Context: an optimization exercise on an open-source flow, tuned for small area. The choices shown serve that exercise and are no tape-out recipe.
The RTL was checked by simulation tests, not by an equivalence proof against the original design.
Not every run is shown, and edits may drop behaviour that the tests do not exercise.
Power and IR drop assume default switching activity.

File: flow/run.sh
#!/bin/bash
# synth_recipe.tcl (not shown) runs the flow's synth.tcl, then flattens the netlist and writes it again
# the make line also repeats each setting of config.mk as NAME=value (left out here)
make -C /OpenROAD-flow-scripts/flow DESIGN_CONFIG=/design/flow/config.mk WORK_HOME=/design/flow/orfs CLKGATE_MAP_FILE= SYNTH_SCRIPT=/design/flow/synth_recipe.tcl finish
File: flow/config.mk
export PLATFORM = sky130hd
export DESIGN_NAME = PILLOUT
export DESIGN_NICKNAME = PILLOUT
export VERILOG_FILES = /design/flow/design.v
export SDC_FILE = /design/flow/constraint.sdc
export NUM_CORES = 4
export LEC_CHECK = 0
export CAP_MARGIN = 20
export CORE_MARGIN = 2
export CORE_UTILIZATION = 60
export CTS_BUF_LIST = sky130_fd_sc_hd__clkbuf_16
export CTS_CLUSTER_DIAMETER = 100
export CTS_CLUSTER_SIZE = 20
export SLEW_MARGIN = 20
File: flow/constraint.sdc
create_clock -name core_clock -period 10.0 [get_ports {clk}]
set_input_delay 2.0000 -clock core_clock [delete_from_list [all_inputs] [get_ports {clk}]]
set_output_delay 2.0000 -clock core_clock [all_outputs]
set_load 0.01 [all_outputs]
File: flow/design.v
module DivFreq(clk, rst, cnt, tick, baud);
input clk;
input rst;
output reg [2:0] cnt;
output tick;
output baud;
always @(posedge clk) begin
	if(rst) cnt <= 3'd0;
	else    cnt <= cnt + 3'd1;
end
assign tick = (cnt == 3'd4);
assign baud = (cnt[1:0] == 2'd2);
endmodule
module Cronometro(clk, rst, en, tiempo, carry);
input clk;
input rst;
input en;
output [15:0] tiempo;
output carry;
reg [9:0] ticks;
reg [3:0] min1;
reg [2:0] min2;
reg [3:0] hora1;
reg [1:0] hora2;
assign carry  = en && (ticks == 10'd601);
assign tiempo = {2'b00, hora2, hora1, 1'b0, min2, min1};
always @(posedge clk) begin
if(rst) begin
	ticks <= 10'd0;
	min1 <= 4'd0; min2 <= 3'd0; hora1 <= 4'd0; hora2 <= 2'd0;
end else if(en) begin
	if(ticks == 10'd601) begin
		ticks <= 10'd2;
		if(min1 != 4'd9) min1 <= min1 + 4'd1;
		else begin
			min1 <= 4'd0;
			if(min2 != 3'd5) min2 <= min2 + 3'd1;
			else begin
				min2 <= 3'd0;
				if(hora2 == 2'd2 && hora1 == 4'd3) begin
					hora1 <= 4'd0; hora2 <= 2'd0;
				end else if(hora1 == 4'd9) begin
					hora1 <= 4'd0; hora2 <= hora2 + 2'd1;
				end else hora1 <= hora1 + 4'd1;
			end
		end
	end else
		ticks <= ticks + 10'd1;
end
end
endmodule
module Comparador(clk, rst, en, filas, columnas, numeros);
input clk, rst, en; input [3:0] filas; output [3:0] columnas; output reg [4:0] numeros;
reg [1:0] selector; reg started;
assign columnas = started ? (4'b0001 << selector) : 4'b0000;
reg [4:0] shift_num; reg env; reg [6:0] delay;
wire one = (filas == 4'b0001) | (filas == 4'b0010) | (filas == 4'b0100) | (filas == 4'b1000);
wire [1:0] row = {filas[3] | filas[2], filas[3] | filas[1]};
reg [3:0] code;
always @(*) begin
	case({selector, row})
	4'h0: code = 4'h1; 4'h1: code = 4'h2; 4'h2: code = 4'h3; 4'h3: code = 4'hA;
	4'h4: code = 4'h4; 4'h5: code = 4'h5; 4'h6: code = 4'h6; 4'h7: code = 4'hB;
	4'h8: code = 4'h7; 4'h9: code = 4'h8; 4'hA: code = 4'h9; 4'hB: code = 4'hC;
	4'hC: code = 4'hF; 4'hD: code = 4'h0; 4'hE: code = 4'hE; default: code = 4'hD;
	endcase
end
wire hit = started & one;
wire newkey = hit && (shift_num != {1'b1, code});
wire [6:0] d = newkey ? 7'd0 : (delay == 7'd101) ? delay : delay + 7'd1;
always @(posedge clk) begin
	if(rst) begin
		selector <= 2'd0; started <= 1'b0;
		shift_num <= 5'h00; env <= 1'b0; delay <= 7'd0; numeros <= 5'h00;
	end else if(en) begin
		selector <= selector + 2'd1; started <= 1'b1;
		numeros   <= env ? shift_num : 5'h00;
		env       <= newkey;
		delay     <= d;
		shift_num <= (d == 7'd100) ? 5'h00 : newkey ? {1'b1, code} : shift_num;
	end
end
endmodule
module UART(clk, rst, baud, en, RX, TX, RST, tag, done);
input clk;
input rst;
input baud;
input en;
input RX;
input RST;
output TX;
output reg done;
output reg [31:0]tag;
reg [4:0]contador;
reg [4:0]delayTX;
reg [5:0]espacio;
reg lector;
reg empezar;
reg pend;
reg pbit;
assign TX = lector && (delayTX != 5'd31);
reg [4:0] c_v, d_v;
reg [5:0] e_v;
reg l_v, s_v, done_v, pend_v, pbit_v;
always @(*) begin
	c_v = contador; d_v = delayTX; e_v = espacio; l_v = lector; s_v = empezar;
	done_v = done; pend_v = pend; pbit_v = pbit;
	if(baud) begin
		c_v = contador + 5'd1;
		if(delayTX != 5'd31) d_v = delayTX + 5'd1;
		if(RST == 1'b0 && lector == 1'b0) begin
			l_v = 1'b1;
			d_v = 5'd0;
			done_v = 1'b0;
		end
		if(RX == 1'b0 && empezar == 1'b0) begin
			s_v = 1'b1;
			c_v = 5'd0;
		end
		if(l_v && s_v && c_v == 5'd25) begin
			c_v = 5'd0;
			if(espacio < 6'd32) begin pend_v = 1'b1; pbit_v = RX; end
			e_v = espacio + 6'd1;
			if(e_v == 6'd33) begin
				e_v = 6'd0;
				s_v = 1'b0;
				l_v = 1'b0;
				done_v = 1'b1;
			end
		end
	end
	if(en) pend_v = 1'b0;
end
wire [4:0] widx = 5'd31 - (espacio[4:0] - 5'd1);
wire tag_d = pbit & ~rst;
integer i;
always @(posedge clk)
	for (i = 0; i < 32; i = i + 1)
		if(rst || (en && pend && widx == i)) tag[i] <= tag_d;
always@(posedge clk)begin
	if(rst) begin
		contador <= 5'd0;
		delayTX <= 5'd0;
		espacio <= 6'd0;
		lector <= 1'b0;
		empezar <= 1'b0;
		done <= 1'b0;
		pend <= 1'b0;
		pbit <= 1'b0;
	end else begin
		contador <= c_v;
		delayTX <= d_v;
		espacio <= e_v;
		lector <= l_v;
		empezar <= s_v;
		done <= done_v;
		pend <= pend_v;
		pbit <= pbit_v;
	end
end
endmodule
module PWM(clk, rst, cnt, servo1, servo2, med);
input clk;
input rst;
input [2:0] cnt;
input [3:0]med;
output reg servo1;
output servo2;
reg [10:0] hi;
assign servo2 = 1'b0;
wire wrap = (hi == 11'd1249) && (cnt == 3'd7);
wire [13:0] cur = {hi, cnt};
reg lt;
always @(*) begin
	case(med)
	4'h7:    lt = (cur < 14'd1041);
	4'h8:    lt = (cur < 14'd485);
	4'h9:    lt = (cur < 14'd832);
	4'hC:    lt = (cur < 14'd1041);
	default: lt = (cur < 14'd624);
	endcase
end
always@(posedge clk)begin
	if(rst) begin
		hi     <= 11'd0;
		servo1 <= 1'b0;
	end else begin
		if(cnt == 3'd7) hi <= wrap ? 11'd0 : hi + 11'd1;
		servo1 <= lt | wrap;
	end
end
endmodule
module BCDSSeg(bcd, seg);
input [3:0] bcd;
output reg [6:0] seg;
always @(*) begin
	case(bcd)
		4'h0: seg = 7'b1000000;
		4'h1: seg = 7'b1111001;
		4'h2: seg = 7'b0100100;
		4'h3: seg = 7'b0110000;
		4'h4: seg = 7'b0011001;
		4'h5: seg = 7'b0010010;
		4'h6: seg = 7'b0000010;
		4'h7: seg = 7'b1111000;
		4'h8: seg = 7'b0000000;
		4'h9: seg = 7'b0010000;
		4'hA: seg = 7'b0001000;
		4'hB: seg = 7'b0000011;
		4'hC: seg = 7'b1000110;
		4'hD: seg = 7'b0100001;
		4'hE: seg = 7'b0000110;
		default: seg = 7'b0001110;
	endcase
end
endmodule
module    LCD_TEXT (  
                    iCLK,iRST_N,
                    LCD_DATA,LCD_RW,LCD_EN,LCD_RS,
                    LUT_LINE, LUT_COL, LUT_DATA, DONE);
output reg [1:0] LUT_LINE;
output reg [4:0] LUT_COL;
input [8:0] LUT_DATA;
input  iCLK,iRST_N;
output [7:0] LCD_DATA;
output LCD_RW,LCD_EN,LCD_RS;
output reg DONE;
reg [6:0]  t;
reg [7:0]  mLCD_DATA;
reg        mLCD_RS;
wire first = (LUT_LINE == 2'd3) && (LUT_COL == 5'd20);
wire last_clk = first ? (t == 7'd70) : (t == 7'd65);
wire running = (LUT_COL != 5'd25);
assign LCD_DATA = mLCD_DATA;
assign LCD_RS   = mLCD_RS;
assign LCD_RW   = 1'b0;
assign LCD_EN   = (t >= 7'd3) && (t <= 7'd5);
always@(posedge iCLK)
begin
    if(!iRST_N)
    begin
        LUT_LINE  <= 2'd3;
        LUT_COL   <= 5'd20;
        t         <= 7'd0;
        mLCD_DATA <= 8'd0;
        mLCD_RS   <= 1'b0;
        DONE      <= 1'b0;
    end
    else if(!running) DONE <= 1'b1;
    else if(t == 7'd0)
    begin
        mLCD_DATA <= LUT_DATA[7:0];
        mLCD_RS   <= LUT_DATA[8];
        t         <= 7'd1;
    end
    else if(last_clk)
    begin
        t <= 7'd0;
        begin
            if(LUT_COL == 5'd19 && LUT_LINE == 2'd3) LUT_COL <= 5'd25;
            else if(LUT_COL == 5'd19 || LUT_COL == 5'd24) begin
                LUT_COL  <= 5'd0;
                LUT_LINE <= LUT_LINE + 2'd1;
            end
            else LUT_COL <= LUT_COL + 5'd1;
        end
    end
    else t <= t + 7'd1;
end
endmodule
module    Reset_Delay(iCLK, rst, oRESET, DONE, chg);
input        iCLK;
input        rst;
input        DONE;
input        chg;
output reg   oRESET;
reg [7:0] Cont;
always@(posedge iCLK)
begin
    if(rst) begin
        Cont   <= 8'd0;
        oRESET <= 1'b0;
    end else begin
        oRESET <= (Cont == 8'hFF);
        if(DONE && chg) Cont <= 8'd0;
        else if(Cont != 8'hFF) Cont <= Cont + 8'd1;
    end
end
endmodule
module Pantalla(line, col, state, info, user, posi, posiH, in, validate, tiempo, c, nmed);
input [1:0] line;
input [4:0] col;
input [2:0] state;
input [128:1] info;
input [1:0] user;
input [1:0] posi;
input [2:0] posiH;
input in, validate;
input [15:0] tiempo;
output reg [8:0] c;
output reg [3:0] nmed;
wire v = (state == 3'd1 || state == 3'd2) ? validate : in;
wire l_0 = (~line[0] & line[1]) |
		(line[1] & state[0] & state[1]) |
		(line[1] & state[2]) |
		(~line[0] & v & state[2]) |
		(line[0] & ~line[1] & ~state[1] & ~state[2]) |
		(line[0] & ~line[1] & ~state[0] & state[1]) |
		(line[1] & ~v & state[1]);
wire l_1 = (~line[0] & line[1] & ~state[0] & ~state[1] & ~state[2]) |
		(line[0] & line[1] & state[2]) |
		(~line[0] & ~line[1] & state[0]) |
		(line[0] & line[1] & state[0] & ~state[1]) |
		(~line[0] & ~line[1] & state[1]) |
		(line[0] & line[1] & v & ~state[0] & state[1]) |
		(~line[0] & v & state[0] & state[1]);
wire l_2 = (line[0] & ~state[0]) |
		(line[0] & ~line[1]) |
		(~line[0] & line[1] & state[0] & ~state[1]) |
		(~state[0] & state[1]) |
		(line[1] & state[2]) |
		(line[0] & ~v & ~state[1]) |
		(~line[0] & line[1] & ~v & state[0]);
wire l_3 = (~line[0] & ~line[1] & ~state[1] & ~state[2]) |
		(~line[0] & state[0] & ~state[1]) |
		(line[0] & state[1]) |
		(line[1] & ~state[0] & state[1]) |
		(line[0] & ~line[1] & state[2]) |
		(line[1] & v & state[0]) |
		(~line[1] & state[0] & ~state[1]);
wire l_4 = (line[1] & ~state[0] & ~state[1] & ~state[2]) |
		(~line[0] & ~line[1] & state[0]) |
		(~line[0] & ~line[1] & state[1]) |
		(~v & state[0] & state[1]) |
		(line[0] & state[0] & state[1]) |
		(line[0] & ~line[1] & state[2]) |
		(~line[0] & ~v & state[2]) |
		(~line[0] & line[1] & state[2]) |
		(line[0] & line[1] & ~v & state[1]);
wire [4:0] lid = {l_4, l_3, l_2, l_1, l_0};
wire r_0, r_1, r_2, r_3, r_4, r_5, r_6, r_7, r_8, r_9;
PantallaRom rom(col[0], col[1], col[2], col[3], col[4], lid[0], lid[1], lid[2], lid[3], lid[4],
                r_0, r_1, r_2, r_3, r_4, r_5, r_6, r_7, r_8, r_9);
wire [7:0] ch = {r_7, r_6, r_5, r_4, r_3, r_2, r_1, r_0};
wire dig = r_8 & ~r_9;
wire hex = r_9 & ~r_8;
wire med = r_9 & r_8;
reg [2:0] pos;
always @(*) begin
	case(col)
	5'd11: pos = 3'd0;
	5'd12: pos = 3'd1;
	5'd14: pos = 3'd2;
	5'd15: pos = 3'd3;
	5'd17: pos = 3'd4;
	5'd18: pos = 3'd5;
	default: pos = 3'd7;
	endcase
end
wire [1:0] grp = {state == 3'd2, line == 2'd1};
reg [23:0] g;
always @(*) begin
	case(grp)
	2'd0: g = info[24:1];
	2'd1: g = info[48:25];
	2'd2: g = info[72:49];
	default: g = info[96:73];
	endcase
end
always @(*) begin
	case(pos)
	3'd0: nmed = g[3:0];
	3'd1: nmed = g[7:4];
	3'd2: nmed = g[11:8];
	3'd3: nmed = g[15:12];
	3'd4: nmed = g[19:16];
	default: nmed = g[23:20];
	endcase
end
reg [3:0] ntag;
wire [2:0] tcol = col[2:0] - 3'd4;
always @(*) begin
	case(tcol)
	3'd0: ntag = info[100:97];
	3'd1: ntag = info[104:101];
	3'd2: ntag = info[108:105];
	3'd3: ntag = info[112:109];
	3'd4: ntag = info[116:113];
	3'd5: ntag = info[120:117];
	3'd6: ntag = info[124:121];
	default: ntag = info[128:125];
	endcase
end
reg [3:0] ntime;
always @(*) begin
	case(col[2:0])
	3'd2: ntime = tiempo[15:12];
	3'd3: ntime = tiempo[11:8];
	3'd5: ntime = tiempo[7:4];
	default: ntime = tiempo[3:0];
	endcase
end
wire [3:0] nd = (state == 3'd0) ? ntime : (line == 2'd0) ? {2'b00, user} : nmed;
wire [3:0] h9 = ntag - 4'd9;
wire form = (state == 3'd1 || state == 3'd2);
reg sline;
always @(*) begin
	case(posi)
	2'd0: sline = (state == 3'd2) && (line == 2'd0);
	2'd1: sline = form && (line == 2'd2);
	2'd2: sline = form && (line == 2'd1);
	default: sline = form && (line == 2'd3) && !(state == 3'd2 && validate);
	endcase
end
wire star = sline && (col == 5'd0);
wire mark = form && in && (line == 2'd0) && (pos == posiH) && (pos != 3'd7);
always @(*) begin
	if(col >= 5'd20) begin
		case(col[2:0])
		3'd4: c = 9'h038;
		3'd5: c = 9'h00C;
		3'd6: c = 9'h001;
		3'd7: c = 9'h006;
		default: c = 9'h080;
		endcase
	end
	else if(mark) c = 9'h121;
	else if(star) c = 9'h12A;
	else if(hex) c = !in ? 9'h120 : (ntag > 4'h9) ? {5'h14, h9} : {5'h13, ntag};
	else if(med) c = {7'b1001100, grp} + 9'd1;
	else if(dig) c = {5'h13, nd};
	else c = {1'b1, ch};
end
endmodule
module PantallaRom ( 
    c0, c1, c2, c3, c4, l0, l1, l2, l3, l4,
    r0, r1, r2, r3, r4, r5, r6, r7, r8, r9  );
  input  c0, c1, c2, c3, c4, l0, l1, l2, l3, l4;
  output r0, r1, r2, r3, r4, r5, r6, r7, r8, r9;
  wire new_n22, new_n23, new_n24, new_n25, new_n26, new_n27, new_n28,
    new_n29, new_n30, new_n31, new_n32, new_n33, new_n34, new_n35, new_n36,
    new_n37, new_n38, new_n39, new_n40, new_n41, new_n42, new_n43, new_n44,
    new_n45, new_n46, new_n47, new_n48, new_n49, new_n50, new_n51, new_n52,
    new_n53, new_n54, new_n55, new_n56, new_n57, new_n58, new_n59, new_n60,
    new_n61, new_n62, new_n63, new_n64, new_n65, new_n66, new_n67, new_n68,
    new_n69, new_n70, new_n71, new_n72, new_n73, new_n74, new_n75, new_n76,
    new_n77, new_n78, new_n79, new_n80, new_n81, new_n82, new_n83, new_n84,
    new_n85, new_n86, new_n87, new_n88, new_n89, new_n90, new_n91, new_n92,
    new_n93, new_n94, new_n95, new_n96, new_n97, new_n98, new_n99,
    new_n100, new_n101, new_n102, new_n103, new_n104, new_n105, new_n106,
    new_n107, new_n108, new_n109, new_n110, new_n111, new_n112, new_n113,
    new_n114, new_n115, new_n116, new_n117, new_n118, new_n119, new_n120,
    new_n121, new_n122, new_n123, new_n124, new_n125, new_n126, new_n127,
    new_n128, new_n129, new_n130, new_n131, new_n132, new_n133, new_n134,
    new_n135, new_n136, new_n137, new_n138, new_n139, new_n140, new_n141,
    new_n142, new_n143, new_n144, new_n145, new_n146, new_n147, new_n148,
    new_n149, new_n150, new_n151, new_n152, new_n153, new_n154, new_n155,
    new_n156, new_n157, new_n158, new_n159, new_n160, new_n161, new_n162,
    new_n163, new_n164, new_n165, new_n167, new_n168, new_n169, new_n170,
    new_n171, new_n172, new_n173, new_n174, new_n175, new_n176, new_n177,
    new_n178, new_n179, new_n180, new_n181, new_n182, new_n183, new_n184,
    new_n185, new_n186, new_n187, new_n188, new_n189, new_n190, new_n191,
    new_n192, new_n193, new_n194, new_n195, new_n196, new_n197, new_n198,
    new_n199, new_n200, new_n201, new_n202, new_n203, new_n204, new_n205,
    new_n206, new_n207, new_n208, new_n209, new_n210, new_n211, new_n212,
    new_n213, new_n214, new_n215, new_n216, new_n217, new_n218, new_n219,
    new_n220, new_n221, new_n222, new_n223, new_n224, new_n225, new_n226,
    new_n227, new_n228, new_n229, new_n230, new_n231, new_n232, new_n233,
    new_n234, new_n235, new_n236, new_n237, new_n238, new_n239, new_n240,
    new_n242, new_n243, new_n244, new_n245, new_n246, new_n247, new_n248,
    new_n249, new_n250, new_n251, new_n252, new_n253, new_n254, new_n255,
    new_n256, new_n257, new_n258, new_n259, new_n260, new_n261, new_n262,
    new_n263, new_n264, new_n265, new_n266, new_n267, new_n268, new_n269,
    new_n270, new_n271, new_n272, new_n273, new_n274, new_n275, new_n276,
    new_n277, new_n278, new_n279, new_n280, new_n281, new_n282, new_n283,
    new_n284, new_n285, new_n286, new_n287, new_n288, new_n289, new_n290,
    new_n291, new_n292, new_n293, new_n294, new_n295, new_n296, new_n297,
    new_n298, new_n299, new_n300, new_n301, new_n302, new_n303, new_n304,
    new_n305, new_n306, new_n307, new_n308, new_n309, new_n310, new_n311,
    new_n312, new_n313, new_n314, new_n315, new_n316, new_n317, new_n318,
    new_n319, new_n321, new_n322, new_n323, new_n324, new_n325, new_n326,
    new_n327, new_n328, new_n329, new_n330, new_n331, new_n332, new_n333,
    new_n334, new_n335, new_n336, new_n337, new_n338, new_n339, new_n340,
    new_n341, new_n342, new_n343, new_n344, new_n345, new_n346, new_n347,
    new_n348, new_n349, new_n350, new_n351, new_n352, new_n353, new_n354,
    new_n355, new_n356, new_n357, new_n358, new_n359, new_n360, new_n361,
    new_n362, new_n363, new_n364, new_n365, new_n366, new_n367, new_n368,
    new_n369, new_n370, new_n371, new_n372, new_n373, new_n374, new_n375,
    new_n376, new_n377, new_n378, new_n379, new_n381, new_n382, new_n383,
    new_n384, new_n385, new_n386, new_n387, new_n388, new_n389, new_n390,
    new_n391, new_n392, new_n393, new_n394, new_n395, new_n396, new_n397,
    new_n398, new_n399, new_n400, new_n401, new_n402, new_n403, new_n404,
    new_n405, new_n406, new_n407, new_n408, new_n409, new_n410, new_n411,
    new_n412, new_n413, new_n415, new_n416, new_n417, new_n418, new_n419,
    new_n420, new_n421, new_n422, new_n423, new_n424, new_n425, new_n426,
    new_n427, new_n428, new_n429, new_n430, new_n431, new_n432, new_n433,
    new_n434, new_n435, new_n436, new_n437, new_n438, new_n439, new_n440,
    new_n441, new_n442, new_n443, new_n444, new_n445, new_n446, new_n447,
    new_n448, new_n449, new_n450, new_n451, new_n452, new_n453, new_n454,
    new_n455, new_n456, new_n457, new_n458, new_n460, new_n461, new_n462,
    new_n463, new_n464, new_n465, new_n466, new_n467, new_n468, new_n469,
    new_n470, new_n471, new_n472, new_n473, new_n474, new_n475, new_n476,
    new_n477, new_n478, new_n479, new_n480, new_n481, new_n482, new_n483,
    new_n484, new_n485, new_n486, new_n487, new_n488, new_n489, new_n490,
    new_n491, new_n492, new_n493, new_n494, new_n495, new_n496, new_n497,
    new_n498, new_n499, new_n500, new_n501, new_n503, new_n504, new_n505,
    new_n506, new_n507, new_n508, new_n509, new_n510, new_n511, new_n512,
    new_n513, new_n514, new_n515, new_n516, new_n517, new_n519, new_n520;
  assign new_n22 = ~c2 & c3;
  assign new_n23 = ~l1 & l3;
  assign new_n24 = new_n22 & new_n23;
  assign new_n25 = ~l0 & new_n24;
  assign new_n26 = c0 & ~new_n25;
  assign new_n27 = ~l2 & ~l3;
  assign new_n28 = c0 & ~new_n27;
  assign new_n29 = ~l1 & l2;
  assign new_n30 = new_n22 & ~new_n29;
  assign new_n31 = new_n28 & new_n30;
  assign new_n32 = ~new_n26 & ~new_n31;
  assign new_n33 = ~l3 & ~l4;
  assign new_n34 = ~l0 & new_n33;
  assign new_n35 = ~c3 & new_n34;
  assign new_n36 = ~c2 & new_n35;
  assign new_n37 = c2 & ~l4;
  assign new_n38 = ~c3 & new_n37;
  assign new_n39 = new_n29 & new_n38;
  assign new_n40 = ~new_n36 & ~new_n39;
  assign new_n41 = c2 & l4;
  assign new_n42 = l0 & new_n41;
  assign new_n43 = ~l3 & new_n42;
  assign new_n44 = c3 & new_n43;
  assign new_n45 = ~c1 & ~new_n44;
  assign new_n46 = c4 & new_n27;
  assign new_n47 = ~c3 & ~c4;
  assign new_n48 = l0 & l3;
  assign new_n49 = new_n47 & new_n48;
  assign new_n50 = ~new_n46 & ~new_n49;
  assign new_n51 = ~c2 & ~l3;
  assign new_n52 = ~c3 & l0;
  assign new_n53 = ~l2 & new_n52;
  assign new_n54 = new_n51 & new_n53;
  assign new_n55 = c4 & l2;
  assign new_n56 = new_n48 & new_n55;
  assign new_n57 = ~new_n54 & ~new_n56;
  assign new_n58 = new_n50 & new_n57;
  assign new_n59 = new_n45 & new_n58;
  assign new_n60 = new_n40 & new_n59;
  assign new_n61 = ~l1 & ~l3;
  assign new_n62 = l2 & ~new_n61;
  assign new_n63 = new_n52 & ~new_n62;
  assign new_n64 = l2 & new_n63;
  assign new_n65 = ~new_n34 & ~new_n64;
  assign new_n66 = ~c4 & ~new_n65;
  assign new_n67 = ~l2 & l3;
  assign new_n68 = new_n42 & ~new_n67;
  assign new_n69 = c1 & ~new_n68;
  assign new_n70 = c2 & ~c3;
  assign new_n71 = ~l2 & ~l4;
  assign new_n72 = new_n70 & new_n71;
  assign new_n73 = ~new_n24 & ~new_n72;
  assign new_n74 = new_n69 & new_n73;
  assign new_n75 = ~new_n66 & new_n74;
  assign new_n76 = ~new_n60 & ~new_n75;
  assign new_n77 = ~new_n32 & ~new_n76;
  assign new_n78 = c3 & l2;
  assign new_n79 = l2 & ~l3;
  assign new_n80 = ~l0 & new_n79;
  assign new_n81 = new_n70 & new_n80;
  assign new_n82 = c1 & new_n81;
  assign new_n83 = ~c1 & new_n48;
  assign new_n84 = new_n22 & new_n83;
  assign new_n85 = ~new_n82 & ~new_n84;
  assign new_n86 = l4 & ~new_n85;
  assign new_n87 = ~l0 & ~l1;
  assign new_n88 = ~c1 & ~new_n51;
  assign new_n89 = new_n87 & ~new_n88;
  assign new_n90 = ~new_n86 & ~new_n89;
  assign new_n91 = new_n78 & ~new_n90;
  assign new_n92 = new_n22 & new_n29;
  assign new_n93 = new_n33 & new_n92;
  assign new_n94 = ~c1 & new_n93;
  assign new_n95 = ~new_n91 & ~new_n94;
  assign new_n96 = ~c4 & l0;
  assign new_n97 = l2 & l4;
  assign new_n98 = new_n96 & new_n97;
  assign new_n99 = new_n51 & new_n98;
  assign new_n100 = ~c2 & l1;
  assign new_n101 = ~l0 & ~l4;
  assign new_n102 = c3 & new_n101;
  assign new_n103 = ~new_n100 & new_n102;
  assign new_n104 = l1 & l3;
  assign new_n105 = new_n103 & new_n104;
  assign new_n106 = ~new_n99 & ~new_n105;
  assign new_n107 = ~c2 & ~c4;
  assign new_n108 = new_n52 & new_n107;
  assign new_n109 = new_n29 & new_n108;
  assign new_n110 = new_n106 & ~new_n109;
  assign new_n111 = c1 & ~new_n110;
  assign new_n112 = c2 & c3;
  assign new_n113 = new_n27 & new_n112;
  assign new_n114 = new_n69 & new_n113;
  assign new_n115 = ~c0 & ~new_n114;
  assign new_n116 = ~new_n63 & ~new_n102;
  assign new_n117 = ~c1 & c2;
  assign new_n118 = ~new_n72 & ~new_n117;
  assign new_n119 = ~new_n116 & ~new_n118;
  assign new_n120 = ~l1 & new_n82;
  assign new_n121 = l2 & l3;
  assign new_n122 = new_n112 & new_n121;
  assign new_n123 = ~new_n120 & ~new_n122;
  assign new_n124 = ~new_n119 & new_n123;
  assign new_n125 = new_n115 & new_n124;
  assign new_n126 = ~new_n111 & new_n125;
  assign new_n127 = new_n95 & new_n126;
  assign new_n128 = ~new_n77 & ~new_n127;
  assign new_n129 = ~l2 & new_n103;
  assign new_n130 = ~c3 & l3;
  assign new_n131 = ~new_n55 & ~new_n130;
  assign new_n132 = l4 & ~new_n131;
  assign new_n133 = ~l2 & new_n47;
  assign new_n134 = ~l0 & new_n133;
  assign new_n135 = ~new_n132 & ~new_n134;
  assign new_n136 = c1 & new_n135;
  assign new_n137 = ~c3 & new_n41;
  assign new_n138 = c4 & ~l0;
  assign new_n139 = c0 & ~new_n138;
  assign new_n140 = ~new_n137 & new_n139;
  assign new_n141 = ~new_n136 & ~new_n140;
  assign new_n142 = ~new_n129 & ~new_n141;
  assign new_n143 = c0 & c1;
  assign new_n144 = ~c0 & ~c1;
  assign new_n145 = ~new_n143 & ~new_n144;
  assign new_n146 = new_n22 & new_n48;
  assign new_n147 = ~new_n145 & ~new_n146;
  assign new_n148 = l1 & ~new_n147;
  assign new_n149 = ~new_n142 & new_n148;
  assign new_n150 = c3 & l3;
  assign new_n151 = new_n117 & new_n150;
  assign new_n152 = ~c3 & new_n107;
  assign new_n153 = c1 & ~l3;
  assign new_n154 = new_n152 & new_n153;
  assign new_n155 = ~new_n151 & ~new_n154;
  assign new_n156 = new_n62 & ~new_n155;
  assign new_n157 = new_n37 & new_n153;
  assign new_n158 = ~new_n156 & ~new_n157;
  assign new_n159 = ~l0 & ~new_n158;
  assign new_n160 = new_n100 & new_n133;
  assign new_n161 = ~l0 & l4;
  assign new_n162 = ~new_n28 & ~new_n161;
  assign new_n163 = new_n160 & ~new_n162;
  assign new_n164 = ~new_n159 & ~new_n163;
  assign new_n165 = ~new_n149 & new_n164;
  assign r0 = new_n128 | ~new_n165;
  assign new_n167 = l0 & new_n121;
  assign new_n168 = ~c1 & ~new_n167;
  assign new_n169 = ~c3 & ~l4;
  assign new_n170 = new_n61 & new_n169;
  assign new_n171 = ~c3 & l1;
  assign new_n172 = new_n97 & new_n171;
  assign new_n173 = l0 & l4;
  assign new_n174 = ~new_n172 & ~new_n173;
  assign new_n175 = ~new_n170 & new_n174;
  assign new_n176 = ~new_n168 & ~new_n175;
  assign new_n177 = new_n40 & ~new_n176;
  assign new_n178 = new_n107 & ~new_n177;
  assign new_n179 = ~new_n34 & ~new_n167;
  assign new_n180 = new_n112 & ~new_n179;
  assign new_n181 = ~l0 & new_n112;
  assign new_n182 = ~new_n37 & ~new_n181;
  assign new_n183 = new_n27 & ~new_n182;
  assign new_n184 = ~c1 & ~new_n183;
  assign new_n185 = ~new_n180 & new_n184;
  assign new_n186 = ~new_n115 & new_n185;
  assign new_n187 = ~new_n163 & new_n186;
  assign new_n188 = ~l0 & l1;
  assign new_n189 = new_n71 & new_n188;
  assign new_n190 = ~new_n35 & ~new_n189;
  assign new_n191 = c2 & ~new_n190;
  assign new_n192 = ~l4 & new_n122;
  assign new_n193 = ~new_n191 & ~new_n192;
  assign new_n194 = new_n47 & ~new_n190;
  assign new_n195 = ~l0 & new_n22;
  assign new_n196 = ~l4 & ~new_n104;
  assign new_n197 = new_n195 & new_n196;
  assign new_n198 = new_n48 & new_n70;
  assign new_n199 = ~l2 & new_n198;
  assign new_n200 = new_n143 & ~new_n199;
  assign new_n201 = ~new_n197 & new_n200;
  assign new_n202 = ~new_n194 & new_n201;
  assign new_n203 = new_n193 & new_n202;
  assign new_n204 = ~new_n187 & ~new_n203;
  assign new_n205 = ~new_n178 & ~new_n204;
  assign new_n206 = c4 & new_n188;
  assign new_n207 = ~l4 & new_n206;
  assign new_n208 = c1 & ~new_n54;
  assign new_n209 = ~new_n207 & new_n208;
  assign new_n210 = ~new_n180 & new_n209;
  assign new_n211 = ~new_n53 & ~new_n170;
  assign new_n212 = c2 & ~new_n211;
  assign new_n213 = ~new_n71 & new_n212;
  assign new_n214 = new_n97 & new_n130;
  assign new_n215 = ~new_n160 & ~new_n214;
  assign new_n216 = l0 & ~new_n215;
  assign new_n217 = ~new_n213 & ~new_n216;
  assign new_n218 = new_n210 & new_n217;
  assign new_n219 = new_n45 & ~new_n93;
  assign new_n220 = new_n193 & ~new_n198;
  assign new_n221 = new_n219 & new_n220;
  assign new_n222 = ~new_n218 & ~new_n221;
  assign new_n223 = new_n29 & new_n181;
  assign new_n224 = ~l3 & new_n223;
  assign new_n225 = c4 & ~l1;
  assign new_n226 = ~l4 & new_n48;
  assign new_n227 = new_n225 & new_n226;
  assign new_n228 = ~new_n224 & ~new_n227;
  assign new_n229 = ~new_n46 & new_n228;
  assign new_n230 = ~new_n173 & ~new_n229;
  assign new_n231 = new_n137 & new_n188;
  assign new_n232 = new_n115 & ~new_n231;
  assign new_n233 = ~new_n230 & new_n232;
  assign new_n234 = ~new_n222 & new_n233;
  assign new_n235 = ~new_n205 & ~new_n234;
  assign new_n236 = ~l2 & new_n42;
  assign new_n237 = c1 & ~new_n236;
  assign new_n238 = ~c3 & ~new_n237;
  assign new_n239 = ~new_n120 & ~new_n238;
  assign new_n240 = ~new_n184 & ~new_n239;
  assign r1 = new_n235 | new_n240;
  assign new_n242 = ~l4 & new_n152;
  assign new_n243 = ~new_n195 & ~new_n242;
  assign new_n244 = new_n29 & ~new_n243;
  assign new_n245 = l1 & l4;
  assign new_n246 = ~new_n135 & new_n245;
  assign new_n247 = ~new_n43 & ~new_n246;
  assign new_n248 = ~new_n244 & new_n247;
  assign new_n249 = ~new_n86 & new_n248;
  assign new_n250 = ~c0 & ~new_n249;
  assign new_n251 = ~c4 & new_n171;
  assign new_n252 = ~c0 & new_n133;
  assign new_n253 = ~new_n251 & ~new_n252;
  assign new_n254 = l0 & ~new_n253;
  assign new_n255 = c0 & c2;
  assign new_n256 = new_n167 & new_n255;
  assign new_n257 = ~new_n31 & ~new_n256;
  assign new_n258 = ~new_n254 & new_n257;
  assign new_n259 = l4 & ~new_n258;
  assign new_n260 = ~new_n71 & ~new_n80;
  assign new_n261 = new_n251 & ~new_n260;
  assign new_n262 = ~new_n113 & ~new_n261;
  assign new_n263 = l0 & l1;
  assign new_n264 = ~c0 & ~c3;
  assign new_n265 = ~new_n263 & ~new_n264;
  assign new_n266 = ~new_n262 & new_n265;
  assign new_n267 = new_n152 & new_n167;
  assign new_n268 = c1 & ~new_n267;
  assign new_n269 = ~new_n266 & new_n268;
  assign new_n270 = ~new_n259 & new_n269;
  assign new_n271 = ~new_n250 & new_n270;
  assign new_n272 = c3 & l0;
  assign new_n273 = new_n61 & new_n272;
  assign new_n274 = ~new_n29 & new_n138;
  assign new_n275 = ~new_n273 & ~new_n274;
  assign new_n276 = ~new_n180 & new_n275;
  assign new_n277 = l4 & ~new_n276;
  assign new_n278 = new_n27 & new_n169;
  assign new_n279 = new_n50 & ~new_n278;
  assign new_n280 = ~c2 & new_n169;
  assign new_n281 = ~new_n279 & new_n280;
  assign new_n282 = new_n26 & ~new_n113;
  assign new_n283 = ~new_n281 & new_n282;
  assign new_n284 = ~new_n277 & new_n283;
  assign new_n285 = new_n150 & new_n245;
  assign new_n286 = ~new_n93 & ~new_n285;
  assign new_n287 = ~c0 & ~new_n46;
  assign new_n288 = ~new_n207 & new_n287;
  assign new_n289 = l4 & new_n56;
  assign new_n290 = ~l1 & new_n70;
  assign new_n291 = l0 & new_n290;
  assign new_n292 = ~new_n289 & ~new_n291;
  assign new_n293 = new_n288 & new_n292;
  assign new_n294 = new_n286 & new_n293;
  assign new_n295 = ~new_n191 & new_n294;
  assign new_n296 = ~new_n284 & ~new_n295;
  assign new_n297 = ~c1 & ~new_n103;
  assign new_n298 = l1 & new_n180;
  assign new_n299 = ~new_n297 & ~new_n298;
  assign new_n300 = c0 & ~l0;
  assign new_n301 = l2 & new_n300;
  assign new_n302 = ~l1 & new_n41;
  assign new_n303 = ~new_n301 & ~new_n302;
  assign new_n304 = ~l0 & ~l2;
  assign new_n305 = new_n41 & ~new_n304;
  assign new_n306 = new_n303 & new_n305;
  assign new_n307 = ~new_n299 & ~new_n306;
  assign new_n308 = ~new_n296 & new_n307;
  assign new_n309 = ~new_n271 & ~new_n308;
  assign new_n310 = ~new_n47 & ~new_n70;
  assign new_n311 = ~new_n29 & ~new_n188;
  assign new_n312 = ~new_n310 & ~new_n311;
  assign new_n313 = ~l2 & l4;
  assign new_n314 = new_n312 & new_n313;
  assign new_n315 = ~c0 & ~new_n314;
  assign new_n316 = c0 & ~new_n103;
  assign new_n317 = c2 & ~new_n34;
  assign new_n318 = ~new_n316 & ~new_n317;
  assign new_n319 = ~new_n315 & new_n318;
  assign r2 = new_n309 | new_n319;
  assign new_n321 = ~new_n23 & new_n40;
  assign new_n322 = ~new_n48 & new_n70;
  assign new_n323 = c1 & new_n322;
  assign new_n324 = ~c2 & ~l2;
  assign new_n325 = new_n96 & new_n324;
  assign new_n326 = ~new_n137 & ~new_n195;
  assign new_n327 = ~new_n325 & new_n326;
  assign new_n328 = ~new_n323 & new_n327;
  assign new_n329 = ~new_n321 & ~new_n328;
  assign new_n330 = c0 & ~new_n329;
  assign new_n331 = ~new_n27 & ~new_n188;
  assign new_n332 = new_n70 & ~new_n331;
  assign new_n333 = ~new_n260 & new_n332;
  assign new_n334 = c4 & ~new_n179;
  assign new_n335 = ~new_n333 & ~new_n334;
  assign new_n336 = new_n219 & new_n335;
  assign new_n337 = ~c2 & new_n194;
  assign new_n338 = new_n97 & new_n322;
  assign new_n339 = c1 & ~new_n338;
  assign new_n340 = ~new_n337 & new_n339;
  assign new_n341 = ~new_n336 & ~new_n340;
  assign new_n342 = new_n24 & new_n161;
  assign new_n343 = ~c0 & ~new_n223;
  assign new_n344 = ~new_n342 & new_n343;
  assign new_n345 = ~new_n341 & new_n344;
  assign new_n346 = ~new_n330 & ~new_n345;
  assign new_n347 = ~new_n152 & ~new_n255;
  assign new_n348 = l1 & ~new_n347;
  assign new_n349 = c0 & new_n133;
  assign new_n350 = ~new_n267 & ~new_n349;
  assign new_n351 = ~new_n348 & new_n350;
  assign new_n352 = new_n173 & ~new_n351;
  assign new_n353 = new_n181 & new_n245;
  assign new_n354 = ~l1 & new_n113;
  assign new_n355 = c1 & ~new_n354;
  assign new_n356 = ~new_n353 & new_n355;
  assign new_n357 = ~new_n352 & new_n356;
  assign new_n358 = ~l0 & new_n255;
  assign new_n359 = ~new_n29 & ~new_n180;
  assign new_n360 = new_n358 & ~new_n359;
  assign new_n361 = ~c2 & ~new_n169;
  assign new_n362 = l3 & new_n29;
  assign new_n363 = ~new_n361 & new_n362;
  assign new_n364 = ~new_n198 & ~new_n363;
  assign new_n365 = c0 & ~new_n364;
  assign new_n366 = new_n37 & new_n167;
  assign new_n367 = ~l1 & ~l4;
  assign new_n368 = new_n195 & new_n367;
  assign new_n369 = ~c1 & ~new_n368;
  assign new_n370 = ~new_n366 & new_n369;
  assign new_n371 = ~new_n365 & new_n370;
  assign new_n372 = ~new_n360 & new_n371;
  assign new_n373 = ~new_n357 & ~new_n372;
  assign new_n374 = c4 & ~new_n27;
  assign new_n375 = new_n70 & new_n304;
  assign new_n376 = ~new_n374 & ~new_n375;
  assign new_n377 = new_n145 & new_n245;
  assign new_n378 = ~new_n376 & new_n377;
  assign new_n379 = ~new_n373 & ~new_n378;
  assign r3 = new_n346 | ~new_n379;
  assign new_n381 = ~new_n155 & new_n367;
  assign new_n382 = new_n107 & new_n263;
  assign new_n383 = ~new_n42 & ~new_n382;
  assign new_n384 = c3 & new_n79;
  assign new_n385 = ~l1 & new_n384;
  assign new_n386 = ~new_n130 & ~new_n385;
  assign new_n387 = ~new_n383 & ~new_n386;
  assign new_n388 = new_n67 & new_n290;
  assign new_n389 = ~new_n56 & ~new_n207;
  assign new_n390 = ~new_n388 & new_n389;
  assign new_n391 = ~new_n387 & new_n390;
  assign new_n392 = c1 & ~new_n391;
  assign new_n393 = ~new_n213 & new_n287;
  assign new_n394 = c1 & c2;
  assign new_n395 = new_n314 & ~new_n394;
  assign new_n396 = new_n228 & ~new_n395;
  assign new_n397 = new_n393 & new_n396;
  assign new_n398 = ~new_n392 & new_n397;
  assign new_n399 = c1 & ~new_n199;
  assign new_n400 = ~c3 & ~l1;
  assign new_n401 = new_n325 & new_n400;
  assign new_n402 = l4 & new_n22;
  assign new_n403 = new_n263 & new_n402;
  assign new_n404 = ~new_n401 & ~new_n403;
  assign new_n405 = new_n399 & new_n404;
  assign new_n406 = new_n152 & new_n245;
  assign new_n407 = new_n184 & ~new_n406;
  assign new_n408 = ~new_n194 & new_n407;
  assign new_n409 = ~new_n405 & ~new_n408;
  assign new_n410 = c0 & new_n106;
  assign new_n411 = ~new_n86 & new_n410;
  assign new_n412 = ~new_n409 & new_n411;
  assign new_n413 = ~new_n398 & ~new_n412;
  assign r4 = new_n381 | new_n413;
  assign new_n415 = ~c0 & c2;
  assign new_n416 = ~new_n143 & ~new_n415;
  assign new_n417 = c2 & ~l1;
  assign new_n418 = ~new_n27 & ~new_n417;
  assign new_n419 = ~new_n416 & new_n418;
  assign new_n420 = c3 & ~new_n419;
  assign new_n421 = ~l4 & new_n104;
  assign new_n422 = ~new_n46 & ~new_n61;
  assign new_n423 = ~new_n421 & new_n422;
  assign new_n424 = ~new_n312 & new_n423;
  assign new_n425 = c1 & ~new_n424;
  assign new_n426 = ~new_n420 & ~new_n425;
  assign new_n427 = ~l3 & ~new_n255;
  assign new_n428 = ~c1 & ~l2;
  assign new_n429 = ~new_n104 & new_n428;
  assign new_n430 = ~new_n427 & new_n429;
  assign new_n431 = ~new_n426 & ~new_n430;
  assign new_n432 = new_n145 & new_n161;
  assign new_n433 = new_n417 & new_n432;
  assign new_n434 = c2 & ~new_n101;
  assign new_n435 = ~new_n87 & ~new_n434;
  assign new_n436 = ~new_n394 & ~new_n435;
  assign new_n437 = ~new_n433 & new_n436;
  assign new_n438 = c0 & ~new_n313;
  assign new_n439 = ~c1 & ~new_n438;
  assign new_n440 = ~new_n48 & ~new_n439;
  assign new_n441 = ~c0 & new_n313;
  assign new_n442 = ~new_n83 & ~new_n374;
  assign new_n443 = ~new_n441 & new_n442;
  assign new_n444 = ~new_n440 & new_n443;
  assign new_n445 = ~new_n437 & ~new_n444;
  assign new_n446 = ~c3 & ~new_n445;
  assign new_n447 = l3 & ~new_n303;
  assign new_n448 = c0 & ~new_n394;
  assign new_n449 = ~new_n33 & ~new_n263;
  assign new_n450 = ~new_n448 & ~new_n449;
  assign new_n451 = ~new_n447 & ~new_n450;
  assign new_n452 = l2 & new_n33;
  assign new_n453 = ~new_n144 & ~new_n452;
  assign new_n454 = l0 & ~new_n453;
  assign new_n455 = c4 & ~new_n432;
  assign new_n456 = ~new_n454 & ~new_n455;
  assign new_n457 = new_n451 & new_n456;
  assign new_n458 = ~new_n446 & new_n457;
  assign r5 = new_n431 | ~new_n458;
  assign new_n460 = new_n161 & new_n171;
  assign new_n461 = new_n279 & ~new_n460;
  assign new_n462 = ~c1 & ~new_n461;
  assign new_n463 = c0 & ~new_n81;
  assign new_n464 = ~new_n70 & new_n98;
  assign new_n465 = ~new_n368 & ~new_n464;
  assign new_n466 = new_n463 & new_n465;
  assign new_n467 = new_n262 & new_n466;
  assign new_n468 = ~new_n462 & new_n467;
  assign new_n469 = new_n51 & ~new_n95;
  assign new_n470 = new_n181 & new_n418;
  assign new_n471 = ~new_n52 & ~new_n104;
  assign new_n472 = new_n41 & ~new_n471;
  assign new_n473 = new_n287 & ~new_n472;
  assign new_n474 = ~new_n470 & new_n473;
  assign new_n475 = ~new_n314 & new_n474;
  assign new_n476 = ~new_n469 & new_n475;
  assign new_n477 = ~new_n468 & ~new_n476;
  assign new_n478 = new_n188 & new_n384;
  assign new_n479 = ~new_n160 & ~new_n285;
  assign new_n480 = ~new_n478 & new_n479;
  assign new_n481 = c0 & ~new_n480;
  assign new_n482 = ~new_n79 & ~new_n101;
  assign new_n483 = new_n290 & ~new_n482;
  assign new_n484 = new_n69 & ~new_n483;
  assign new_n485 = new_n106 & new_n484;
  assign new_n486 = ~c4 & ~l4;
  assign new_n487 = c0 & ~new_n486;
  assign new_n488 = ~l1 & new_n108;
  assign new_n489 = ~new_n56 & ~new_n206;
  assign new_n490 = ~new_n488 & new_n489;
  assign new_n491 = ~new_n487 & ~new_n490;
  assign new_n492 = new_n262 & ~new_n491;
  assign new_n493 = new_n485 & new_n492;
  assign new_n494 = ~new_n481 & new_n493;
  assign new_n495 = ~new_n47 & new_n176;
  assign new_n496 = new_n42 & new_n78;
  assign new_n497 = ~new_n207 & ~new_n496;
  assign new_n498 = ~new_n212 & new_n497;
  assign new_n499 = new_n297 & new_n498;
  assign new_n500 = ~new_n495 & new_n499;
  assign new_n501 = ~new_n494 & ~new_n500;
  assign r6 = new_n477 | new_n501;
  assign new_n503 = ~new_n188 & ~new_n358;
  assign new_n504 = c1 & new_n91;
  assign new_n505 = new_n503 & ~new_n504;
  assign new_n506 = c1 & ~new_n503;
  assign new_n507 = new_n22 & new_n441;
  assign new_n508 = ~new_n385 & ~new_n507;
  assign new_n509 = ~new_n506 & ~new_n508;
  assign new_n510 = ~new_n505 & new_n509;
  assign new_n511 = new_n186 & new_n366;
  assign new_n512 = new_n272 & ~new_n416;
  assign new_n513 = new_n145 & new_n225;
  assign new_n514 = ~new_n512 & ~new_n513;
  assign new_n515 = ~l4 & new_n121;
  assign new_n516 = ~new_n514 & new_n515;
  assign new_n517 = ~new_n511 & ~new_n516;
  assign r8 = new_n510 | ~new_n517;
  assign new_n519 = ~new_n24 & ~new_n291;
  assign new_n520 = new_n313 & ~new_n519;
  assign r9 = new_n511 | new_n520;
  assign r7 = 1'b0;
endmodule
module Cambio(chg, st_s, posi_s, posiH_s, in_s, val_s, tcarry, dchg,
              st_l, posi_l, posiH_l, in_l, val_l);
output chg;
input [2:0] st_s, st_l;
input [1:0] posi_s, posi_l;
input [2:0] posiH_s, posiH_l;
input in_s, in_l, val_s, val_l, tcarry, dchg;
wire [2:0] mark_s = in_s ? posiH_s : 3'd7;    
wire [2:0] mark_l = in_l ? posiH_l : 3'd7;
wire d_form = (posi_s != posi_l) || (mark_s != mark_l) || (val_s != val_l);
wire d_in   = in_s != in_l;
reg c;
always @(*) begin
	case(st_s)
	3'd0: c = tcarry;
	3'd1: c = d_form || dchg;
	3'd2: c = d_form || dchg;
	3'd3: c = d_in;
	3'd4: c = d_in;
	default: c = 1'b0;
	endcase
end
assign chg = (st_s != st_l) || c;
endmodule
module PILLOUT(clk,
					rst,
					filas,
					columnas,
					RX,
					TX,
					Servo1,
					Servo2,
					Bocina,
					HEX0,
					dis,
					LCD_RW, 
					LCD_EN, 
					LCD_RS, 
					LCD_DATA);
input	clk;
input	rst;
input  [3:0]filas;
output [3:0]columnas;
input RX;
output TX;
output Servo1;
output Servo2;
output Bocina;
output dis;
output [6:0] HEX0;
output  [7:0] LCD_DATA;
output LCD_RW;
output LCD_EN;
output LCD_RS;
wire [4:0]num;
wire Done;
wire [15:0]tiempo;
wire tcarry;
wire DLY_RST;
wire clk_10k;
wire baud;
wire [2:0]cnt;
wire [31:0]tag;
wire done;
wire [1:0] LUT_LINE;
wire [4:0] LUT_COL;
wire [8:0] LUT_DATA;
wire chg;
assign Bocina = 1'b0;
assign dis    = 1'b0;
parameter MenuPrin 	 = 0;
parameter NewUser1 	 = 1;
parameter NewUser2 	 = 2;
parameter RFID1    	 = 3; 
parameter RFID2    	 = 4;
parameter Medicamento = 5;
function [116:0] pack(input [128:0] i);
	pack = {i[128:93], i[91:85], i[82:69], i[67:61], i[58:45], i[43:37], i[34:21], i[19:13], i[10:0]};
endfunction
function [128:0] unpack(input [116:0] p);
	unpack = {p[116:81], 1'b0, p[80:74], 2'b00, p[73:60], 1'b0, p[59:53], 2'b00,
	          p[52:39], 1'b0, p[38:32], 2'b00, p[31:18], 1'b0, p[17:11], 2'b00, p[10:0]};
endfunction
reg [2:0]state_s;
reg [1:0]posi_s;
reg [2:0]posiH_s;
reg in_s;
reg [8:0]contador_s;
reg RST_s;
reg [3:0]med_s;
reg [1:0]user_s;
reg validate_s;
reg [84:0] rec_s;      
reg [3:0] used_s;
reg [31:0] tag0_s, tag1_s, tag2_s, tag3_s;
reg [4:0] num_i;
reg done_i;
reg rstd;
wire [128:0] info_rd = unpack({32'd0, rec_s});
reg [514:0] Usuarios;
always @(*) begin
	Usuarios = 515'd0;
	Usuarios[0]       = used_s[0];
	Usuarios[128:97]  = tag0_s;
	Usuarios[129]     = used_s[1];
	Usuarios[257:226] = tag1_s;
	Usuarios[258]     = used_s[2];
	Usuarios[386:355] = tag2_s;
	Usuarios[387]     = used_s[3];
	Usuarios[514:483] = tag3_s;
end
reg wr;    
reg [23:0] we;    
reg clr;          
reg twr;          
reg [2:0]state;
reg [1:0]posi;
reg [2:0]posiH;
reg in;
reg [8:0]contador;
reg RST;
reg [3:0]med;
reg [128:0]info;
reg [1:0]user;
reg validate;
always @(*) begin
wr = 1'b0;
we = 24'd0;
clr = 1'b0;
twr = 1'b0;
state = state_s;
posi = posi_s;
posiH = posiH_s;
in = in_s;
contador = contador_s;
RST = RST_s;
med = med_s;
user = user_s;
validate = validate_s;
if(state == 0) med = num_i;
info = info_rd;
case(state)
	MenuPrin:begin
					if(num_i == 5'h11) begin
						state = 1;
						info[0] = 1;  
					if(Usuarios[0]   == 0) begin user=2'h0; end
					else if(Usuarios[129] == 0) begin user=2'h1; end
					else if(Usuarios[258] == 0) begin user=2'h2; end
					else if(Usuarios[387] == 0) begin user=2'h3; end
					else state = 0;
					end
					if(num_i == 5'h12) begin state = 4; RST = 0; end
			end
	NewUser1:begin
				if(in == 0 && num_i == 5'h1B) begin
					state = 0; 
					posi = 0; 
					posiH = 0; 
					if( validate == 0) begin info = 0; clr = 1'b1; end
					else validate = 0;
				end
				if(in == 0)begin
					if(posi == 0 || (num_i == 5'h1C && posi == 2'b10)) posi = 2'b01;
					else if((num_i == 5'h1D && posi == 2'b01) || (num_i == 5'h1c && posi == 2'b11)) posi = 2'b10;
					else if(num_i == 5'h1D && posi == 2'b10) posi = 2'b11;
				end
				if((num_i == 5'h1A && (posi == 2'b01 || posi == 2'b10))|| in == 1)begin
				in = 1;
					if((num_i == 5'h1E && posiH == 3'b000) || (num_i == 5'h1F && posiH == 3'b010)) posiH = 3'b001;
					else if((num_i == 5'h1E && posiH == 3'b001) || (num_i == 5'h1F && posiH == 3'b011)) posiH = 3'b010;
					else if((num_i == 5'h1E && posiH == 3'b010) || (num_i == 5'h1F && posiH == 3'b100)) posiH = 3'b011;
					else if((num_i == 5'h1E && posiH == 3'b011) || (num_i == 5'h1F && posiH == 3'b101)) posiH = 3'b100;
					else if((num_i == 5'h1E && posiH == 3'b100)) posiH = 3'b101;			
					else if(num_i == 5'h1F && posiH == 3'b001) posiH = 3'b000;		
					if(posi == 2'b01 && num_i[4]==1'b1 && num_i[3:0] <= 4'h9)begin
						case(posiH)
							3'b000: begin info[4:1] = num_i[3:0]; wr = 1'b1; we[0] = 1'b1; end
							3'b001: begin info[8:5] = num_i[3:0]; wr = 1'b1; we[1] = 1'b1; end
							3'b010: if(num_i[3:0] < 4'h3 && info[16:13] < 4'h4)begin info[12:9] = num_i[3:0]; wr = 1'b1; we[2] = 1'b1; end
							3'b011: begin 
									  if(info[12:9] != 4'h2) begin info[16:13] = num_i[3:0]; wr = 1'b1; we[3] = 1'b1; end
										else if(num_i[3:0] < 4'h4) begin info[16:13] = num_i[3:0]; wr = 1'b1; we[3] = 1'b1; end
									  end
							3'b100: if(num_i[3:0] < 4'h6)begin info[20:17] = num_i[3:0]; wr = 1'b1; we[4] = 1'b1; end		
							3'b101: begin info[24:21] = num_i[3:0]; wr = 1'b1; we[5] = 1'b1; end				
						endcase						
					end
					if(posi == 2'b10 && num_i[4]==1'b1 && num_i[3:0] <= 4'h9)begin
					case(posiH)
						3'b000: begin info[28:25] = num_i[3:0]; wr = 1'b1; we[6] = 1'b1; end
						3'b001: begin info[32:29] = num_i[3:0]; wr = 1'b1; we[7] = 1'b1; end
						3'b010: if(num_i[3:0] < 4'h3 && info[40:37] < 4'h4)begin info[36:33] = num_i[3:0]; wr = 1'b1; we[8] = 1'b1; end
						3'b011: begin 
									if(info[36:33] != 4'h2) begin info[40:37] = num_i[3:0]; wr = 1'b1; we[9] = 1'b1; end
									else if(num_i[3:0] < 4'h4)begin info[40:37] = num_i[3:0]; wr = 1'b1; we[9] = 1'b1; end
								  end
						3'b100: if(num_i[3:0] < 4'h6)begin info[44:41] = num_i[3:0]; wr = 1'b1; we[10] = 1'b1; end
						3'b101: begin info[48:45] = num_i[3:0]; wr = 1'b1; we[11] = 1'b1; end				
					endcase
					end
					if(num_i == 5'h1B)begin in=0; posiH = 3'b000; end
				end	
				if(in == 0 && posi==2'b11 && num_i == 5'h1A)  begin state = 2; posi = 0; posiH = 0;end	
				end
	NewUser2:begin
				if(in == 0 && num_i == 5'h1B) begin
					state = 0; 
					posi = 0; 
					posiH = 0; 
					if( validate == 0)begin
					info = 0; clr = 1'b1;
					end else validate = 0;
				end
				if(in ==	0)begin
					if(num_i == 5'h1C && posi == 2'b01) posi = 2'b00;
					if((num_i == 5'h1D && posi == 2'b00) || (num_i == 5'h1C && posi == 2'b10)) posi = 2'b01;
					else if((num_i == 5'h1D && posi == 2'b01) || (num_i == 5'h1c && posi == 2'b11)) posi = 2'b10;
					else if(num_i == 5'h1D && posi == 2'b10 && validate == 0) posi = 2'b11;
				end
				if((num_i == 5'h1A && (posi == 2'b01 || posi == 2'b10)) || in == 1)begin
				in = 1;
					if((num_i == 5'h1E && posiH == 3'b000) || (num_i == 5'h1F && posiH == 3'b010)) posiH = 3'b001;
					else if((num_i == 5'h1E && posiH == 3'b001) || (num_i == 5'h1F && posiH == 3'b011)) posiH = 3'b010;
					else if((num_i == 5'h1E && posiH == 3'b010) || (num_i == 5'h1F && posiH == 3'b100)) posiH = 3'b011;
					else if((num_i == 5'h1E && posiH == 3'b011) || (num_i == 5'h1F && posiH == 3'b101)) posiH = 3'b100;
					else if((num_i == 5'h1E && posiH == 3'b100)) posiH = 3'b101;			
					else if(num_i == 5'h1F && posiH == 3'b001) posiH = 3'b000;		
					if(posi == 2'b01 && num_i[4]==1'b1 && num_i[3:0] <= 4'h9)begin
						case(posiH)
							3'b000: begin info[52:49] = num_i[3:0]; wr = 1'b1; we[12] = 1'b1; end
							3'b001: begin info[56:53] = num_i[3:0]; wr = 1'b1; we[13] = 1'b1; end
							3'b010: if(num_i[3:0] < 4'h3 && info[64:61] < 4'h4)begin info[60:57] = num_i[3:0]; wr = 1'b1; we[14] = 1'b1; end
							3'b011: begin 
									  if(info[60:57] != 4'h2) begin info[64:61] = num_i[3:0]; wr = 1'b1; we[15] = 1'b1; end
										else if(num_i[3:0] < 4'h4) begin info[64:61] = num_i[3:0]; wr = 1'b1; we[15] = 1'b1; end
									  end
							3'b100: if(num_i[3:0] < 4'h6)begin info[68:65] = num_i[3:0]; wr = 1'b1; we[16] = 1'b1; end		
							3'b101: begin info[72:69] = num_i[3:0]; wr = 1'b1; we[17] = 1'b1; end				
						endcase
					end
					if(posi == 2'b10 && num_i[4]==1'b1 && num_i[3:0] <= 4'h9)begin
					case(posiH)
						3'b000: begin info[76:73] = num_i[3:0]; wr = 1'b1; we[18] = 1'b1; end
						3'b001: begin info[80:77] = num_i[3:0]; wr = 1'b1; we[19] = 1'b1; end
						3'b010: if(num_i[3:0] < 4'h3 && info[88:85] < 4'h4)begin info[84:81] = num_i[3:0]; wr = 1'b1; we[20] = 1'b1; end
						3'b011: begin 
									if(info[84:81] != 4'h2) begin info[88:85] = num_i[3:0]; wr = 1'b1; we[21] = 1'b1; end
									else if(num_i[3:0] < 4'h4)begin info[88:85] = num_i[3:0]; wr = 1'b1; we[21] = 1'b1; end
								  end
						3'b100: if(num_i[3:0] < 4'h6)begin info[92:89] = num_i[3:0]; wr = 1'b1; we[22] = 1'b1; end
						3'b101: begin info[96:93] = num_i[3:0]; wr = 1'b1; we[23] = 1'b1; end				
					endcase
					end
				end
				if(num_i == 5'h1B)begin in=0; posiH = 3'b000; end
				if(in == 0 && num_i == 5'h1A)begin
					if(posi==2'b11)begin
					state = 3; 
					RST = 0;
					end else if(posi == 2'b00) state = 1;
					posi = 0; posiH = 0;
				end
				end
	RFID1: 	begin
					RST = 1;
					if(num_i == 5'h1b) state = 2;					
					info[128:97] = tag[31:0]; twr = 1'b1;
					in = done_i;
						if(in == 1)begin
						contador = contador + 1;
							if(contador == 'd500) begin 
							state = 0; 
							contador = 0;
							in = 0;
							end
						end
				end
	RFID2:	begin
					RST = 1;
					if(num_i == 5'h1b) state = 0;	
					if(done_i)begin
						case(tag)
							Usuarios[128:97]:  begin user = 2'h0; state = 1; in = 0; validate = 1; info[128:97] = tag[31:0]; twr = 1'b1;end
							Usuarios[257:226]: begin user = 2'h1; state = 1; in = 0; validate = 1; info[128:97] = tag[31:0]; twr = 1'b1;end
							Usuarios[386:355]: begin user = 2'h2; state = 1; in = 0; validate = 1; info[128:97] = tag[31:0]; twr = 1'b1;end
							Usuarios[514:483]: begin user = 2'h3; state = 1; in = 0; validate = 1; info[128:97] = tag[31:0]; twr = 1'b1;end
							default: begin
								in = 1;
								RST = 0;
							end
						endcase
					end
				end
endcase
if(rstd) begin
state = 0;
posi = 0;
posiH = 0;
in = 0;
contador = 0;
RST = 1;
med = 0;
info = 0;
user = 0;
validate = 0;
end
end
wire chg_now;
reg [128:0] upd_en, upd_val;
integer k;
always @(*) begin
	upd_en  = 129'd0;
	upd_val = 129'd0;
	upd_en[0]  = 1'b1;
	upd_val[0] = info[0];
	for (k = 0; k < 24; k = k + 1) begin
		upd_en[4*k+1 +: 4]  = {4{we[k] | clr | rstd}};
		upd_val[4*k+1 +: 4] = (clr | rstd) ? 4'd0 : num_i[3:0];    
	end
end
wire [116:0] rec_en = pack(upd_en), rec_val = pack(upd_val);    
integer j;
always @(posedge clk)
	if(clk_10k)
		for (j = 0; j < 85; j = j + 1)
			if(rec_en[j]) rec_s[j] <= rec_val[j];
wire lcd_idle = (LUT_COL == 5'd25);
reg [4:0] fcol;
always @(*) begin
	case(posiH_s)
	3'd0: fcol = 5'd11;
	3'd1: fcol = 5'd12;
	3'd2: fcol = 5'd14;
	3'd3: fcol = 5'd15;
	3'd4: fcol = 5'd17;
	default: fcol = 5'd18;
	endcase
end
wire [1:0] pan_line = lcd_idle ? ((posi_s == 2'd2) ? 2'd1 : 2'd2) : LUT_LINE;
wire [4:0] pan_col  = lcd_idle ? fcol : LUT_COL;
wire [3:0] old_dig;
wire dchg = wr && (old_dig != num_i[3:0]);
always @(posedge clk) begin
	if(rst) rstd <= 1'b1;
	else if(clk_10k) rstd <= 1'b0;
	if(clk_10k) begin
		state_s <= state;
		posi_s <= posi;
		posiH_s <= posiH;
		in_s <= in;
		contador_s <= contador;
		RST_s <= RST;
		med_s <= med;
		user_s <= user;
		validate_s <= validate;
		num_i <= num;
		done_i <= done;
		if(rstd || user == 2'h0) used_s[0] <= info[0];
		if(rstd || user == 2'h1) used_s[1] <= info[0];
		if(rstd || user == 2'h2) used_s[2] <= info[0];
		if(rstd || user == 2'h3) begin used_s[3] <= info[0]; tag3_s[0] <= info[96]; end
		if(rstd || (user == 2'h0 && (twr || clr))) tag0_s <= (twr && !rstd) ? tag : 32'd0;
		if(rstd || (user == 2'h1 && (twr || clr))) tag1_s <= (twr && !rstd) ? tag : 32'd0;
		if(rstd || (user == 2'h2 && (twr || clr))) tag2_s <= (twr && !rstd) ? tag : 32'd0;
		if(rstd || (user == 2'h3 && (twr || clr))) tag3_s[31:1] <= (twr && !rstd) ? tag[30:0] : 31'd0;
	end
end
DivFreq 	div0 (clk, rst, cnt, clk_10k, baud);
Cronometro cronometro1(clk, rst, clk_10k, tiempo, tcarry);
Pantalla   dis1(pan_line, pan_col, state_s, {tag, info_rd[96:1]}, user_s, posi_s, posiH_s, in_s, validate_s, tiempo, LUT_DATA, old_dig);
Cambio     cmb (chg_now, state_s, posi_s, posiH_s, in_s, validate_s, tcarry, dchg,
                state, posi, posiH, in, validate);
reg chg_q;
always @(posedge clk) chg_q <= clk_10k & chg_now;
assign chg = chg_q;
LCD_TEXT    LCD1(clk, DLY_RST & ~rst, LCD_DATA, LCD_RW, LCD_EN, LCD_RS, LUT_LINE, LUT_COL, LUT_DATA, Done);
Reset_Delay r0 (clk, rst, DLY_RST, Done, chg);
Comparador  comp (clk, rst, clk_10k, filas, columnas, num);
UART RFID(clk, rst, baud, clk_10k, RX, TX, RST, tag, done);
PWM servos(clk, rst, cnt, Servo1, Servo2, med);
BCDSSeg sseg(num[3:0], HEX0);
endmodule
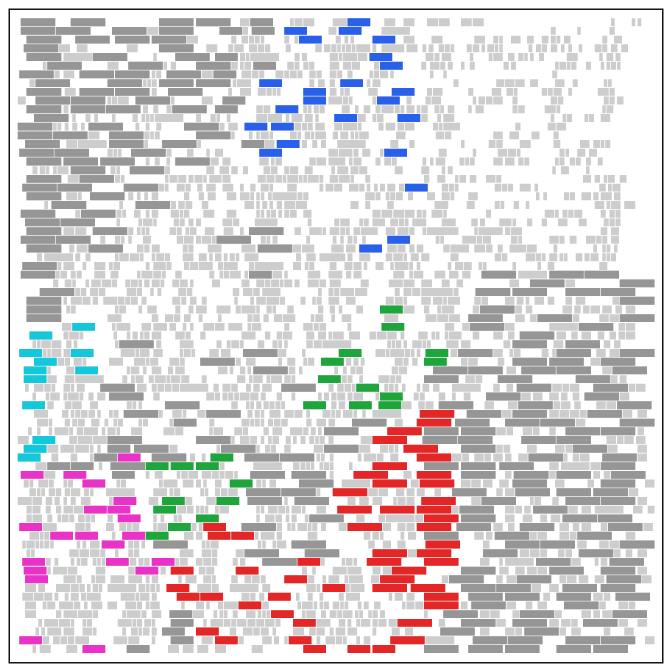
**Above:** run 1 (sequential cells colored by instance or generate block).
Other sequential cells in the stronger gray, the rest of the logic in the fainter gray.
magenta -> comp  # placed flops 21, where south-west
blue -> LCD1  # placed flops 24, where north
red -> RFID  # placed flops 53
cyan -> servos  # placed flops 12, where west
green -> cronometro1  # placed flops 23, where center
not colored = 270

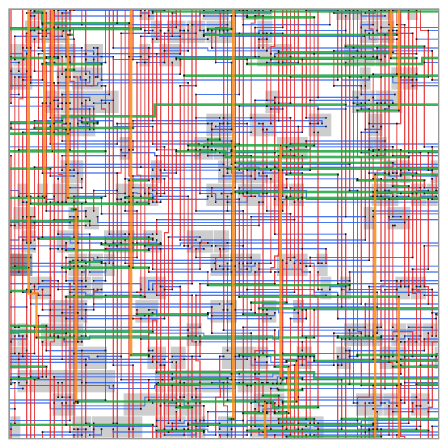
**Above:** run 1 (a small window of the routed layout).
Region (128, 128) to (178, 178) um. Cells in gray, sequential cells in the stronger gray; small squares are vias.
red -> met2
green -> met3
blue -> met1
orange -> met4
cells with their middle in the window = 139
most frequent = nor2_1 (20), nand2_1 (15), a21oi_1 (14)
sequential cells in the window = 0

==> run notes, run 1 <==
power density cells around 120 mW/mm^2; first-pass GRT wire length 104 mm; HP Start comp.numeros[1]; WL/cell around 23 um; Post-Synth Simple-Gate Area 0.188; Post-Synth Adder-Cell Area 0.0350; clk pwr 1.05 mW; final hold violations 0; largest family of logic cells by synthesized area compound AO/OA/AOI/OAI gates; grt ovf 0; Critical R2R Launch posiH_s[2]; GPL Wtd Cong around 0.98; Least-Margin Pin Slew just over 1000 ps; vias per cell about 6.7; clock skew between 20 and 30 ps; dpl ws around 4200 ps; post-synthesis xor/xnor area fraction 0.0699; multi-input logic area approximately 0.012 sq mm; slew margin rel. 0.308; mux contribution to synthesized area 0.0130; critical-path cell list nor2b_1, a21oi_1, a21o_1, inv_1, ha_1, a222oi_1, a21oi_1, a21o_1, mux2i_1, ha_1, nor2_1, nor2_1, nor2_2, mux2i_1, a32o_1, a2111oi_2, a21oi_1; Fillers roughly 3300; combinational share of power 0.060; share of cells above drive strength 1 0.0532; Pre-antenna DRT Iters 8; Synth top area share 0.353; Clock Latency Late Sink about 600 ps; Top power group sequential cells; asr flop ratio synth 0; Max Fclk approximately 170 MHz; crit path to LCD1.mLCD_DATA[1]; CTS Buffer Depth 3; hold endpoint num_i[1]; maximum capacitance violations 0; cells after synthesis around 2500; most common cell in the synthesized netlist edfxtp_1; Synth Register Bits between 400 and 500; Top Ports 34; synthesized area 0.0239 sq mm; Peak VDD IR ~130 uV; hpwl dp 45.3 mm; Seq. pwr about 1.8 mW; Post-CTS Setup Bufs 0; vias in the first global route ~18000; Worst setup EP type register; post-synthesis sequential area ratio 0.455; synth warn 11; Post-synth EDFFs between 200 and 300; initial antenna violation count 0; CP Depth 17; Tcrit/Tclk final 0.598; CP bufs+invs 1; max-slew violations 0; via count approximately 20000; CP Data Arrival Time about 6500 ps; Placed Instance Area 0.0243 sq mm; sw power 0.739 mW; part of the power in registers 0.599; 1st-iter DRT viols ~2300; dominant synthesized flop cell edfxtp_1; TritonCTS clock tree yes; top cells by area, synth edfxtp_1, dfxtp_1, xor2_1, nor2_1, ha_1; fin area approximately 0.025 sq mm; Worst-path clk slew 100 ps; clk sink count between 400 and 500; Final Setup Violations 0; GR Util All Layers 0.317; post-cts resize count 0; syn avg cell area about 9.5 sq um; synth cell count leaders edfxtp_1, nor2_1, nand2_1, a21oi_1, xor2_1; status no timing/DRC/antenna violations; CP required 10490 ps; r2r endpoint LCD1.mLCD_DATA[1]; hold_buf cts 0; Residual DRC 0; CTS root buffer clkbuf_16; Hold Crit Depth 0; most used cell, CP a21oi_1; internal power between 2 and 2.5 mW; Compound-Gate Fraction of Synth Area 0.193; Core Area ~0.040 sq mm; most frequent cells in the layout edfxtp_1, nor2_1, nand2_1; Synth cell types around 110; type of the most critical hold path register to register; worst setup path startpoint posiH_s[2]; Final Hold Slack approximately 430 ps; final net count 2499; Initial Util 0.605; num rows 73; WS Path Type register to register; post-synth top area cell edfxtp_1; CP max stage delay ~940 ps; switching share of power 0.241; most common cell after layout, fill and taps aside edfxtp_1; combinational power 0.184 mW
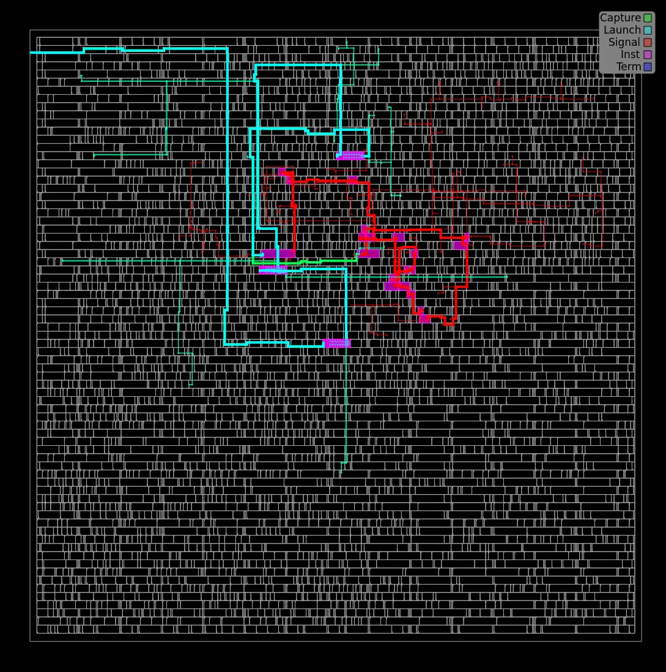
**Above:** run 1 (path with the least slack).
Setup TNS Final: 0 ps
Layout Cells excl Fill: 2969
Period minus WS final: 5980 ps
post-layout util: 0.634
setup ws final: 4020 ps

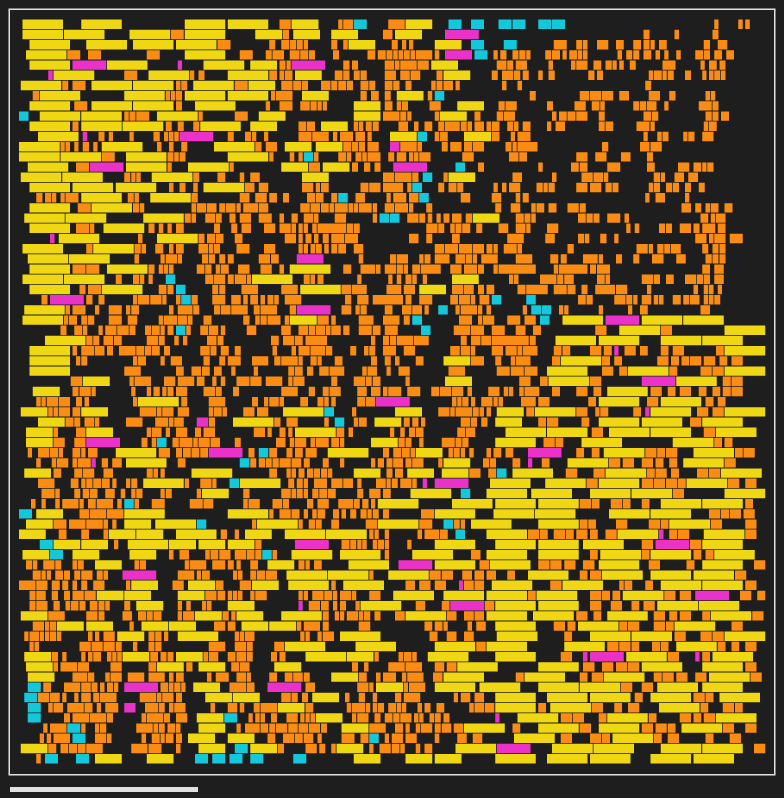
**Above:** run 1 (cell classes on the final placement).
Bar = 50 um.
yellow -> flip-flops  # cells 403, share of their area 45%
cyan -> other buffers and delay cells  # cells 65, share of their area 2.3%
magenta -> clock drivers and dummy loads  # cells 45, share of their area 3.1%
orange -> all other logic  # cells 1930, share of their area 50%

-- run 1: sequential cells by signal (all words and copies together), names as in the netlist, 8 cells and up --
name / flops
LCD1.mLCD_DATA: 8
tag0_s: 32
contador_s: 9
tag1_s: 32
cronometro1.ticks: 10
r0.Cont: 8
tag2_s: 32
tag3_s: 32
rec_s: 85
servos.hi: 11
RFID.tag: 32
-- run 1: final cells by class --
cell class,instances,area share
Multi-Input combinational cell,1859,0.477
Inverter,71,0.0106
Clock inverter,20,0.00484
Sequential cell,403,0.434
Antenna cell,1,0.0000997
Timing Repair Buffer,65,0.0222
Tap cell,525,0.0262
Clock buffer,25,0.0249
-- run 1: worst register-to-register path: stages, from the launching register on --
cell	delay (ps)
edfxtp_1	940
nor2b_1	180
a21oi_1	240
a21o_1	830
inv_1	580
ha_1	700
a222oi_1	440
a21oi_1	120
a21o_1	180
mux2i_1	270
ha_1	260
nor2_1	60
nor2_1	150
nor2_2	80
mux2i_1	150
a32o_1	290
a2111oi_2	280
a21oi_1	120
-- run 1: metal layers --
layer,track usage,vias to the layer above,wire length (um)
met2,0.508,1003,30900
met4,0.110,0,2170
met5,0,-,0
li1,-,9119,-
met1,0.443,9478,28400
met3,0.0443,152,5540
**Run 1: where the registers sit**

Other sequential cells in the stronger gray, the rest of the logic in the fainter gray.
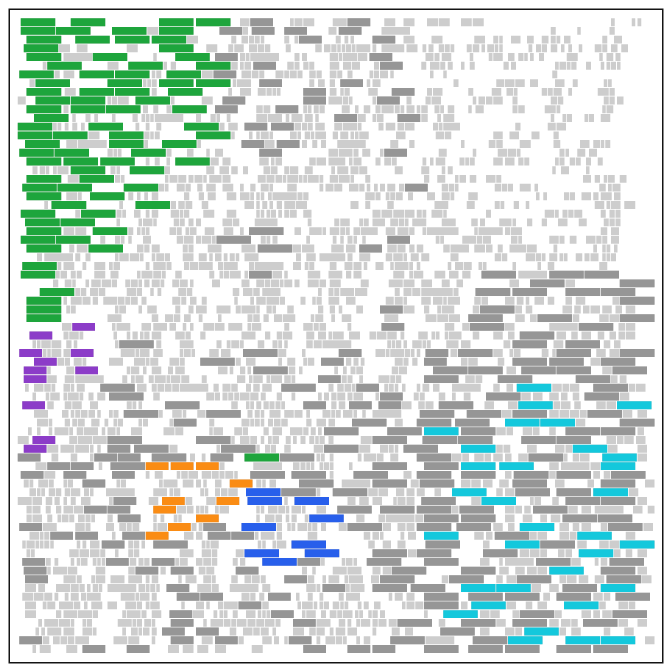

==> run 1 -> run 2 <==
--- a/flow/design.v
+++ b/flow/design.v
@@ -215,12 +215,11 @@
 end
 endmodule
-module    LCD_TEXT (  
-                    iCLK,iRST_N,
+module    LCD_TEXT (iCLK, rst, chg,
                     LCD_DATA,LCD_RW,LCD_EN,LCD_RS,
                     LUT_LINE, LUT_COL, LUT_DATA, DONE);
+input  iCLK, rst, chg;
 output reg [1:0] LUT_LINE;
 output reg [4:0] LUT_COL;
 input [8:0] LUT_DATA;
-input  iCLK,iRST_N;
 output [7:0] LCD_DATA;
 output LCD_RW,LCD_EN,LCD_RS;
@@ -229,4 +228,9 @@
 reg [7:0]  mLCD_DATA;
 reg        mLCD_RS;
+reg        run;
+reg        win;
+wire [7:0] cont = (run && !win) ? 8'hFF : {LUT_LINE[0], t};
+wire       sat  = (cont == 8'hFF);
+wire [7:0] cont_n = (DONE && chg) ? 8'h00 : sat ? 8'hFF : cont + 8'd1;
 wire first = (LUT_LINE == 2'd3) && (LUT_COL == 5'd20);
 wire last_clk = first ? (t == 7'd70) : (t == 7'd65);
@@ -235,8 +239,8 @@
 assign LCD_RS   = mLCD_RS;
 assign LCD_RW   = 1'b0;
-assign LCD_EN   = (t >= 7'd3) && (t <= 7'd5);
+assign LCD_EN   = run && !win && (t >= 7'd3) && (t <= 7'd5);
 always@(posedge iCLK)
 begin
-    if(!iRST_N)
+    if(rst || !run)
     begin
         LUT_LINE  <= 2'd3;
@@ -257,32 +261,20 @@
     begin
         t <= 7'd0;
-        begin
-            if(LUT_COL == 5'd19 && LUT_LINE == 2'd3) LUT_COL <= 5'd25;
-            else if(LUT_COL == 5'd19 || LUT_COL == 5'd24) begin
-                LUT_COL  <= 5'd0;
-                LUT_LINE <= LUT_LINE + 2'd1;
-            end
-            else LUT_COL <= LUT_COL + 5'd1;
+        if(LUT_COL == 5'd19 && LUT_LINE == 2'd3) LUT_COL <= 5'd25;
+        else if(LUT_COL == 5'd19 || LUT_COL == 5'd24) begin
+            LUT_COL  <= 5'd0;
+            LUT_LINE <= LUT_LINE + 2'd1;
         end
+        else LUT_COL <= LUT_COL + 5'd1;
     end
     else t <= t + 7'd1;
-end
-endmodule
-module    Reset_Delay(iCLK, rst, oRESET, DONE, chg);
-input        iCLK;
-input        rst;
-input        DONE;
-input        chg;
-output reg   oRESET;
-reg [7:0] Cont;
-always@(posedge iCLK)
-begin
     if(rst) begin
-        Cont   <= 8'd0;
-        oRESET <= 1'b0;
+        run <= 1'b0;
+        win <= 1'b0;
+        {LUT_LINE[0], t} <= 8'd0;
     end else begin
-        oRESET <= (Cont == 8'hFF);
-        if(DONE && chg) Cont <= 8'd0;
-        else if(Cont != 8'hFF) Cont <= Cont + 8'd1;
+        run <= sat;
+        win <= sat && (cont_n != 8'hFF);
+        if(!sat || cont_n != 8'hFF) {LUT_LINE[0], t} <= cont_n;
     end
 end
@@ -1067,5 +1059,4 @@
 wire [15:0]tiempo;
 wire tcarry;
-wire DLY_RST;
 wire clk_10k;
 wire baud;
@@ -1385,6 +1376,5 @@
 always @(posedge clk) chg_q <= clk_10k & chg_now;
 assign chg = chg_q;
-LCD_TEXT    LCD1(clk, DLY_RST & ~rst, LCD_DATA, LCD_RW, LCD_EN, LCD_RS, LUT_LINE, LUT_COL, LUT_DATA, Done);
-Reset_Delay r0 (clk, rst, DLY_RST, Done, chg);
+LCD_TEXT    LCD1(clk, rst, chg, LCD_DATA, LCD_RW, LCD_EN, LCD_RS, LUT_LINE, LUT_COL, LUT_DATA, Done);
 Comparador  comp (clk, rst, clk_10k, filas, columnas, num);
 UART RFID(clk, rst, baud, clk_10k, RX, TX, RST, tag, done);
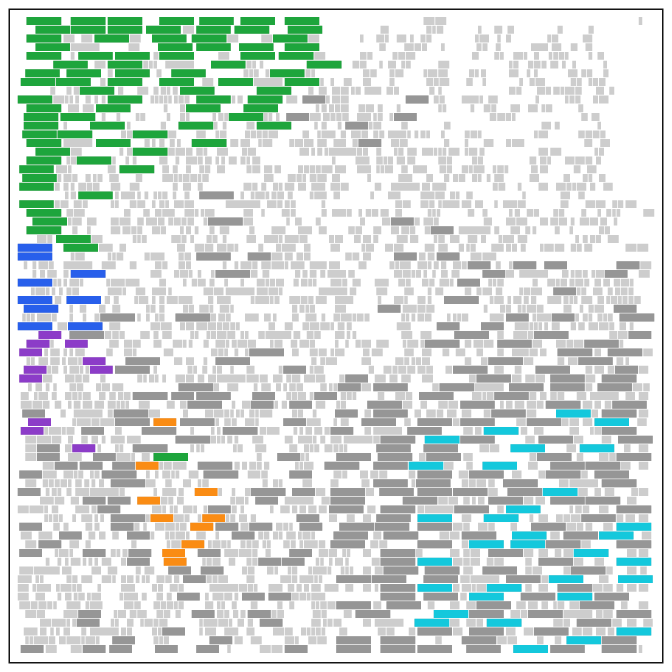
**Above:** run 2 (where the registers sit).
Other sequential cells in the stronger gray, the rest of the logic in the fainter gray.
blue -> contador_s  # placed flops 9, where west
cyan -> tag2_s  # placed flops 32, where south-east
green -> rec_s  # placed flops 85, where north-west
orange -> cronometro1.ticks  # placed flops 10, where south-west
purple -> servos.hi  # placed flops 11, where west
not colored = 249

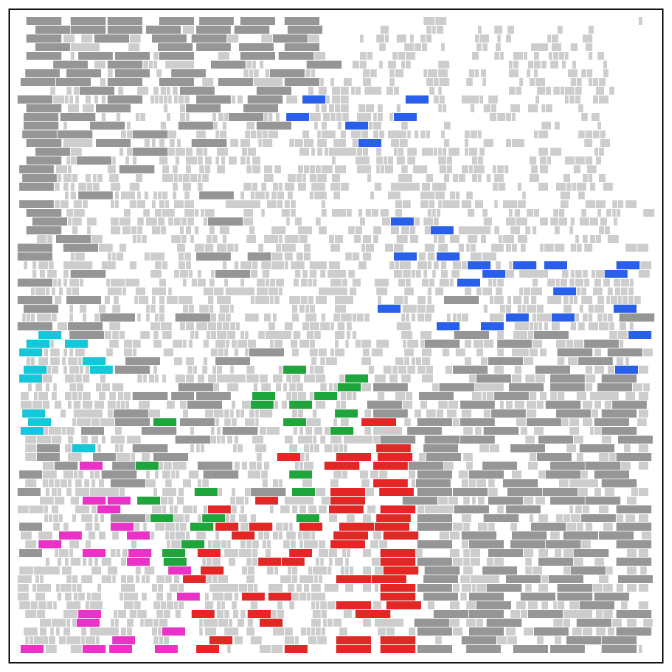
**Above:** run 2 (sequential cells colored by instance or generate block).
Other sequential cells in the stronger gray, the rest of the logic in the fainter gray.
red -> RFID  # placed flops 53, where south
green -> cronometro1  # placed flops 23
cyan -> servos  # placed flops 12, where west
magenta -> comp  # placed flops 21, where south-west
blue -> LCD1  # placed flops 26

==> run 2 against run 1 <==
Setup slack got worse by 240 ps. First-iteration DRC count increased by 15%. Total power decreased by 1.8%. Core utilization decreased by 0.072 points. Largest cell class unchanged. Global-route usage increased by 0.88 points. Largest power group unchanged. Clock power decreased by 4%. Critical endpoint is now LCD1.mLCD_DATA[0].
==> run notes, run 2 <==
max-slew violations 0 (unchanged); 1st-iter DRT viols 2632 (+15%); Post-CTS Setup Bufs 0 (unchanged); Top Ports 34 (unchanged); part of the power in registers 0.603 (+0.004); HP Start comp.numeros[3]; Max Fclk 161 MHz (-3.9%); antenna cells 0 (-1); combinational power 0.191 mW (+4%); CP Data Arrival Time 6690 ps (+220 ps); CTS Buffer Depth 3 (unchanged); type of the most critical hold path register to register; syn avg cell area 9.44 sq um (-0.78%); via count 20000 (+1.3%); CP max stage delay 830 ps (-110 ps); final net count 2500 (+0.040%); hold endpoint num_i[3]; power density cells 121 mW/mm^2 (-1.5%); Least-Margin Pin Slew 1140 ps (+102 ps); critical-path cell list and4b_1, a21o_1, inv_1, ha_1, a2111oi_1, a22o_1, inv_1, ha_1, or2_2, a21boi_1, xnor2_1, a21oi_1, nor3b_1, o211ai_1, o22ai_1; most common cell in the synthesized netlist edfxtp_1; max reg flops 85 (unchanged); fin area 0.0250 sq mm (-0.34%); Post-synth EDFFs 281 (unchanged); combinational share of power 0.063 (+0.003); Peak VDD IR 141 uV (+12%); synthesized area 0.0238 sq mm (-0.39%); share of cells above drive strength 1 0.0507 (-0.00248); GPL Wtd Cong 0.993 (+1.3%); vias per cell 6.74 (+1.3%); Placed Instance Area 0.0243 sq mm (-0.27%); r2r endpoint LCD1.mLCD_DATA[0]; Layout Cells excl Fill 2969 (unchanged); Final Setup Violations 0 (unchanged); Synth top area share 0.354 (+0.00137); Hold Crit Depth 0 (unchanged); status no timing/DRC/antenna violations; hpwl dp 47.2 mm (+4.1%); vias in the first global route 18500 (+0.69%); placed cell count between 2000 and 3000; synth warn 10 (-1); post-layout util 0.634 (-0.000720); Initial Util 0.604 (-0.000946); clk pwr 1.01 mW (-4%); post-synth top area cell edfxtp_1; top cells by area, synth edfxtp_1, dfxtp_1, xor2_1, ha_1, nor2_1; Residual DRC 0 (unchanged); Tcrit/Tclk final 0.622 (+0.0241); slew margin rel. 0.240 (-0.0681); setup ws final 3780 ps (-241 ps); num rows 73 (unchanged); internal power 2.29 mW (-1.8%); Core Area 0.0395 sq mm (-0.23%); Critical R2R Launch LCD1.LUT_COL[4]; Period minus WS final 6220 ps (+241 ps); first-pass GRT wire length 106 mm (+1.7%); grt ovf 0 (unchanged); worst setup path startpoint LCD1.LUT_COL[4]; Worst R2R Setup Slack 3780 ps; dominant synthesized flop cell edfxtp_1; CP Depth 15 (-2); initial antenna violation count 0 (unchanged); CP required 10470 ps (-20 ps); post-cts resize count 0 (unchanged); most common cell after layout, fill and taps aside edfxtp_1; crit path to LCD1.mLCD_DATA[0]; Top power group sequential cells; GR Util All Layers 0.326 (+0.00877); Leakage between 8 and 9 nW; Clock Latency Late Sink 590 ps (about the same); Synth cell types 102 (-2.9%); TritonCTS clock tree yes; CTS root buffer clkbuf_16; asr flop ratio synth 0 (unchanged); clock skew 33.2 ps (+4.11 ps); WL/cell 23.1 um (+2.6%); Setup TNS Final 0 ps (unchanged); Pre-antenna DRT Iters 13 (+5); sw power 0.726 mW (-1.7%); cells after synthesis 2526 (+0.40%); dpl ws 4060 ps (-180 ps); Worst setup EP type register; hold_buf cts 0 (unchanged); Largest Register rec_s; Final Hold Slack 437 ps (+5.93 ps); WS Path Type register to register; clk sink count 396 (-1.7%); Synth Register Bits 396 (-1.7%); Seq. pwr 1.82 mW (about the same); post-synthesis sequential area ratio 0.450 (-0.00411); most frequent cells in the layout edfxtp_1, nor2_1, nand2_1
## run 2: kinds of logic (layout without fill, tap and decap cells)
group,Yosys count,count (layout),share of synthesized area
flip-flops,396,396,0.450
AO/OA/AOI/OAI,698,698,0.201
other,1,4,0.000157
multiplexers,26,26,0.0121
buffers and inverters,259,174,0.0455
XOR/XNOR,183,183,0.0672
AND/OR/NAND/NOR,896,896,0.189
adder cells (fa/ha/maj),67,67,0.0352
## run 2: layout make-up
class,instances,area (sq um)
well taps,525,657
flip-flops and latches,396,10700
clock buffers,24,601
inverters,68,255
multi-input cells,1874,12100
repair buffers,62,536
fillers,3308,14500
clock inverters,20,121
## run 2: worst reg2reg max path: stages, from the launching register on
cell and delay (ps):
dfxtp_1 820, and4b_1 830, a21o_1 730, inv_1 520
ha_1 640, a2111oi_1 710, a22o_1 280, inv_1 80
ha_1 210, or2_2 310, a21boi_1 200, xnor2_1 140
a21oi_1 80, nor3b_1 270, o211ai_1 130, o22ai_1 180
## run 2: per-layer routing
metal,vias to the layer above,track usage,share of wire
met4,0,0.122,0.041
met3,187,0.0475,0.091
li1,9165,-,-
met2,1039,0.506,0.44
met5,-,0,0
met1,9623,0.465,0.42
**Run 2: path with the least slack**

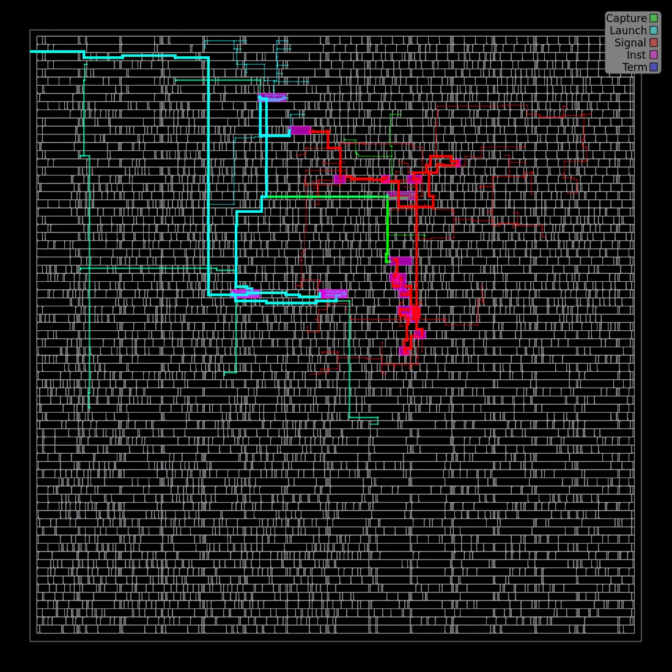

==> run 2 -> run 3 <==
--- a/flow/config.mk
+++ b/flow/config.mk
@@ -11,4 +11,4 @@
 export CTS_BUF_LIST = sky130_fd_sc_hd__clkbuf_16
 export CTS_CLUSTER_DIAMETER = 100
-export CTS_CLUSTER_SIZE = 20
+export CTS_CLUSTER_SIZE = 25
 export SLEW_MARGIN = 20
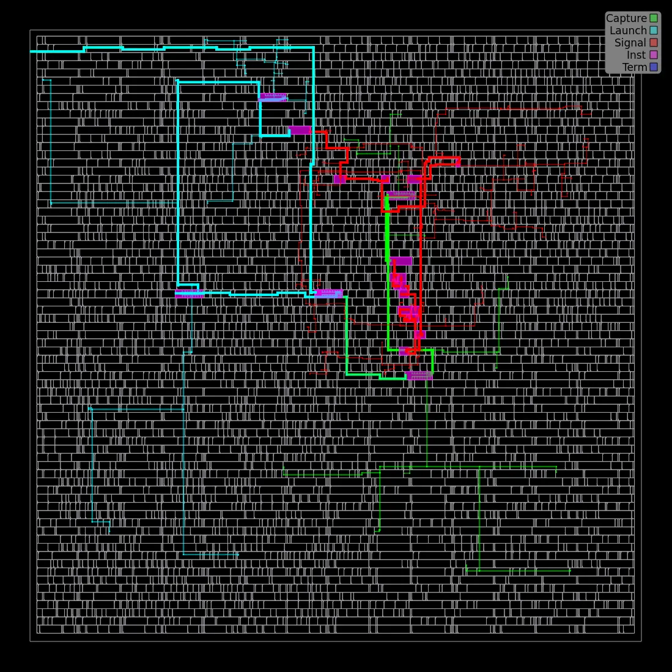
**Above:** run 3 (path with the least slack).
post-layout util: 0.631
Period minus WS final: 6220 ps
setup ws final: 3780 ps
Layout Cells excl Fill: 2961

==> run 3 against run 2 <==
Clock skew is 3.5 ps lower. Sequential power barely moved. Cell area is 0.44% lower. Synthesized cell count unchanged. Die area unchanged. Clock power is 8% lower. Critical endpoint unchanged. Largest power group unchanged.
==> run notes, run 3 <==
Synth Register Bits 396 (unchanged); CP required 10450 ps (-20 ps); largest family of logic cells by synthesized area compound AO/OA/AOI/OAI gates; critical-path cell list and4b_1, a21o_1, inv_1, ha_1, a2111oi_1, a22o_1, inv_1, ha_1, or2_2, a21boi_1, xnor2_1, a21oi_1, nor3b_1, o211ai_1, o22ai_1; crit path to LCD1.mLCD_DATA[0]; Post-Synth Simple-Gate Area 0.189 (unchanged); Max Fclk 161 MHz (about the same); vias in the first global route 18500 (-0.23%); CP Depth 15 (unchanged); most common cell in the synthesized netlist edfxtp_1; routing usage on met1 0.464 (-0.000744); Post-synth EDFFs 281 (unchanged); family with the most delay on the worst path compound AO/OA/AOI/OAI gates; type of the most critical hold path register to register; Fillers 3307 (-0.030%); Critical Path Start Type register; Worst setup EP type register; dominant synthesized flop cell edfxtp_1; sw power 0.702 mW (-3.4%); Post-CTS Setup Bufs 0 (unchanged); Initial Util 0.604 (unchanged); Synth top area share 0.354 (unchanged); initial antenna violation count 0 (unchanged); Post-Synth Adder-Cell Area 0.0352 (unchanged); Final Setup Violations 0 (unchanged); most common cell after layout, fill and taps aside edfxtp_1; fin area 0.0249 sq mm (-0.44%); vias per cell 6.73 (about the same); status no timing/DRC/antenna violations; post-cts resize count 0 (unchanged); synth warn 10 (unchanged); GPL Wtd Cong 0.993 (unchanged); CP Data Arrival Time 6670 ps (-20 ps); share of cells above drive strength 1 0.0505 (-0.000223); part of the power in registers 0.619 (+0.016); clk sink count 396 (unchanged); CP bufs+invs 2; WS Path Type register to register; max-slew violations 0 (unchanged); mux contribution to synthesized area 0.0121 (unchanged); antenna viol nets, final 0; cells after synthesis 2526 (unchanged); most frequent cells in the layout edfxtp_1, nor2_1, nand2_1; hpwl dp 47.2 mm (unchanged); worst setup path startpoint LCD1.LUT_COL[4]; first-pass GRT wire length 106 mm (about the same); die area between 0.04 and 0.05 sq mm; switching share of power 0.239; Seq. pwr 1.82 mW (about the same); top cells by area, synth edfxtp_1, dfxtp_1, xor2_1, ha_1, nor2_1; largest net degree at the start of global routing 92; num rows 73 (unchanged); Compound-Gate Fraction of Synth Area 0.201 (unchanged); combinational share of power 0.065 (+0.002); grt peak-use layer met2; Top power group sequential cells; clock skew 29.6 ps (-3.55 ps); Leakage 8.58 nW (-0.91%); Pre-antenna DRT Iters 8 (-5); grt met2 use 0.512 (+0.00524); Worst R2R Setup Slack 3780 ps (about the same); Core Area 0.0395 sq mm (unchanged); Residual DRC 0 (unchanged); CTS Buffer Depth 3 (unchanged); Setup TNS Final 0 ps (unchanged); Synth cell types 102 (unchanged); hold_buf cts 0 (unchanged); internal power 2.23 mW (-2.4%); TritonCTS clock tree yes; Clock Latency Late Sink 570 ps (-20 ps); Top Ports 34 (unchanged); CTS root buffer clkbuf_16; asr flop ratio synth 0 (unchanged); Critical R2R Launch LCD1.LUT_COL[4]; max reg flops 85 (unchanged); HP Start comp.numeros[3]; Peak VDD IR 209 uV (+49%); post-synthesis sequential area ratio 0.450 (unchanged); post-synthesis xor/xnor area fraction 0.0672 (unchanged); grt ovf 0 (unchanged); synthesized area 0.0238 sq mm (unchanged); post-synth top area cell edfxtp_1; met3 GRT Util 0.0468 (-0.000639); Largest Register rec_s; syn avg cell area 9.44 sq um (unchanged); I/O Buffers 29; worst reg2reg path depth 15; WL/cell 23.2 um (+0.19%); 1st-iter DRT viols 2685 (+2.0%); slew margin rel. 0.244 (+0.00462); via count 19900 (-0.36%); power density cells 118 mW/mm^2 (-2.2%); combinational power 0.192 mW (about the same); Max FO, Critical Path 22; Placed Instance Area 0.0243 sq mm (unchanged); Least-Margin Pin Slew 1130 ps (-6.92 ps); area growth from synthesis to layout 4.40%; CP max stage delay 830 ps (about the same); drt total wl between 60 and 70 mm; r2r endpoint LCD1.mLCD_DATA[0]; Slowest-stage cell, CP dfxtp_1; clk pwr 0.925 mW (-8%); GR Util All Layers 0.326 (about the same); final net count 2496 (-0.16%); Tcrit/Tclk final 0.622 (about the same)
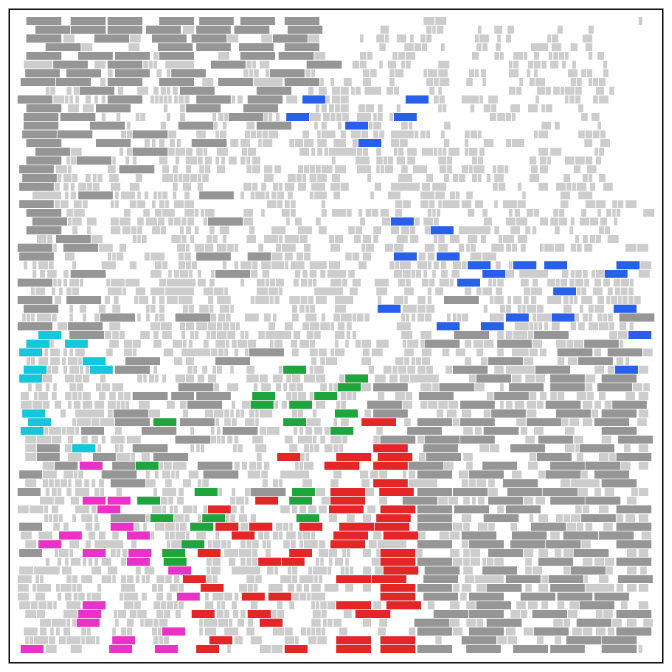
**Above:** run 3 (sequential cells colored by instance or generate block).
Other sequential cells in the stronger gray, the rest of the logic in the fainter gray.
green -> cronometro1  # placed flops 23
red -> RFID  # placed flops 53, where south
blue -> LCD1  # placed flops 26
magenta -> comp  # placed flops 21, where south-west
cyan -> servos  # placed flops 12, where west

run 3: stage by stage:
step	hold slack, ps	worst slack (ps)	std cells
after floorplan	408	4950	2529
after global placement	416	4360	2925
after detailed placement	415	4060	2925
after CTS	445	4050	2960
after global routing	456	3530	2960
final	445	3780	2961
run 3: per-layer routing:
layer	part of all wire	routed length, um
met1	0.42	28900
met2	0.44	30500
met3	0.097	6690
met4	0.038	2640
met5	0	0
run 3: worst min path at each step:
| stage | end | slack, ps | cells past startpoint |
|---|---|---|---|
| finish | num_i[3] | 450 | 0 |
| global route | num_i[3] | 460 | 0 |
| CTS | num_i[3] | 440 | 0 |
| detailed placement | done_i | 420 | 0 |
| global placement | num_i[3] | 420 | 0 |
| floorplan | done_i | 410 | 0 |
run 3: cell type report:
| type | count | area [sq um] | share of cell area |
|---|---|---|---|
| Antenna cell | 1 | 2.50 | 0.000101 |
| Clock buffer | 21 | 526 | 0.0211 |
| Clock inverter | 14 | 77.6 | 0.00312 |
| Inverter | 68 | 255 | 0.0103 |
| Multi-Input combinational cell | 1874 | 12100 | 0.486 |
| Sequential cell | 396 | 10700 | 0.431 |
| Tap cell | 525 | 657 | 0.0264 |
| Timing Repair Buffer | 62 | 536 | 0.0215 |

## what the ideal ports hide
No port has a modelled driver above. Below, the same layouts with a new extraction and two added sets of constraints.
Step 1 assumes that a clkbuf_16 drives the clock port and a buf_2 every other input.
Step 2, shift: input delay + t, output delay - t, t = (earliest + latest rising clock arrival at the registers) / 2. This alone moves slack from input paths to output paths.
a / b / c = ideal / step 1 / step 2; a / b = the first two.
run	t, ns	slack for setup (ns)	worst setup path at the end	worst data-port slew with drivers (ns)	cell pins on the clock port's net
run 1	0.647	4.020 / 4.020 / 4.020	register to register	0.03	1
run 2	0.633	3.779 / 3.779 / 3.779	register to register	0.03	1
run 3	0.604	3.780 / 3.780 / 3.780	register to register	0.03	1
After both steps setup and hold are still met in every run listed.
